This design comes from an exercise in tuning for small area on the open sky130 flow, not from production work. Where RTL was checked, it was by simulation tests only, not by an equivalence proof against the original. Some runs may be left out. An edit can pass the tests and still lose a function that they never use. Function not checked in run 2: the RTL went through the layout flow alone.

File: flow/config.mk
export PLATFORM = sky130hd
export DESIGN_NAME = layer_ctrl_top
export DESIGN_NICKNAME = layer_ctrl_top
export VERILOG_FILES = /design/flow/design.v
export SDC_FILE = /design/flow/constraint.sdc
export NUM_CORES = 4
export LEC_CHECK = 0
export CAP_MARGIN = 30
export CORE_AREA = 6 6 674 674
export DIE_AREA = 0 0 680 680
export PLACE_DENSITY = 0.35
export SLEW_MARGIN = 40
File: flow/constraint.sdc
create_clock -name core_clock -period 10.0 [get_ports {CLK}]
set_input_delay 2.0000 -clock core_clock [delete_from_list [all_inputs] [get_ports {CLK}]]
set_output_delay 2.0000 -clock core_clock [all_outputs]
set_load 0.01 [all_outputs]
File: flow/design.v
module int_action_rom #(
	parameter LC_INT_DEPTH = 13
)
(
	output	[4*LC_INT_DEPTH-1:0] int_func_id,
	output 	[(32*3)*LC_INT_DEPTH-1:0] int_payload,
	output	[2*LC_INT_DEPTH-1:0] int_cmd_len
);
wire	[4-1:0] int_func_array [0:LC_INT_DEPTH-1];
wire	[(32*3)-1:0] int_payload_array [0:LC_INT_DEPTH-1];
wire	[1:0] int_cmd_len_array [0:LC_INT_DEPTH-1];
genvar idx;
generate
	for (idx=0; idx<LC_INT_DEPTH; idx=idx+1)
	begin: INT_ACTION
		assign int_func_id[4*(idx+1)-1:4*idx] = int_func_array[idx];
		assign int_payload[(32*3)*(idx+1)-1:(32*3)*idx] = int_payload_array[idx];
		assign int_cmd_len[2*(idx+1)-1:2*idx] = int_cmd_len_array[idx];
	end
endgenerate
localparam RF_READ_INT_DEPTH = 3;
localparam RF_WRITE_INT_DEPTH = 3;
localparam MEM_READ_INT_DEPTH = 5;
wire	[7:0] rf_read_from [0:RF_READ_INT_DEPTH-1]; 
wire	[7:0] rf_read_length [0:RF_READ_INT_DEPTH-1]; 
wire	[7:0] rf_read_reply_addr[0:RF_READ_INT_DEPTH-1];  
wire	[7:0] rf_read_reply_loc[0:RF_READ_INT_DEPTH-1]; 
wire	[7:0] rf_write_to [0:5];
wire	[23:0] rf_write_data [0:5];
wire	[29:0] mem_read_start_addr [0:MEM_READ_INT_DEPTH-1];
wire	[7:0]  mem_read_reply_addr [0:MEM_READ_INT_DEPTH-1];
wire	[19:0] mem_read_length [0:MEM_READ_INT_DEPTH-1];
wire	[29:0] mem_read_reply_locs [0:MEM_READ_INT_DEPTH-1];
generate
	for (idx=0; idx<RF_READ_INT_DEPTH; idx=idx+1)
	begin: RF_READ_INT
		assign int_payload_array[idx] = (((rf_read_from[idx]<<24 | rf_read_length[idx]<<16 | rf_read_reply_addr[idx]<<8 | rf_read_reply_loc[idx])<<32*2) | {(32*2){1'b0}});	
		assign int_cmd_len_array[idx] = 2'b01;
		assign int_func_array[idx] = 4'h1;
	end
endgenerate
assign rf_read_from[0] = 8'h0;					 
assign rf_read_length[0] = 8'h0;				 
assign rf_read_reply_addr[0] = {4'd4, 4'h0}; 
assign rf_read_reply_loc[0] = 8'h0;				 
assign rf_read_from[1] = 8'h2;					 
assign rf_read_length[1] = 8'h4;				 
assign rf_read_reply_addr[1] = {4'd4, 4'h0};  
assign rf_read_reply_loc[1] = 8'h2;				 
assign rf_read_from[2] = 8'h0;					 
assign rf_read_length[2] = 8'd9;				 
assign rf_read_reply_addr[2] = {4'd4, 2'b01, 2'b00}; 
assign rf_read_reply_loc[2] = 8'd100;			 
generate
	for (idx=0; idx<RF_WRITE_INT_DEPTH; idx=idx+1)
	begin: RF_WRITE_INT
		assign int_func_array[RF_READ_INT_DEPTH+idx] = 4'h0;
	end
endgenerate
assign rf_write_to[0] = 8'b0;						 
assign rf_write_data[0] = 24'habcdef;				
assign int_cmd_len_array[RF_READ_INT_DEPTH] = 2'b01;					 
assign int_payload_array[RF_READ_INT_DEPTH] = (((rf_write_to[0]<<24 | rf_write_data[0])<<(32*2)) | {(32*2){1'b0}});	
assign rf_write_to[1] = 8'd1;						 
assign rf_write_data[1] = 24'h123456;				
assign rf_write_to[2] = 8'd3;						 
assign rf_write_data[2] = 24'h987654;				
assign int_cmd_len_array[RF_READ_INT_DEPTH+1] = 2'b10;					 
assign int_payload_array[RF_READ_INT_DEPTH+1] = (((rf_write_to[1]<<24 | rf_write_data[1])<<(32*2)) | ((rf_write_to[2]<<24 | rf_write_data[2])<<32) | {(32){1'b0}});	
assign rf_write_to[3] = 8'd2;						 
assign rf_write_data[3] = 24'h123321;				
assign rf_write_to[4] = 8'd4;						 
assign rf_write_data[4] = 24'habccba;				
assign rf_write_to[5] = 8'd6;						 
assign rf_write_data[5] = 24'h090785;				
assign int_cmd_len_array[RF_READ_INT_DEPTH+2] = 2'b11;				 
assign int_payload_array[RF_READ_INT_DEPTH+2] = ((rf_write_to[3]<<24 | rf_write_data[3])<<(32*2)) | ((rf_write_to[4]<<24 | rf_write_data[4])<<32) | (rf_write_to[5]<<24 | rf_write_data[5]);
generate
	for (idx=0; idx<MEM_READ_INT_DEPTH; idx=idx+1)
	begin: MEM_READ_INT
		assign int_payload_array[RF_READ_INT_DEPTH + RF_WRITE_INT_DEPTH + idx]	= ((((mem_read_reply_addr[idx]<<24) | (4'b0<<20) | mem_read_length[idx])<<(32*2)) | ((mem_read_start_addr[idx]<<2) | 2'b0)<<32) | ((mem_read_reply_locs[idx]<<2) | 2'b0);
	assign int_func_array[RF_READ_INT_DEPTH + RF_WRITE_INT_DEPTH + idx]		= 4'h3;
	end
endgenerate
assign mem_read_start_addr[0]	= 30'h0;			 
assign mem_read_reply_addr[0]	= {4'd4, 4'h2};  
assign mem_read_length[0]		= 20'd0;			 
assign mem_read_reply_locs[0]	= 30'd1;			 
assign int_cmd_len_array[RF_READ_INT_DEPTH+RF_WRITE_INT_DEPTH]	= 2'b11;
assign mem_read_start_addr[1]	= 30'h1;			 
assign mem_read_reply_addr[1]	= {4'd4, 4'h2};  
assign mem_read_length[1]		= 20'd4;			 
assign mem_read_reply_locs[1]	= 30'd2;			 
assign int_cmd_len_array[RF_READ_INT_DEPTH+RF_WRITE_INT_DEPTH+1]	= 2'b11;
assign mem_read_start_addr[2]	= 30'd100;			 
assign mem_read_reply_addr[2]	= {4'd3, 4'h0};  
assign mem_read_length[2]		= 20'd0;			 
assign mem_read_reply_locs[2]	= 30'd0;			 
assign int_cmd_len_array[RF_READ_INT_DEPTH+RF_WRITE_INT_DEPTH+2]	= 2'b10;
assign mem_read_start_addr[3]	= 30'd101;			 
assign mem_read_reply_addr[3]	= {4'd3, 4'h0};  
assign mem_read_length[3]		= 20'd3;			 
assign mem_read_reply_locs[3]	= 30'd0;			 
assign int_cmd_len_array[RF_READ_INT_DEPTH+RF_WRITE_INT_DEPTH+3]	= 2'b10;
assign mem_read_start_addr[4]	= 30'd0;			 
assign mem_read_reply_addr[4]	= {4'd4, 2'b01, 2'b01};  
assign mem_read_length[4]		= 20'd9;			 
assign mem_read_reply_locs[4]	= 30'd0;			 
assign int_cmd_len_array[RF_READ_INT_DEPTH+RF_WRITE_INT_DEPTH+4]	= 2'b10;
assign int_cmd_len_array[RF_READ_INT_DEPTH + RF_WRITE_INT_DEPTH + MEM_READ_INT_DEPTH]	= 2'b00;	 
assign int_func_array[RF_READ_INT_DEPTH + RF_WRITE_INT_DEPTH + MEM_READ_INT_DEPTH]		= 4'b0;		 
assign int_payload_array[RF_READ_INT_DEPTH + RF_WRITE_INT_DEPTH + MEM_READ_INT_DEPTH]	= 96'b0;	 
assign int_cmd_len_array[RF_READ_INT_DEPTH + RF_WRITE_INT_DEPTH + MEM_READ_INT_DEPTH + 1]	= 2'b01;	
assign int_func_array[RF_READ_INT_DEPTH + RF_WRITE_INT_DEPTH + MEM_READ_INT_DEPTH + 1]		= 4'b1100;	 
assign int_payload_array[RF_READ_INT_DEPTH + RF_WRITE_INT_DEPTH + MEM_READ_INT_DEPTH + 1]	= 96'b0;	 
endmodule
module layer_ctrl_v3 #(
	parameter LC_INT_DEPTH = 13,		
	parameter LC_MEM_STREAM_CHANNELS = 2,
	parameter LC_MEM_ADDR_WIDTH = 32,	 
	parameter LC_MEM_DATA_WIDTH = 32,	 
	parameter LC_RF_DEPTH = 256		 
)
(
	input		CLK,
	input		RESETn,
	output reg	[32-1:0] TX_ADDR,
	output reg	[32-1:0] TX_DATA, 
	output reg	TX_PEND,
	output reg	TX_REQ,
	input		TX_ACK, 
	output reg	TX_PRIORITY,
	input		[32-1:0] RX_ADDR,
	input		[32-1:0] RX_DATA, 
	input		RX_PEND,
	input		RX_REQ,
	output reg	RX_ACK, 
	input		RX_BROADCAST,
	input		RX_FAIL,
	input		TX_FAIL,
	input		TX_SUCC, 
	output reg	TX_RESP_ACK,
	input 		RELEASE_RST_FROM_MBUS,
	output 		MEM_REQ_OUT,
	output 		MEM_WRITE,
	input		MEM_ACK_IN,
	output reg	MEM_PEND,
	output reg	[LC_MEM_DATA_WIDTH-1:0] MEM_WR_DATA,
	input		[LC_MEM_DATA_WIDTH-1:0] MEM_RD_DATA,
	output reg	[LC_MEM_ADDR_WIDTH-3:0] MEM_ADDR,
	input		[4-1:0] PREFIX_ADDR_IN,
	input		[LC_INT_DEPTH-1:0] INT_VECTOR,
	output reg	[LC_INT_DEPTH-1:0] CLR_INT,
	input		[4*LC_INT_DEPTH-1:0] INT_FU_ID,
	input		[(32*3)*LC_INT_DEPTH-1:0] INT_CMD,
	input		[2*LC_INT_DEPTH-1:0] INT_CMD_LEN,
	input		[(24*LC_RF_DEPTH)-1:0] REG_RD_DATA,
	output reg	[24-1:0] REG_WR_DATA,
	output reg	[LC_RF_DEPTH-1:0] REG_WR_EN
);
function integer log2;
	input [31:0] value;
	for (log2=0; value>0; log2=log2+1)
	value = value>>1;
endfunction
function integer log2long;
	input [255:0] value;
	for (log2long=0; value>0; log2long=log2long+1)
	value = value>>1;
endfunction
wire	RESETn_local = (RESETn & (~RELEASE_RST_FROM_MBUS));
wire		[LC_INT_DEPTH-1:0] INT_VECTOR_clocked;
input_stabilizer_layer_ctrl input_stabilizer_layer_ctrl0[LC_INT_DEPTH-1:0]  (
		.clk(CLK),
		.reset(~RESETn_local),
		.a(INT_VECTOR),
		.a_clocked(INT_VECTOR_clocked)
);
parameter MAX_DMA_LENGTH = 20;  
localparam LC_STATE_IDLE		= 4'd0;
localparam LC_STATE_RF_READ 	= 4'd1;
localparam LC_STATE_RF_WRITE 	= 4'd2;
localparam LC_STATE_MEM_READ 	= 4'd3;
localparam LC_STATE_MEM_WRITE 	= 4'd4;
localparam LC_STATE_BUS_TX		= 4'd5;
localparam LC_STATE_WAIT_CPL	= 4'd6;
localparam LC_STATE_ERROR		= 4'd7;
localparam LC_STATE_INT_ARBI	= 4'd8;
localparam LC_STATE_INT_HANDLED	= 4'd9;
localparam LC_STATE_CLR_INT		= 4'd10;
localparam LC_STATE_STREAM_ALERT= 4'd11;
localparam LC_STATE_STREAM_WRITE= 4'd12;
localparam MEM_READ_WAIT_START_ADDRESS	= 3'd1;
localparam MEM_READ_WAIT_DEST_LOCATION	= 3'd2;
localparam MEM_READ_TX_DEST_LOC			= 3'd3;
localparam MEM_READ_ACCESS_READ			= 3'd4;
localparam MEM_READ_ACCESS_WAIT			= 3'd5;
localparam MEM_READ_TX_WAIT				= 3'd6;
localparam RF_WRITE_LOAD			= 3'd1;
localparam RF_WRITE_STREAM_COUNTER	= 3'd2;
localparam RF_WRITE_STREAM_LOAD		= 3'd3;
localparam RF_WRITE_CHECK			= 3'd4;
localparam RF_WRITE_RECEIVE			= 3'd5;
localparam RF_WRITE_INT_COPY		= 3'd6;
localparam STREAM_MEM_WRITE			= 3'd1;
localparam STREAM_MEM_WAIT			= 3'd2;
localparam STREAM_MEM_REG_UPDATE	= 3'd3;
localparam STREAM_RF_WRITE			= 3'd4;
localparam STREAM_RECEIVE			= 3'd5;
localparam STREAM_REG2_UPDATE	= 3'd0;
localparam STREAM_REG2_LOAD		= 3'd1;
localparam STREAM_REG2_WR_DELAY	= 3'd2;
localparam STREAM_REG3_UPDATE	= 3'd3;
localparam STREAM_REG3_LOAD		= 3'd4;
localparam STREAM_REG3_WR_DELAY	= 3'd5;
localparam STREAM_ERROR_CHECK	= 3'd6;
reg		TX_ACK_DL1, TX_ACK_DL2;
reg		RX_REQ_DL1, RX_REQ_DL2;
reg		TX_FAIL_DL1, TX_FAIL_DL2;
reg		TX_SUCC_DL1, TX_SUCC_DL2;
reg		RX_FAIL_DL1, RX_FAIL_DL2;
reg		RX_PEND_DL2;
reg		MEM_ACK_IN_DL1, MEM_ACK_IN_DL2;
reg		[3:0]	lc_state, next_lc_state, lc_return_state, next_lc_return_state;
reg		rx_pend_reg, next_rx_pend_reg;
reg		[2:0]	mem_sub_state, next_mem_sub_state;
reg		[MAX_DMA_LENGTH-1:0] dma_counter, next_dma_counter;
reg		[32-1:0] 	rx_dat_buffer, next_rx_dat_buffer;
reg		[32-1:0] 	next_tx_addr;
reg		[32-1:0]	next_tx_data;
reg		next_tx_pend;
reg		next_tx_req;
reg		next_priority;
reg		next_rx_ack;
reg		next_tx_resp_ack;
wire	[24-1:0] rf_in_array [0:LC_RF_DEPTH-1];
genvar unpk_idx; 
generate 
	for (unpk_idx=0; unpk_idx<(LC_RF_DEPTH); unpk_idx=unpk_idx+1)
	begin: UNPACK
		assign rf_in_array[unpk_idx] = REG_RD_DATA[((24)*(unpk_idx+1)-1):((24)*unpk_idx)]; 
	end
endgenerate
reg		[LC_RF_DEPTH-1:0] next_rf_load;
wire	[LC_RF_DEPTH-1:0] rf_load_temp = (1'b1<<(rx_dat_buffer[32-1:32-8]));
reg		[24-1:0] next_rf_dout;
wire	[8-1:0] rf_dma_length = rx_dat_buffer[23:16];
wire	[log2(LC_RF_DEPTH-1)-1:0] rf_idx_temp = rx_dat_buffer[(24+log2(LC_RF_DEPTH-1)-1):24];
wire	[(4 + 4)-1:0] rf_relay_addr = rx_dat_buffer[15:15-(4 + 4)+1];
reg		[log2(LC_RF_DEPTH-1)-1:0] rf_idx, next_rf_idx;
reg		mem_write, next_mem_write, mem_read, next_mem_read;
assign	MEM_REQ_OUT = (mem_write | mem_read);
assign	MEM_WRITE = mem_write;
reg		[LC_MEM_ADDR_WIDTH-3:0] next_mem_aout;
reg		[LC_MEM_DATA_WIDTH-1:0] next_mem_dout;
reg		next_mem_pend;
reg		[LC_INT_DEPTH-1:0] next_clr_int, int_vector_copied, next_int_vector_copied;
reg		[log2(LC_INT_DEPTH-1)-1:0] int_idx, next_int_idx;
reg		next_layer_interrupted, layer_interrupted;
wire	[4-1:0] interrupt_functional_id [0:LC_INT_DEPTH-1];
wire	[(32*3)-1:0] interrupt_payload [0:LC_INT_DEPTH-1];
wire	[1:0] interrupt_command_length [0:LC_INT_DEPTH-1];
reg		[1:0] int_cmd_cnt, next_int_cmd_cnt;
generate
	for (unpk_idx=0; unpk_idx<(LC_INT_DEPTH); unpk_idx=unpk_idx+1)
	begin: UNPACK_INT
		assign interrupt_functional_id[unpk_idx] = INT_FU_ID[((4)*(unpk_idx+1)-1):((4)*unpk_idx)]; 
		assign interrupt_payload[unpk_idx] = INT_CMD[((32*3)*(unpk_idx+1)-1):((32*3)*unpk_idx)]; 
		assign interrupt_command_length[unpk_idx] = INT_CMD_LEN[(2*(unpk_idx+1)-1):(2*unpk_idx)];
	end
endgenerate
wire	[24-1:0] stream_reg0 [0:LC_MEM_STREAM_CHANNELS-1];
wire	[24-1:0] stream_reg1 [0:LC_MEM_STREAM_CHANNELS-1];
wire	[24-1:0] stream_reg2 [0:LC_MEM_STREAM_CHANNELS-1];
wire	[24-1:0] stream_reg3 [0:LC_MEM_STREAM_CHANNELS-1];
wire	[4-3:0] STREAM_CH = RX_ADDR[4-3:0];
reg		[4-3:0] stream_channel, next_stream_channel;
reg		stream_alert_double_bf, next_stream_alert_double_bf;
reg		stream_alert_overflow, next_stream_alert_overflow;
reg		stream_alert_buf_full, next_stream_alert_buf_full;
reg		[2:0] stream_reg_update_state, next_stream_reg_update_state;
wire	stream_remaining	= (stream_reg3[stream_channel][19:0] < stream_reg2[stream_channel][19:0])? 1'b1 : 1'b0;
wire	stream_enable		= stream_reg2[stream_channel][24-1];
wire	stream_wrapping		= stream_reg2[stream_channel][24-2];
wire	stream_double_bf	= stream_reg2[stream_channel][24-3];
wire	[7:0] stream_alert_dest_address = stream_reg0[stream_channel][24-1:24-8];
wire	[LC_MEM_ADDR_WIDTH-3:0] stream_write_buffer_base = {stream_reg1[stream_channel][15:0], stream_reg0[stream_channel][15:2]};
wire	[LC_MEM_ADDR_WIDTH-3:0] stream_write_buffer_tagt= stream_write_buffer_base + stream_reg3[stream_channel][19:0];
wire	stream_enable_temp = ((rx_dat_buffer[24-1])==1'b1)? 1'b1: 1'b0;
wire	[LC_MEM_STREAM_CHANNELS-1:0] channel_enable_set;
localparam LC_MEM_STREAM_SYSREG_OFFSET = 16;
wire	[31:0] stream_reg2_param = (LC_RF_DEPTH - LC_MEM_STREAM_SYSREG_OFFSET - 1'b1 - (stream_channel<<2) - 1'b1);
wire	[31:0] stream_reg3_param = (LC_RF_DEPTH - LC_MEM_STREAM_SYSREG_OFFSET - 1'b1 - (stream_channel<<2));
wire	[8-1:0] stream_reg2_idx = stream_reg2_param[8-1:0];
wire	[8-1:0] stream_reg3_idx = stream_reg3_param[8-1:0];
generate
	for (unpk_idx=0; unpk_idx<(LC_MEM_STREAM_CHANNELS); unpk_idx=unpk_idx+1)
	begin: UNPACK_STREAM
		assign stream_reg0[unpk_idx] = rf_in_array[LC_RF_DEPTH-LC_MEM_STREAM_SYSREG_OFFSET-1-(4*unpk_idx)-3];	 
		assign stream_reg1[unpk_idx] = rf_in_array[LC_RF_DEPTH-LC_MEM_STREAM_SYSREG_OFFSET-1-(4*unpk_idx)-2];	 
		assign stream_reg2[unpk_idx] = rf_in_array[LC_RF_DEPTH-LC_MEM_STREAM_SYSREG_OFFSET-1-(4*unpk_idx)-1];	 
		assign stream_reg3[unpk_idx] = rf_in_array[LC_RF_DEPTH-LC_MEM_STREAM_SYSREG_OFFSET-1-(4*unpk_idx)];		 
		assign channel_enable_set[unpk_idx] = (rx_dat_buffer[32-1:32-8]==(LC_RF_DEPTH-LC_MEM_STREAM_SYSREG_OFFSET-1-(4*unpk_idx)-1))? stream_enable_temp : 1'b0;
	end
endgenerate
wire	[24-1:0] sys_reg_action	= rf_in_array[LC_RF_DEPTH-1];
wire	[24-1:0] sys_reg_bulk_mem = rf_in_array[LC_RF_DEPTH-LC_MEM_STREAM_SYSREG_OFFSET+2];
wire	bulk_enable = sys_reg_bulk_mem[24-1];
wire	bulk_ctrl_active = sys_reg_bulk_mem[24-2];
wire	[19:0] bulk_max_length = sys_reg_bulk_mem[19:0];
always @ (posedge CLK or negedge RESETn_local) 
begin
	if (~RESETn_local) 
		RX_PEND_DL2 <= 1'b0;
	else if (RX_REQ_DL1 & ~RX_REQ_DL2) 
		RX_PEND_DL2 <= RX_PEND;
	else if (~RX_REQ_DL1) 
		RX_PEND_DL2 <= 1'b0;
end
always @ (posedge CLK or negedge RESETn_local)
begin
	if (~RESETn_local)
	begin
		TX_ACK_DL1 <= 0;
		TX_ACK_DL2 <= 0;
		RX_REQ_DL1 <= 0;
		RX_REQ_DL2 <= 0;
		TX_FAIL_DL1 <= 0;
		TX_FAIL_DL2 <= 0;
		TX_SUCC_DL1 <= 0;
		TX_SUCC_DL2 <= 0;
		RX_FAIL_DL1 <= 0;
		RX_FAIL_DL2 <= 0;
		MEM_ACK_IN_DL1 <= 0;
		MEM_ACK_IN_DL2 <= 0;
	end
	else
	begin
		TX_ACK_DL1 <= TX_ACK;
		TX_ACK_DL2 <= TX_ACK_DL1;
		RX_REQ_DL1 <= RX_REQ;
		RX_REQ_DL2 <= RX_REQ_DL1;
		TX_FAIL_DL1 <= TX_FAIL;
		TX_FAIL_DL2 <= TX_FAIL_DL1;
		TX_SUCC_DL1 <= TX_SUCC;
		TX_SUCC_DL2 <= TX_SUCC_DL1;
		RX_FAIL_DL1 <= RX_FAIL;
		RX_FAIL_DL2 <= RX_FAIL_DL1;
		MEM_ACK_IN_DL1 <= MEM_ACK_IN;
		MEM_ACK_IN_DL2 <= MEM_ACK_IN_DL1;
	end
end
always @ (posedge CLK or negedge RESETn_local)
begin
	if (~RESETn_local)
	begin
		lc_state <= LC_STATE_IDLE;
		lc_return_state <= LC_STATE_IDLE;
		rx_pend_reg <= 0;
		mem_sub_state <= 0;
		dma_counter <= 0;
		rx_dat_buffer <= 0;
		TX_ADDR <= 0;
		TX_DATA <= 0;
		TX_REQ <= 0;
		TX_PEND <= 0;
		TX_PRIORITY<= 0;
		RX_ACK	<= 0;
		TX_RESP_ACK <= 0;
		REG_WR_EN <= 0;
		REG_WR_DATA <= 0;
		rf_idx <= 0;
		CLR_INT <= 0;
		int_idx <= 0;
		int_vector_copied <= 0;
		layer_interrupted <= 0;
		int_cmd_cnt <= 0;
		mem_write 	<= 0;
		mem_read 	<= 0;
		MEM_ADDR <= 0;
		MEM_WR_DATA <= 0;
		MEM_PEND <= 1'b0;
		stream_channel <= 0;
		stream_reg_update_state <= 0;
		stream_alert_double_bf <= 1'b0;
		stream_alert_overflow <= 1'b0;
		stream_alert_buf_full <= 1'b0;
	end
	else
	begin
		lc_state <= next_lc_state;
		lc_return_state <= next_lc_return_state;
		rx_pend_reg <= next_rx_pend_reg;
		mem_sub_state <= next_mem_sub_state;
		dma_counter <= next_dma_counter;
		rx_dat_buffer <= next_rx_dat_buffer;
		TX_ADDR <= next_tx_addr;
		TX_DATA <= next_tx_data;
		TX_REQ <= next_tx_req;
		TX_PEND <= next_tx_pend;
		TX_PRIORITY <= next_priority;
		RX_ACK	<= next_rx_ack;
		TX_RESP_ACK <= next_tx_resp_ack;
		REG_WR_EN <= next_rf_load;
		REG_WR_DATA <= next_rf_dout;
		rf_idx <= next_rf_idx;
		CLR_INT <= next_clr_int;
		int_idx <= next_int_idx;
		int_vector_copied <= next_int_vector_copied;
		layer_interrupted <= next_layer_interrupted;
		int_cmd_cnt <= next_int_cmd_cnt;
		mem_write	<= next_mem_write;
		mem_read 	<= next_mem_read;
		MEM_ADDR <= next_mem_aout;
		MEM_WR_DATA <= next_mem_dout;
		MEM_PEND <= next_mem_pend;
		stream_channel <= next_stream_channel;
		stream_reg_update_state <= next_stream_reg_update_state;
		stream_alert_double_bf <= next_stream_alert_double_bf;
		stream_alert_overflow <= next_stream_alert_overflow;
		stream_alert_buf_full <= next_stream_alert_buf_full;
	end
end
always @ *
begin
	next_lc_state 	= lc_state;
	next_lc_return_state = lc_return_state;
	next_rx_pend_reg= rx_pend_reg;
	next_mem_sub_state = mem_sub_state;
	next_dma_counter = dma_counter;
	next_rx_dat_buffer = rx_dat_buffer;
	next_tx_addr 	= TX_ADDR;
	next_tx_data 	= TX_DATA;
	next_tx_pend 	= TX_PEND;
	next_tx_req 	= TX_REQ;
	next_priority 	= TX_PRIORITY;
	next_rx_ack		= RX_ACK;
	next_tx_resp_ack= TX_RESP_ACK;
	next_rf_load 	= 0;
	next_rf_dout 	= REG_WR_DATA;
	next_rf_idx		= rf_idx;
	next_clr_int = CLR_INT;
	next_int_idx = int_idx;
	next_int_vector_copied = int_vector_copied;
	next_layer_interrupted = layer_interrupted;
	next_int_cmd_cnt = int_cmd_cnt;
	next_mem_aout	= MEM_ADDR;
	next_mem_dout	= MEM_WR_DATA;
	next_mem_write	= mem_write;
	next_mem_read	= mem_read;
	next_mem_pend	= MEM_PEND;
	next_stream_channel = stream_channel;
	next_stream_reg_update_state = stream_reg_update_state;
	next_stream_alert_double_bf = stream_alert_double_bf;
	next_stream_alert_overflow = stream_alert_overflow;
	next_stream_alert_buf_full = stream_alert_buf_full;
	if ((~(RX_REQ_DL2 | RX_FAIL_DL2)) & RX_ACK)
		next_rx_ack = 0;
	if (CLR_INT & (~INT_VECTOR_clocked))
		next_clr_int = 0;
	if (TX_ACK_DL2 & TX_REQ)
		next_tx_req = 0;
	if (TX_SUCC_DL2 | TX_FAIL_DL2)
		next_tx_resp_ack = 1;
	if ((~(TX_SUCC_DL2 | TX_FAIL_DL2)) & TX_RESP_ACK)
		next_tx_resp_ack = 0;
	if (TX_FAIL_DL2 & (~TX_RESP_ACK) & (TX_REQ))
		next_tx_req = 0;
	if (MEM_ACK_IN_DL2 & MEM_REQ_OUT)
	begin
		next_mem_read = 0;
		next_mem_write = 0;
	end
	case (lc_state)
		LC_STATE_IDLE:
		begin
			next_mem_sub_state = 0;
			next_tx_pend = 0;
			next_layer_interrupted = 0;
			next_mem_pend = 0;
			if (stream_alert_overflow | stream_alert_double_bf | stream_alert_buf_full)		 
				next_lc_state = LC_STATE_STREAM_ALERT;
			else
			if ((INT_VECTOR_clocked>0) && (CLR_INT==0))		 
			begin
				next_int_vector_copied = INT_VECTOR_clocked;
				next_lc_state = LC_STATE_INT_ARBI;
				next_int_idx = 0;
			end
			else
			begin
				if (RX_REQ_DL2 | RX_FAIL_DL2)							 
					next_rx_ack = 1;
				if (RX_REQ_DL2 & (~RX_ACK))	  
				begin
					next_rx_dat_buffer = RX_DATA;
					next_rx_pend_reg = RX_PEND_DL2;
					case (RX_ADDR[4-1:0])
						4'h1: begin next_lc_state = LC_STATE_RF_READ; end
						4'h0: begin next_lc_state = LC_STATE_RF_WRITE; end
						4'h3: begin next_lc_state = LC_STATE_MEM_READ; end
						4'h2: begin next_lc_state = LC_STATE_MEM_WRITE; end
						default: 
						begin 
							if ((RX_ADDR[4-1:4-2]==2'b01) && (STREAM_CH < LC_MEM_STREAM_CHANNELS))
							begin
								next_stream_channel = STREAM_CH;
								next_lc_state = LC_STATE_STREAM_WRITE;
							end
							else 
							if (RX_PEND_DL2)   
								next_lc_state = LC_STATE_ERROR; 
						end	
					endcase
				end
			end
		end
		LC_STATE_RF_READ:
		begin
			case (mem_sub_state)
				0:
				begin
					if (~rx_pend_reg)
					begin
						next_dma_counter = {{(MAX_DMA_LENGTH-8){1'b0}}, rf_dma_length};
						next_rf_idx = rf_idx_temp;
						next_mem_sub_state = 1;
						next_tx_addr = {{(32-(4 + 4)){1'b0}}, rf_relay_addr};
					end
					else	 
					begin 
						next_lc_state = LC_STATE_ERROR;
						next_mem_sub_state = 0;
					end
				end
				1:
				begin
					if (~TX_REQ & ~TX_ACK_DL2)
					begin
						next_tx_data = (((rx_dat_buffer[(32-24-1):0] + (rf_idx-rf_idx_temp))<<24) | rf_in_array[rf_idx]);
						next_tx_req = 1;
						next_lc_state = LC_STATE_BUS_TX;
						next_mem_sub_state = 2;
						next_lc_return_state = LC_STATE_RF_READ;
						if (dma_counter)
						begin
							next_tx_pend = 1;
							next_dma_counter = dma_counter - 1'b1;
						end
						else
							next_tx_pend = 0;
					end
				end
				2:
				begin
					if (rf_idx < {8{1'b1}})
						next_rf_idx = rf_idx + 1'b1;
					else
						next_rf_idx = 0;
					next_mem_sub_state = 1;
				end
			endcase
		end
		LC_STATE_RF_WRITE:
		begin
			case (mem_sub_state)
				0:
				begin
					next_rf_dout = rx_dat_buffer[24-1:0];
					next_mem_sub_state = RF_WRITE_LOAD;
				end
				RF_WRITE_LOAD:
				begin
					next_rf_load = rf_load_temp;
					if (channel_enable_set)	 
						next_mem_sub_state = RF_WRITE_STREAM_COUNTER;
					else
						next_mem_sub_state = RF_WRITE_CHECK;
				end
				RF_WRITE_STREAM_COUNTER:
				begin
					next_rf_dout = 0;		 
					next_mem_sub_state = RF_WRITE_STREAM_LOAD;
				end
				RF_WRITE_STREAM_LOAD:
				begin
					next_rf_load = (rf_load_temp<<1);
					next_mem_sub_state = RF_WRITE_CHECK;
				end
				RF_WRITE_CHECK:
				begin
					if (layer_interrupted)
						next_mem_sub_state = RF_WRITE_INT_COPY;
					else
					begin
						if (rx_pend_reg)
							next_mem_sub_state = RF_WRITE_RECEIVE;
						else
							next_lc_state = LC_STATE_IDLE;
					end
				end
				RF_WRITE_RECEIVE:
				begin
					if (RX_REQ_DL2 & (~RX_ACK))
					begin
						next_rx_ack = 1;
						next_mem_sub_state = 0;
						next_rx_dat_buffer = RX_DATA;
						next_rx_pend_reg = RX_PEND_DL2;
					end
					else if ((RX_FAIL_DL2) & (~RX_ACK))
					begin
						next_rx_ack = 1;
						next_lc_state = LC_STATE_IDLE;
					end
				end
				RF_WRITE_INT_COPY:
				begin
					next_mem_sub_state = 0;
					next_int_cmd_cnt = int_cmd_cnt + 1'b1;
					if (rx_pend_reg)
					begin
						if (int_cmd_cnt==interrupt_command_length[int_idx])
							next_rx_pend_reg = 1'b0;
						else
							next_rx_pend_reg = 1'b1;
						case(int_cmd_cnt)
							2'b10: begin next_rx_dat_buffer = interrupt_payload[int_idx][(32<<1)-1:32]; end
							2'b11: begin next_rx_dat_buffer = interrupt_payload[int_idx][32-1:0]; end
						endcase
					end
					else
						next_lc_state = LC_STATE_CLR_INT;
				end
			endcase
		end
		LC_STATE_MEM_READ:
		begin
			case (mem_sub_state)
				0:
				begin
					next_dma_counter = rx_dat_buffer[MAX_DMA_LENGTH-1:0];	
					next_tx_addr = {{(32-(4 + 4)){1'b0}}, rx_dat_buffer[32-1:32-(4 + 4)]};
					if (rx_pend_reg)
						next_mem_sub_state = MEM_READ_WAIT_START_ADDRESS;
					else  
						next_lc_state = LC_STATE_IDLE;
				end
				MEM_READ_WAIT_START_ADDRESS:
				begin
					if (layer_interrupted)
					begin
						next_tx_pend = 1;
						next_mem_aout = interrupt_payload[int_idx][(32<<1)-1:32+2];  
						if (interrupt_command_length[int_idx]==2'b11)
							next_mem_sub_state = MEM_READ_WAIT_DEST_LOCATION;
						else
							next_mem_sub_state = MEM_READ_ACCESS_READ;
					end
					else
					begin
						if (RX_REQ_DL2 & (~RX_ACK))
						begin
							next_tx_pend = 1;
							next_rx_ack = 1;
							next_mem_aout = RX_DATA[32-1:2];  
							if (RX_PEND_DL2)
								next_mem_sub_state = MEM_READ_WAIT_DEST_LOCATION;
							else 
								next_mem_sub_state = MEM_READ_ACCESS_READ;
						end
						else if (RX_FAIL_DL2 & (~RX_ACK))
						begin
							next_rx_ack = 1;
							next_lc_state = LC_STATE_IDLE;
						end
					end
				end
				MEM_READ_WAIT_DEST_LOCATION:
				begin
					if (layer_interrupted)
					begin
						next_tx_data = (interrupt_payload[int_idx][32-1:0] & 32'hfffffffc);  
						next_mem_sub_state = MEM_READ_TX_DEST_LOC;
					end
					else
					begin
						if (RX_REQ_DL2 & (~RX_ACK))
						begin
							next_rx_ack = 1;
							next_tx_data = (RX_DATA & 32'hfffffffc);	 
							if (RX_PEND_DL2)  
							begin
								next_rx_pend_reg = 1;
								next_mem_sub_state = 0;
								next_lc_state = LC_STATE_ERROR;
							end
							else 
								next_mem_sub_state = MEM_READ_TX_DEST_LOC;
						end
						else if (RX_FAIL_DL2 & (~RX_ACK))
						begin
							next_rx_ack = 1;
							next_lc_state = LC_STATE_IDLE;
						end
					end
				end
				MEM_READ_TX_DEST_LOC:
				begin
					if (~TX_REQ & ~TX_ACK_DL2)
					begin
						next_tx_req = 1;
						next_mem_sub_state = MEM_READ_ACCESS_READ;
						next_lc_state = LC_STATE_BUS_TX;
						next_lc_return_state = LC_STATE_MEM_READ;
					end
				end
				MEM_READ_ACCESS_READ:
				begin
					if (~MEM_REQ_OUT)
					begin
						next_mem_read = 1;
						next_mem_sub_state = MEM_READ_ACCESS_WAIT;
						if (dma_counter)
							next_mem_pend = 1'b1;
						else
							next_mem_pend = 1'b0;
					end
				end
				MEM_READ_ACCESS_WAIT:
				begin
					if (MEM_ACK_IN_DL2)  
						next_mem_sub_state = MEM_READ_TX_WAIT;
				end
				MEM_READ_TX_WAIT:
				begin
					if (~TX_REQ & ~TX_ACK_DL2)
					begin
						next_tx_req = 1;
						next_tx_data = MEM_RD_DATA;
						next_lc_state = LC_STATE_BUS_TX;
						next_lc_return_state = LC_STATE_MEM_READ;
						next_mem_sub_state = MEM_READ_ACCESS_READ;
						next_mem_aout = MEM_ADDR + 1'b1;
						if (dma_counter)
						begin
							next_dma_counter = dma_counter - 1'b1;
							next_tx_pend = 1;
						end
						else
							next_tx_pend = 0;
					end
				end
			endcase
		end
		LC_STATE_MEM_WRITE:
		begin
			case (mem_sub_state)
				0:
				begin
					next_mem_aout = rx_dat_buffer[LC_MEM_ADDR_WIDTH-1:2];
					next_dma_counter = bulk_max_length;
					if (~rx_pend_reg)  
						next_lc_state = LC_STATE_IDLE;
					else if (~bulk_enable)	 
					begin
						next_mem_sub_state = 0;
						next_lc_state = LC_STATE_ERROR;
					end
					else
						next_mem_sub_state = 1;
				end
				1:
				begin
					if (RX_REQ_DL2 & (~RX_ACK))
					begin
						next_rx_ack = 1;
						next_mem_sub_state = 2;
						next_mem_dout = RX_DATA[LC_MEM_DATA_WIDTH-1:0];
						next_rx_pend_reg = RX_PEND_DL2;
					end
					else if (RX_FAIL_DL2 & (~RX_ACK))
					begin
						next_rx_ack = 1;
						next_lc_state = LC_STATE_IDLE;
					end
				end
				2:
				begin
					if (~MEM_REQ_OUT)
					begin
						next_mem_write = 1;
						next_mem_sub_state = 3;
						if ((bulk_ctrl_active) && (dma_counter==0))
							next_mem_pend = 0;
						else
							next_mem_pend = rx_pend_reg;
					end
				end
				3:
				begin
					if (MEM_ACK_IN_DL2)
					begin
						if (rx_pend_reg)
						begin
							if ((dma_counter>0) || (~bulk_ctrl_active))
							begin
								if (bulk_ctrl_active)
									next_dma_counter = dma_counter - 1'b1;
								next_mem_aout = MEM_ADDR + 1'b1;
								next_mem_sub_state = 1;
							end
							else
							begin
								next_mem_sub_state = 0;
								next_lc_state = LC_STATE_ERROR;
							end
						end
						else 
							next_lc_state = LC_STATE_IDLE;
					end
				end
			endcase
		end
		LC_STATE_STREAM_WRITE:
		begin
			case (mem_sub_state)
				0:
				begin
					if (stream_enable)
					begin
						next_mem_aout = stream_write_buffer_tagt;
						next_mem_dout = rx_dat_buffer;
						next_mem_pend = ((stream_wrapping & rx_pend_reg) | (rx_pend_reg & stream_remaining));
						next_mem_sub_state = STREAM_MEM_WRITE;
					end
					else
					begin
						if (rx_pend_reg)
						begin
							next_mem_sub_state = 0;
							next_lc_state = LC_STATE_ERROR;
						end
						else
							next_lc_state = LC_STATE_IDLE;
					end
				end
				STREAM_MEM_WRITE:
				begin
					if (~MEM_REQ_OUT)
					begin
						next_mem_write = 1;
						next_mem_sub_state = STREAM_MEM_WAIT;
					end
				end
				STREAM_MEM_WAIT:
				begin
					next_dma_counter = 1;
					next_stream_reg_update_state = STREAM_REG2_UPDATE;
					if (MEM_ACK_IN_DL2)
						next_mem_sub_state = STREAM_MEM_REG_UPDATE;
				end
				STREAM_MEM_REG_UPDATE:
				begin
					case (stream_reg_update_state)
						STREAM_REG2_UPDATE:
						begin
							next_stream_reg_update_state = STREAM_REG3_UPDATE;
							if (~stream_remaining)
							begin
								if (~stream_wrapping)
								begin
									next_rf_dout = (1'b0<<(24-1)) | stream_reg2[stream_channel][24-2:0];  
									next_stream_reg_update_state = STREAM_REG2_LOAD;
								end
								if (stream_alert_buf_full)
									next_stream_alert_overflow = 1'b1;
								else
									next_stream_alert_buf_full = 1'b1;
							end
						end
						STREAM_REG2_LOAD:
						begin
							next_rf_load = (1'b1<<stream_reg2_idx);
							next_stream_reg_update_state = STREAM_REG2_WR_DELAY;
						end
						STREAM_REG2_WR_DELAY:
						begin
							if (dma_counter)
								next_dma_counter = dma_counter - 1'b1;
							else
							begin
								next_dma_counter = 1;
								next_stream_reg_update_state = STREAM_REG3_UPDATE;
							end
						end
						STREAM_REG3_UPDATE:
						begin
							next_stream_reg_update_state = STREAM_ERROR_CHECK;
							if (stream_remaining)
							begin
								next_rf_dout = (4'b0<<20) | (stream_reg3[stream_channel][19:0] + 1'b1);
								next_stream_reg_update_state = STREAM_REG3_LOAD;
								if ((stream_reg3[stream_channel][18:0]==stream_reg2[stream_channel][19:1]) && (stream_double_bf))
									next_stream_alert_double_bf = 1'b1;
							end
							else
							begin
								if (stream_wrapping)
								begin
									next_stream_reg_update_state = STREAM_REG3_LOAD;
									next_rf_dout = 0;		 
								end
							end
						end
						STREAM_REG3_LOAD:
						begin
							next_rf_load = (1'b1<<stream_reg3_idx);
							next_stream_reg_update_state = STREAM_REG3_WR_DELAY;
						end
						STREAM_REG3_WR_DELAY:
						begin
							if (dma_counter)
								next_dma_counter = dma_counter - 1'b1;
							else
							begin
								next_dma_counter = 1;
								next_stream_reg_update_state = STREAM_ERROR_CHECK;
							end
						end
						STREAM_ERROR_CHECK:
						begin
							if ((~stream_enable) & (rx_pend_reg))
							begin
								next_mem_sub_state = 0;
								next_lc_state = LC_STATE_ERROR;
							end
							else if (MEM_PEND)
								next_mem_sub_state = STREAM_RECEIVE;
							else
								next_lc_state = LC_STATE_IDLE;
						end
					endcase
				end
				STREAM_RECEIVE:
				begin
					if (RX_REQ_DL2 & (~RX_ACK))
					begin
						next_rx_ack = 1;
						next_mem_sub_state = 0;
						next_rx_dat_buffer = RX_DATA;
						next_rx_pend_reg = RX_PEND_DL2;
					end
					else if ((RX_FAIL_DL2) & (~RX_ACK))
					begin
						next_rx_ack = 1;
						next_lc_state = LC_STATE_IDLE;
					end
				end
			endcase
		end
		LC_STATE_STREAM_ALERT:
		begin
			if (~TX_REQ & ~TX_ACK_DL2)
			begin
				next_tx_req = 1;
				next_tx_addr = {{(32-(4 + 4)){1'b0}}, stream_alert_dest_address};
				next_tx_data = {stream_reg1[stream_channel][24-1:24-8], PREFIX_ADDR_IN, 2'b01, stream_channel, 
								stream_enable, stream_alert_buf_full, stream_alert_double_bf, stream_alert_overflow, 12'b0};
				next_tx_pend = 0;
				next_lc_state = LC_STATE_BUS_TX;
				next_stream_alert_double_bf = 1'b0;
				next_stream_alert_overflow = 1'b0;
				next_stream_alert_buf_full = 1'b0;
			end
		end
		LC_STATE_BUS_TX:
		begin  
			if (TX_FAIL_DL2)
				next_lc_state = LC_STATE_CLR_INT;
			else if (TX_ACK_DL2)
			begin
				if (TX_PEND)
					next_lc_state = lc_return_state;
				else
					next_lc_state = LC_STATE_WAIT_CPL;
			end
		end
		LC_STATE_WAIT_CPL:
		begin
			if (TX_SUCC_DL2 | TX_FAIL_DL2)
				next_lc_state = LC_STATE_CLR_INT;
		end
		LC_STATE_INT_ARBI:
		begin
			if (int_vector_copied[0])
				next_lc_state = LC_STATE_INT_HANDLED;
			else
			begin
				next_int_vector_copied = (int_vector_copied>>1);
				next_int_idx = int_idx + 1;
			end
		end
		LC_STATE_INT_HANDLED:
		begin
			next_layer_interrupted = 1;
			if ((interrupt_command_length[int_idx])==2'b00)
				next_lc_state = LC_STATE_CLR_INT;
			else
			begin
				next_rx_dat_buffer = interrupt_payload[int_idx][(32*3)-1:(32<<1)];
				case (interrupt_functional_id[int_idx])
					4'h0: begin next_lc_state = LC_STATE_RF_WRITE; next_rx_pend_reg = interrupt_command_length[int_idx][1]; next_int_cmd_cnt = 2; end
					4'h1: begin next_lc_state = LC_STATE_RF_READ; next_rx_pend_reg = 0; end
					4'h3: begin next_lc_state = LC_STATE_MEM_READ; next_rx_pend_reg = 1; end
					default: begin next_lc_state = LC_STATE_CLR_INT; end	 
				endcase
			end
		end
		LC_STATE_ERROR:
		begin
			case (mem_sub_state)
				0:
				begin
					if (RX_REQ_DL2 & (~RX_ACK))
					begin
						next_rx_pend_reg = RX_PEND_DL2;
						next_mem_sub_state = 1;
					end
				end
				1:
				begin
					if (~rx_pend_reg)
					begin
						next_rx_ack = 1;
						next_lc_state = LC_STATE_IDLE;
					end
					else if (RX_FAIL_DL2)
					begin
						next_rx_ack = 1;
						next_lc_state = LC_STATE_IDLE;
					end
				end
			endcase
		end
		LC_STATE_CLR_INT:
		begin
			next_lc_state = LC_STATE_IDLE;
			if (layer_interrupted)
				next_clr_int = (1'b1 << int_idx);
		end
		default:
		begin
		end
	endcase
end
endmodule
module input_stabilizer_layer_ctrl (
	input clk,
	input reset,
	input a,
	output a_clocked
);
	reg [1:0] a_reg;
   always @ (posedge reset or posedge clk)
     if (reset)
       a_reg <= 2'b00;  
     else
       a_reg <= {a,a_reg[1]};
	 assign a_clocked = a_reg[0];
endmodule  
module layer_ctrl_top (
	input		CLK,
	input		RESETn,
	output		[32-1:0] TX_ADDR,
	output		[32-1:0] TX_DATA,
	output		TX_PEND,
	output		TX_REQ,
	input		TX_ACK,
	output		TX_PRIORITY,
	input		[32-1:0] RX_ADDR,
	input		[32-1:0] RX_DATA,
	input		RX_PEND,
	input		RX_REQ,
	output		RX_ACK,
	input		RX_BROADCAST,
	input		RX_FAIL,
	input		TX_FAIL,
	input		TX_SUCC,
	output		TX_RESP_ACK,
	output		MEM_REQ_OUT,
	output		MEM_WRITE,
	input		MEM_ACK_IN,
	output		MEM_PEND,
	output		[31:0] MEM_WR_DATA,
	input		[31:0] MEM_RD_DATA,
	output		[29:0] MEM_ADDR,
	input		[4-1:0] PREFIX_ADDR_IN,
	input		[12:0] INT_VECTOR,
	output		[12:0] CLR_INT,
	input		[24*64-1:0] REG_RD_DATA,
	output		[23:0] REG_WR_DATA,
	output		[63:0] REG_WR_EN
);
wire	[4*13-1:0] int_func_id;
wire	[(32*3)*13-1:0] int_payload;
wire	[2*13-1:0] int_cmd_len;
int_action_rom #(.LC_INT_DEPTH(13)) ir0 (
	.int_func_id(int_func_id),
	.int_payload(int_payload),
	.int_cmd_len(int_cmd_len)
);
layer_ctrl_v3 #(
	.LC_INT_DEPTH(13),
	.LC_MEM_STREAM_CHANNELS(2),
	.LC_MEM_ADDR_WIDTH(32),
	.LC_MEM_DATA_WIDTH(32),
	.LC_RF_DEPTH(64)
) lc0 (
	.CLK(CLK),
	.RESETn(RESETn),
	.TX_ADDR(TX_ADDR),
	.TX_DATA(TX_DATA),
	.TX_PEND(TX_PEND),
	.TX_REQ(TX_REQ),
	.TX_ACK(TX_ACK),
	.TX_PRIORITY(TX_PRIORITY),
	.RX_ADDR(RX_ADDR),
	.RX_DATA(RX_DATA),
	.RX_PEND(RX_PEND),
	.RX_REQ(RX_REQ),
	.RX_ACK(RX_ACK),
	.RX_BROADCAST(RX_BROADCAST),
	.RX_FAIL(RX_FAIL),
	.TX_FAIL(TX_FAIL),
	.TX_SUCC(TX_SUCC),
	.TX_RESP_ACK(TX_RESP_ACK),
	.RELEASE_RST_FROM_MBUS(1'b0),
	.MEM_REQ_OUT(MEM_REQ_OUT),
	.MEM_WRITE(MEM_WRITE),
	.MEM_ACK_IN(MEM_ACK_IN),
	.MEM_PEND(MEM_PEND),
	.MEM_WR_DATA(MEM_WR_DATA),
	.MEM_RD_DATA(MEM_RD_DATA),
	.MEM_ADDR(MEM_ADDR),
	.PREFIX_ADDR_IN(PREFIX_ADDR_IN),
	.INT_VECTOR(INT_VECTOR),
	.CLR_INT(CLR_INT),
	.INT_FU_ID(int_func_id),
	.INT_CMD(int_payload),
	.INT_CMD_LEN(int_cmd_len),
	.REG_RD_DATA(REG_RD_DATA),
	.REG_WR_DATA(REG_WR_DATA),
	.REG_WR_EN(REG_WR_EN)
);
endmodule
File: flow/run.sh
#!/bin/bash
# synth_recipe.tcl (not shown) runs the flow's synth.tcl, then flattens the netlist and writes it again
# the make line also repeats each setting of config.mk as NAME=value (left out here)
make -C /OpenROAD-flow-scripts/flow DESIGN_CONFIG=/design/flow/config.mk WORK_HOME=/design/flow/orfs CLKGATE_MAP_FILE= SYNTH_SCRIPT=/design/flow/synth_recipe.tcl finish
run_1/layers.png
Bar = 200 um.
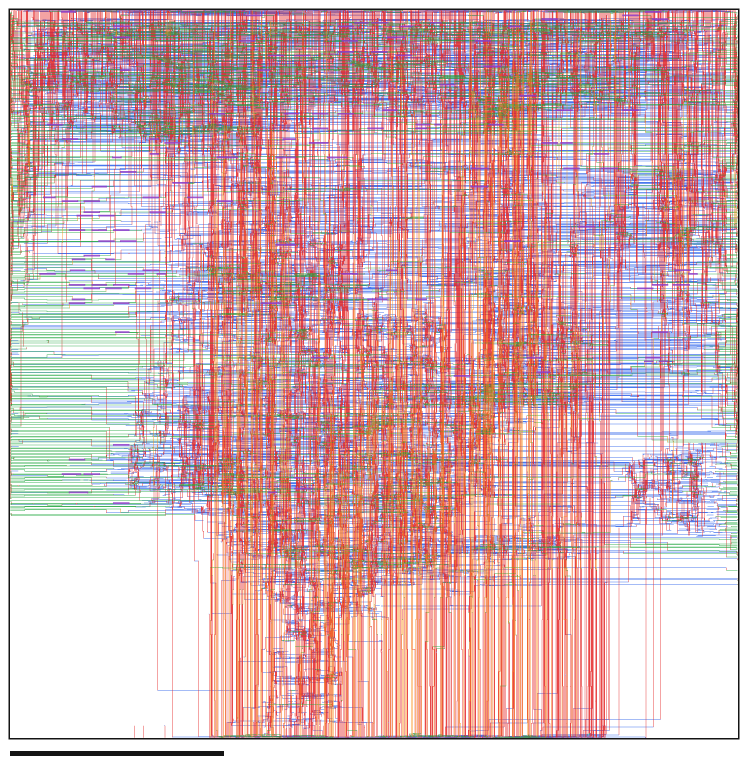
[blue] M1 | wire length: 272 mm
[red] M2 | wire length: 320 mm
[orange] M4 | wire length: 65.4 mm
[purple] M5 | wire length: 1670 um
[green] M3 | wire length: 73.9 mm

run_1/clock_wires.png
Bar = 200 um.
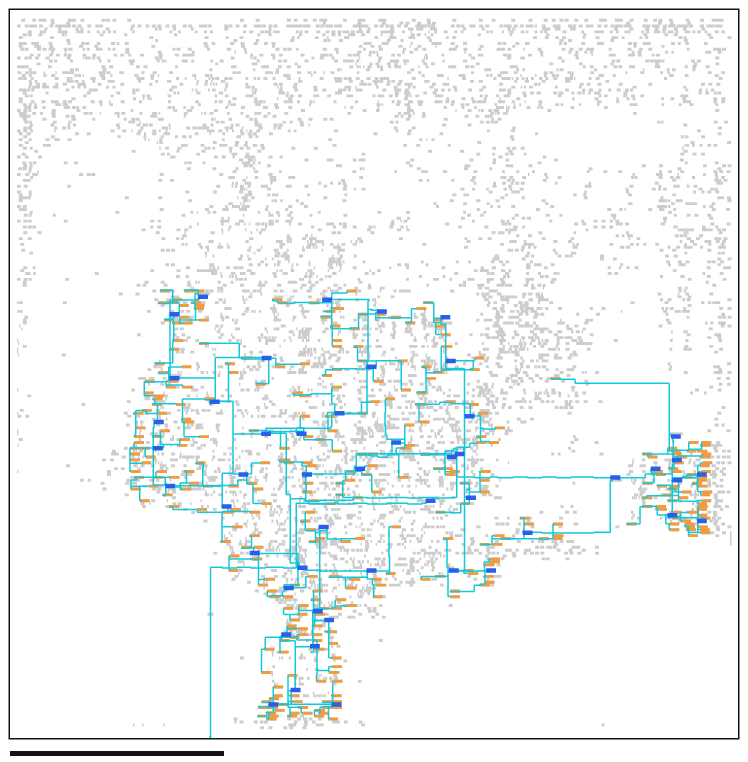
[orange] flip-flops | count: 345
[blue] clock-net drivers | count: 49
[cyan] clock wires | length: 8080 um
routed clock nets: 50

run_1/floorplan.png
Pins as bars on the die edge.
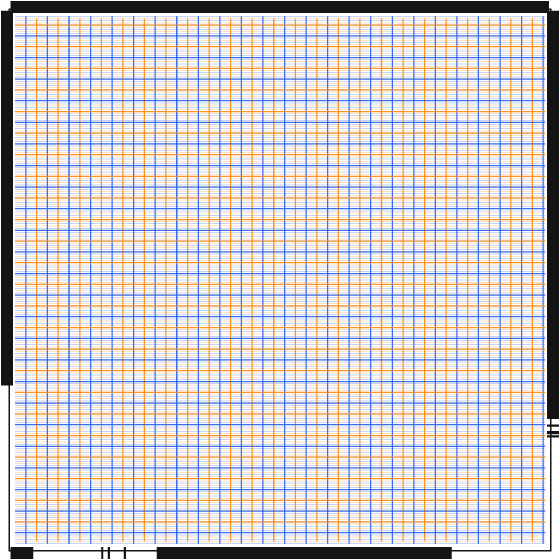
[orange] VDD
[blue] VSS
signal pins: 1894
rows: 244
met5 straps: 48
met1 rails: 245

run_1/placed.png
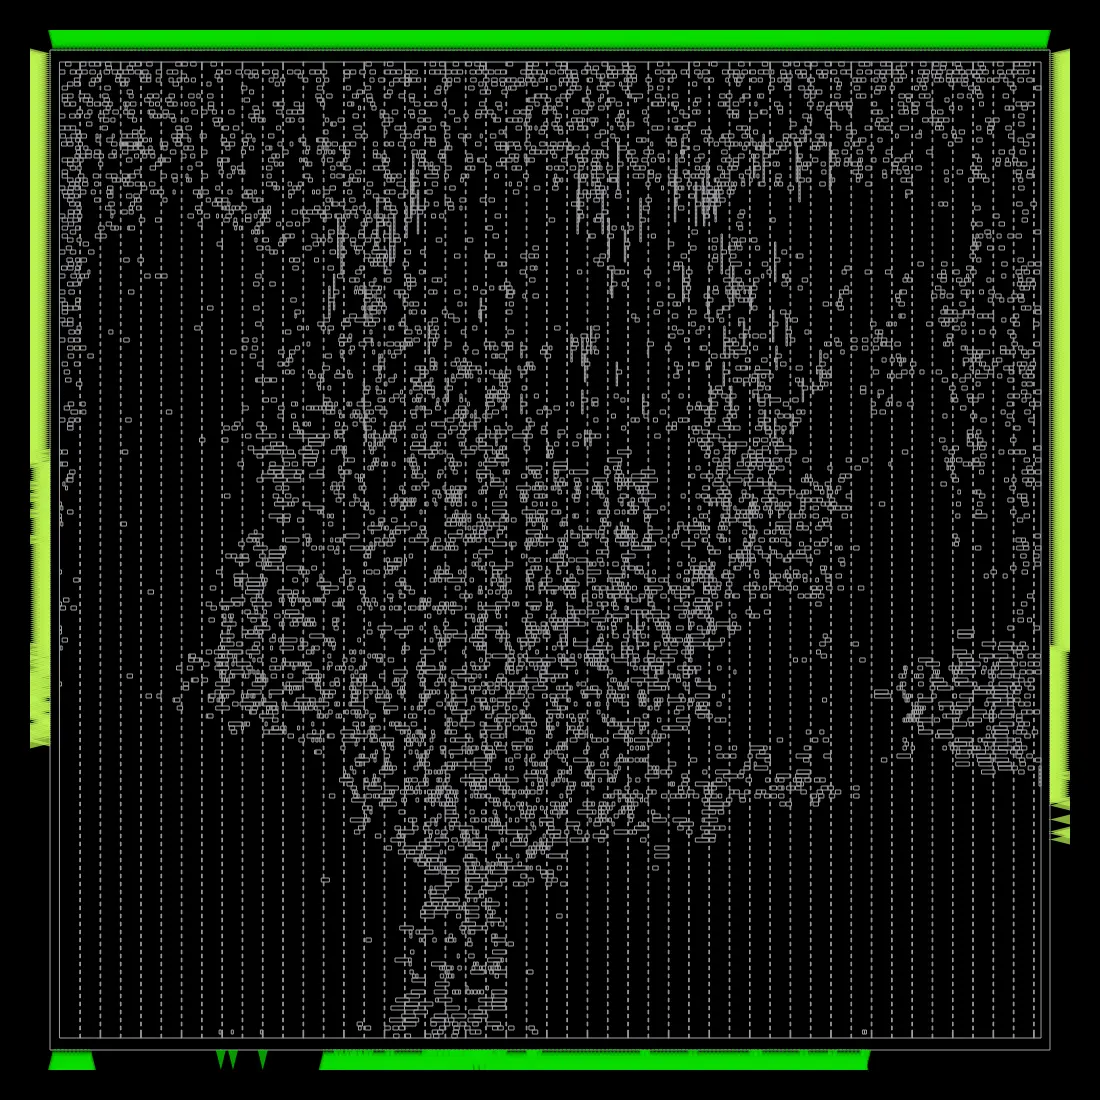
Non-Filler Instances: 12900
Seq cells: 345
row cnt: 244
fillcell total: 50800

==> results.json, run 1 <==
{
  "floorplan.die.height_um": 680,
  "grt_pass1_wl_mm": 847,
  "detail_route.iter0.violations": 8847,
  "place_ws_ns": 3.23,
  "postCtsSetupRepairBufs": 0,
  "fp.dieW_um": 680,
  "synth-edff-count": 0,
  "most_frequent_cells_in_the_layout": "1829 x sky130_fd_sc_hd__clkdlybuf4s50_1, 701 x sky130_fd_sc_hd__a22oi_1, 519 x sky130_fd_sc_hd__nand2_1",
  "final_min_period_over_clock_period_pct": 60.1,
  "synth_async_sr_flop_share_pct": 100,
  "rsz0062_at_grt": "false",
  "drc": 0,
  "ctsHtreeMaxLevel": 2,
  "vias_per_instance": 4.47,
  "critPathBufInv": 2,
  "cp-start-kind": "primary input",
  "worst-endpoint-required_ns": 10.61,
  "drt_wl_cell_um": 56.7,
  "timing_hold_violations_final": 0,
  "antenna_violating_nets_post_route": 0,
  "multi_input_comb_area_um2": 23900,
  "number_of_clock_buffers_inserted_by_tritoncts": 49,
  "timing.final.ws_setup_ns": 3.99,
  "hpwlAfterDp_mm": 645,
  "crit_path_max_fanout": 5,
  "synth_ff_type": "sky130_fd_sc_hd__dfrtp_1",
  "outcome": "finished clean",
  "crit_arrival_ns": 6.62,
  "report.final.slew_viol_count": 0,
  "final_layout_size_suffix_gt1_share_pct": 10.3,
  "largest_register_ff_count": 64,
  "report.final.setup_viol": 0,
  "vias": 57800,
  "grt_use_total_pct": 30.0,
  "ys_ff_latch": 345,
  "seqCellArea_um2": 8650,
  "clock_latency_ns": 0.76,
  "ys.warnings.count": 35,
  "routed_wirelength_mm": 733,
  "avgSynthCellArea_um2": 7.69,
  "ctsHoldBuffers": 0,
  "first_global_vias": 51600
}
[run 1: per-layer routing]
| metal | vias to the layer above | part of all wire, % | global-route usage, % | wire length (um) |
|---|---|---|---|---|
| li1 | 21500 | - | - | - |
| met1 | 29300 | 37 | 33.7 | 272000 |
| met2 | 5124 | 44 | 46.2 | 320000 |
| met3 | 1545 | 10 | 11.6 | 73900 |
| met4 | 254 | 8.9 | 21.8 | 65400 |
| met5 | - | 0.23 | 0 | 1670 |
[run 1: final timing paths]
| kind | to | from | cells after the start | slack (ns) |
|---|---|---|---|---|
| setup / recovery | lc0.MEM_ADDR[29]$_DFFE_PN0P_ | REG_RD_DATA[1040] | 11 | 3.99 |
| hold reg to reg | lc0.TX_FAIL_DL2$_DFF_PN0_ | lc0.TX_FAIL_DL1$_DFF_PN0_ | 0 | 0.33 |
| min in group asynchronous | lc0.MEM_WR_DATA[2]$_DFFE_PN0P_ | RESETn | 1 | 1.19 |
| setup reg to reg | lc0.REG_WR_DATA[9]$_DFFE_PN0P_ | lc0.stream_channel[0]$_DFFE_PN0P_ | 13 | 4.47 |
| hold / removal | lc0.TX_FAIL_DL2$_DFF_PN0_ | lc0.TX_FAIL_DL1$_DFF_PN0_ | 0 | 0.33 |
| max in group asynchronous | lc0.dma_counter[14]$_DFFE_PN0P_ | RESETn | 3 | 7.21 |
[run 1: Yosys cell counts (all sizes together) (69+ instances only)]
cell type / n / area, um2
nor3: 120 / 632
inv: 95 / 357
dfrtp: 345 / 8630
o22ai: 97 / 607
nand2: 527 / 1990
ha: 69 / 863
o21ai: 233 / 1180
nand4: 125 / 788
nand3: 95 / 495
nor2: 363 / 1380
mux2i: 81 / 843
a21oi: 275 / 1390
buf: 223 / 1400
clkbuf: 157 / 589
a22oi: 710 / 5330
[run 1: worst reg2reg max path, stage by stage, from the launching register on]
cell and delay (ns):
sky130_fd_sc_hd__dfrtp_4 0.78, sky130_fd_sc_hd__buf_4 0.72, sky130_fd_sc_hd__mux2i_1 0.75, sky130_fd_sc_hd__inv_1 0.28, sky130_fd_sc_hd__ha_1 0.37, sky130_fd_sc_hd__nand4_1 0.16, sky130_fd_sc_hd__nor3_1 0.07, sky130_fd_sc_hd__a22o_1 0.20
sky130_fd_sc_hd__a21o_1 0.25, sky130_fd_sc_hd__o21ai_1 0.65, sky130_fd_sc_hd__mux2i_1 0.24, sky130_fd_sc_hd__o32ai_4 0.14, sky130_fd_sc_hd__buf_4 0.41, sky130_fd_sc_hd__mux2_2 0.45
[run 1: per-stage QoR]
stage / instance area, um2 / std cells / utilization (%) / hold slack [ns]
after global placement: 60400 / 12000 / 13.6 / 0.340
after global routing: 64300 / 12800 / 14.5 / 0.353
after detailed placement: 61100 / 12100 / 13.8 / 0.337
final: 64600 / 12900 / 14.6 / 0.334
after floorplan: 34000 / 4433 / - / 0.331
after CTS: 62800 / 12200 / 14.2 / 0.335
[run 1: cell families after synthesis]
family / count (synthesis) / synth area share [%]
mux: 138 / 4.39
compound gates: 1768 / 36.2
simple gates: 1503 / 21.5
other cells: 1 / 0.0111
flops: 345 / 25.5
buf+inv: 476 / 6.91
fa+ha+maj: 72 / 2.72
xor+xnor: 106 / 2.74
[run 1: cell type report]
class / instances / share of cell area (%)
Clock inverter: 26 / 0.590
Clock buffer: 63 / 2.04
Sequential cell: 345 / 13.4
Tap cell: 5904 / 11.4
Multi-Input combinational cell: 3612 / 37.0
Antenna cell: 746 / 2.89
Timing Repair Buffer: 2133 / 32.1
Inverter: 96 / 0.557
==> run 2: too many edits to list; what changed since run 1 <==
flow/design.v: 1156 -> 1101 lines; modules unchanged: 2
  layer_ctrl_v3: edited, 941 -> 900 lines
  removed: input_stabilizer_layer_ctrl
==> flow/flow/run.sh (new file) <==
#!/bin/bash
# Layout flow: the standard flow (standard.sh), with the smallest buffer
# cell (buf_1) for the port buffers.
set -e
export BUFFER_PORTS_ARGS="-buffer_cell sky130_fd_sc_hd__buf_1"
bash standard.sh > standard.log 2>&1
==> flow/standard.sh (new file) <==
#!/bin/bash
# synth_recipe.tcl (not shown) runs the flow's synth.tcl, then flattens the netlist and writes it again
# the make line also repeats each setting of config.mk as NAME=value (left out here)
make -C /OpenROAD-flow-scripts/flow DESIGN_CONFIG=/design/flow/config.mk WORK_HOME=/design/flow/orfs CLKGATE_MAP_FILE= SYNTH_SCRIPT=/design/flow/synth_recipe.tcl "${@:-finish}"
removed: flow/run.sh
run_2/floorplan.png
Pins as bars on the die edge.
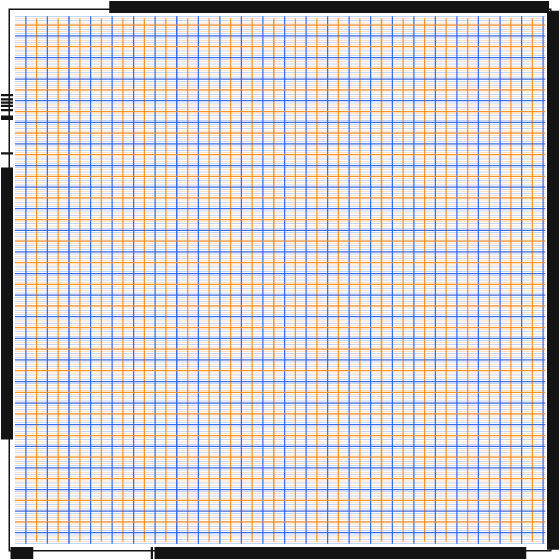
[blue] VSS
[orange] VDD
met4 straps: 49
met1 rails: 245
met5 straps: 48
signal pins: 1894
rows: 244

run_2/clock_wires.png
Bar = 200 um.
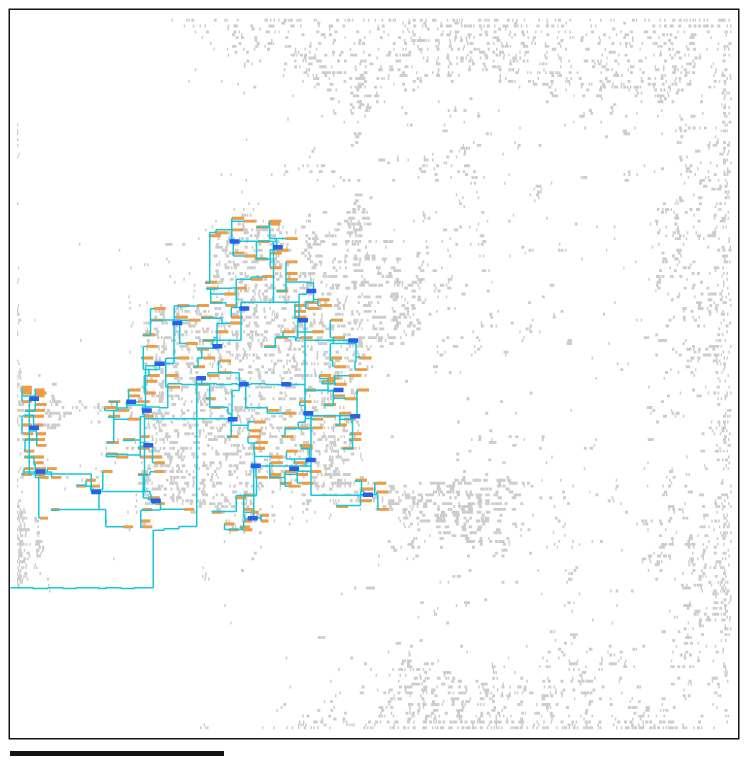
clock latency at the later pin of the worst-skew pair: 0.65 ns
clock tree skew after final layout: 0.0489 ns

==> run 2 against run 1 <==
  * First-iteration DRC count is 19% lower
  * Sequential share of layout area is 0.87 points lower
  * Synthesized cell count is 16% lower
  * Non-clock buffer count is 9 higher
  * Sequential cell count is 141 lower
  * Largest cell class unchanged
==> results.json, run 2 <==
{
  "outcome": "finished clean",
  "drt-met1-wl_mm": 247,
  "synth-edff-count": 139,
  "synth_async_sr_flop_share_pct": 28.9,
  "first_global_vias": 44400,
  "most_used_standard_cell_by_instance_count_after_synthesis": "sky130_fd_sc_hd__a22oi_1",
  "synth_ff_type": "sky130_fd_sc_hd__edfxtp_1",
  "rsz0062_at_grt": "false",
  "routed_wirelength_mm": 669,
  "most_frequent_cells_in_the_layout": "1817 x sky130_fd_sc_hd__buf_1, 740 x sky130_fd_sc_hd__a22oi_1, 416 x sky130_fd_sc_hd__nand2_1",
  "drt_wl_cell_um": 55.6,
  "final_layout_size_suffix_gt1_share_pct": 10.8,
  "fp.dieW_um": 680,
  "drc": 0,
  "finish.cell_count_without_fillers": 12000,
  "synth.top_cells.by_area": "sky130_fd_sc_hd__a22oi_1 20%, sky130_fd_sc_hd__edfxtp_1 15%, sky130_fd_sc_hd__nand2_1 5.7%",
  "final_min_period_over_clock_period_pct": 59.9,
  "hpwlAfterDp_mm": 593,
  "cp-start-kind": "register",
  "ctsHoldBuffers": 0,
  "grt_use_total_pct": 27.3,
  "std_cell_rows": 244,
  "hold_path_end": "lc0.INT_VECTOR_clocked[4]$_DFF_PN0_",
  "crit_arrival_ns": 6.31,
  "crit-reg2reg-capture": "lc0.TX_DATA[18]$_DFFE_PP_"
}
run_2/class_map.png
Bar = 200 um. Fill, decap, tap and diode cells in gray.
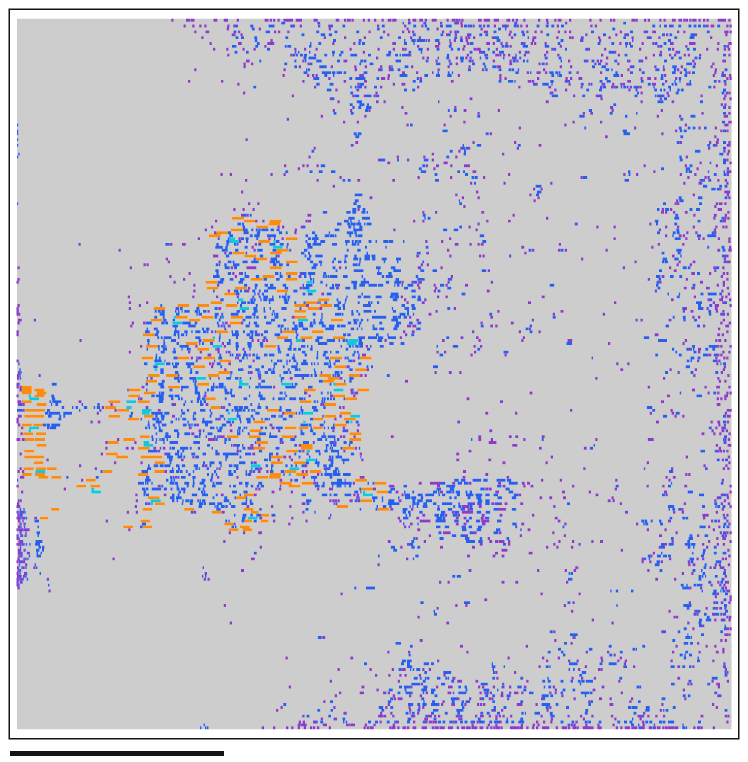
[cyan] clock drivers and dummy loads | cells: 54 | share of their area: 2.5%
[purple] remaining buffers and delay cells | cells: 2142 | share of their area: 25%
[blue] remaining logic cells | cells: 3206 | share of their area: 57%
[orange] sequential cells | cells: 204 | share of their area: 15%

==> run 2: cell types whose count changed after synthesis, moves of 64 or more <==
cell                       before  now
sky130_fd_sc_hd__buf_2        128   36
sky130_fd_sc_hd__nand2_1      522  419
sky130_fd_sc_hd__edfxtp_1       0  139
sky130_fd_sc_hd__a21oi_1      272  167
sky130_fd_sc_hd__dfrtp_1      345   59
sky130_fd_sc_hd__o22ai_1       97   33
sky130_fd_sc_hd__clkbuf_1     157  234
==> run 2: how the worst max path moves through the flow <==
stage                                          start                               to  slack [ns]  cells after the start
floorplan           lc0.mem_sub_state[2]$_DFFE_PN0P_         lc0.TX_DATA[0]$_DFFE_PP_        4.54                      9
global placement                   REG_RD_DATA[1147]   lc0.rx_dat_buffer[2]$_DFFE_PP_        3.32                     12
detailed placement                 REG_RD_DATA[1147]  lc0.rx_dat_buffer[13]$_DFFE_PP_        3.67                     12
CTS                          lc0.rf_idx[0]$_DFFE_PP_        lc0.TX_DATA[18]$_DFFE_PP_        3.85                     11
global route                 lc0.rf_idx[0]$_DFFE_PP_        lc0.TX_DATA[18]$_DFFE_PP_        3.92                     11
finish                       lc0.rf_idx[0]$_DFFE_PP_        lc0.TX_DATA[18]$_DFFE_PP_        4.01                     11
==> run 2: area by class of cell <==
cell class | instances | area share, %
multi-input cells | 3110 | 45.6
repair buffers | 2142 | 20.3
well taps | 5904 | 16.0
flip-flops and latches | 204 | 12.5
diodes | 510 | 2.77
clock buffers | 41 | 1.85
inverters | 96 | 0.786
clock inverters | 13 | 0.198
==> run 2: kinds of logic after synthesis <==
kind of cell	count (synthesis)	synth area share, %
other	1	0.0136
xor gates and xnor gates	103	3.27
muxes	143	5.55
and+or+nand+nor	1287	22.1
DFF	204	20.9
buffers and inverters	434	6.91
AOI/OAI and AO/OA	1488	38.2
adders and majority gates	64	3.09
==> run 2: routing by layer <==
layer,vias to the layer above,global-route usage [%]
li1,18900,-
met1,25100,31.0
met4,246,14.2
met3,1271,10.1
met5,-,0
met2,4528,44.7
==> run 2: worst max-delay path: cells and delay by family (launching register included) <==
family	cells	cell delay, ns
DFF	1	0.54
AOI/OAI and AO/OA	2	0.94
adders and majority gates	1	0.50
buffers and inverters	3	1.17
muxes	1	0.57
and+or+nand+nor	4	1.85

afterwards: timing with drivers on the ports:
No port has a modelled driver above. Below, the same layouts with a new extraction and two added sets of constraints. Step 1 (the two cells are an assumption about what drives the block):
set clk [get_ports {CLK}]
set_driving_cell -lib_cell sky130_fd_sc_hd__clkbuf_16 $clk
set_driving_cell -lib_cell sky130_fd_sc_hd__buf_2 [delete_from_list [all_inputs] $clk]
Step 2 adds t to the input delays and takes it off the output delays; t is the mean of the earliest and latest rising clock arrival at the registers after step 1. Input paths then give back, and output paths get back, about the clock's delay inside the block. a / b / c = ideal / step 1 / step 2; a / b = the first two.
run	t, ns	setup slack, ns	worst slew at a driven data input, ns	cell pins on the clock port's net
run 1	0.790	3.992 / 4.066 / 3.276	0.79	1
run 2	0.705	4.007 / 4.007 / 3.544	0.76	1
After both steps setup and hold are still met in every run listed. The setup slack of run 1, which loses most, moves by +0.074 ns with the drivers and by -0.716 ns with both steps.
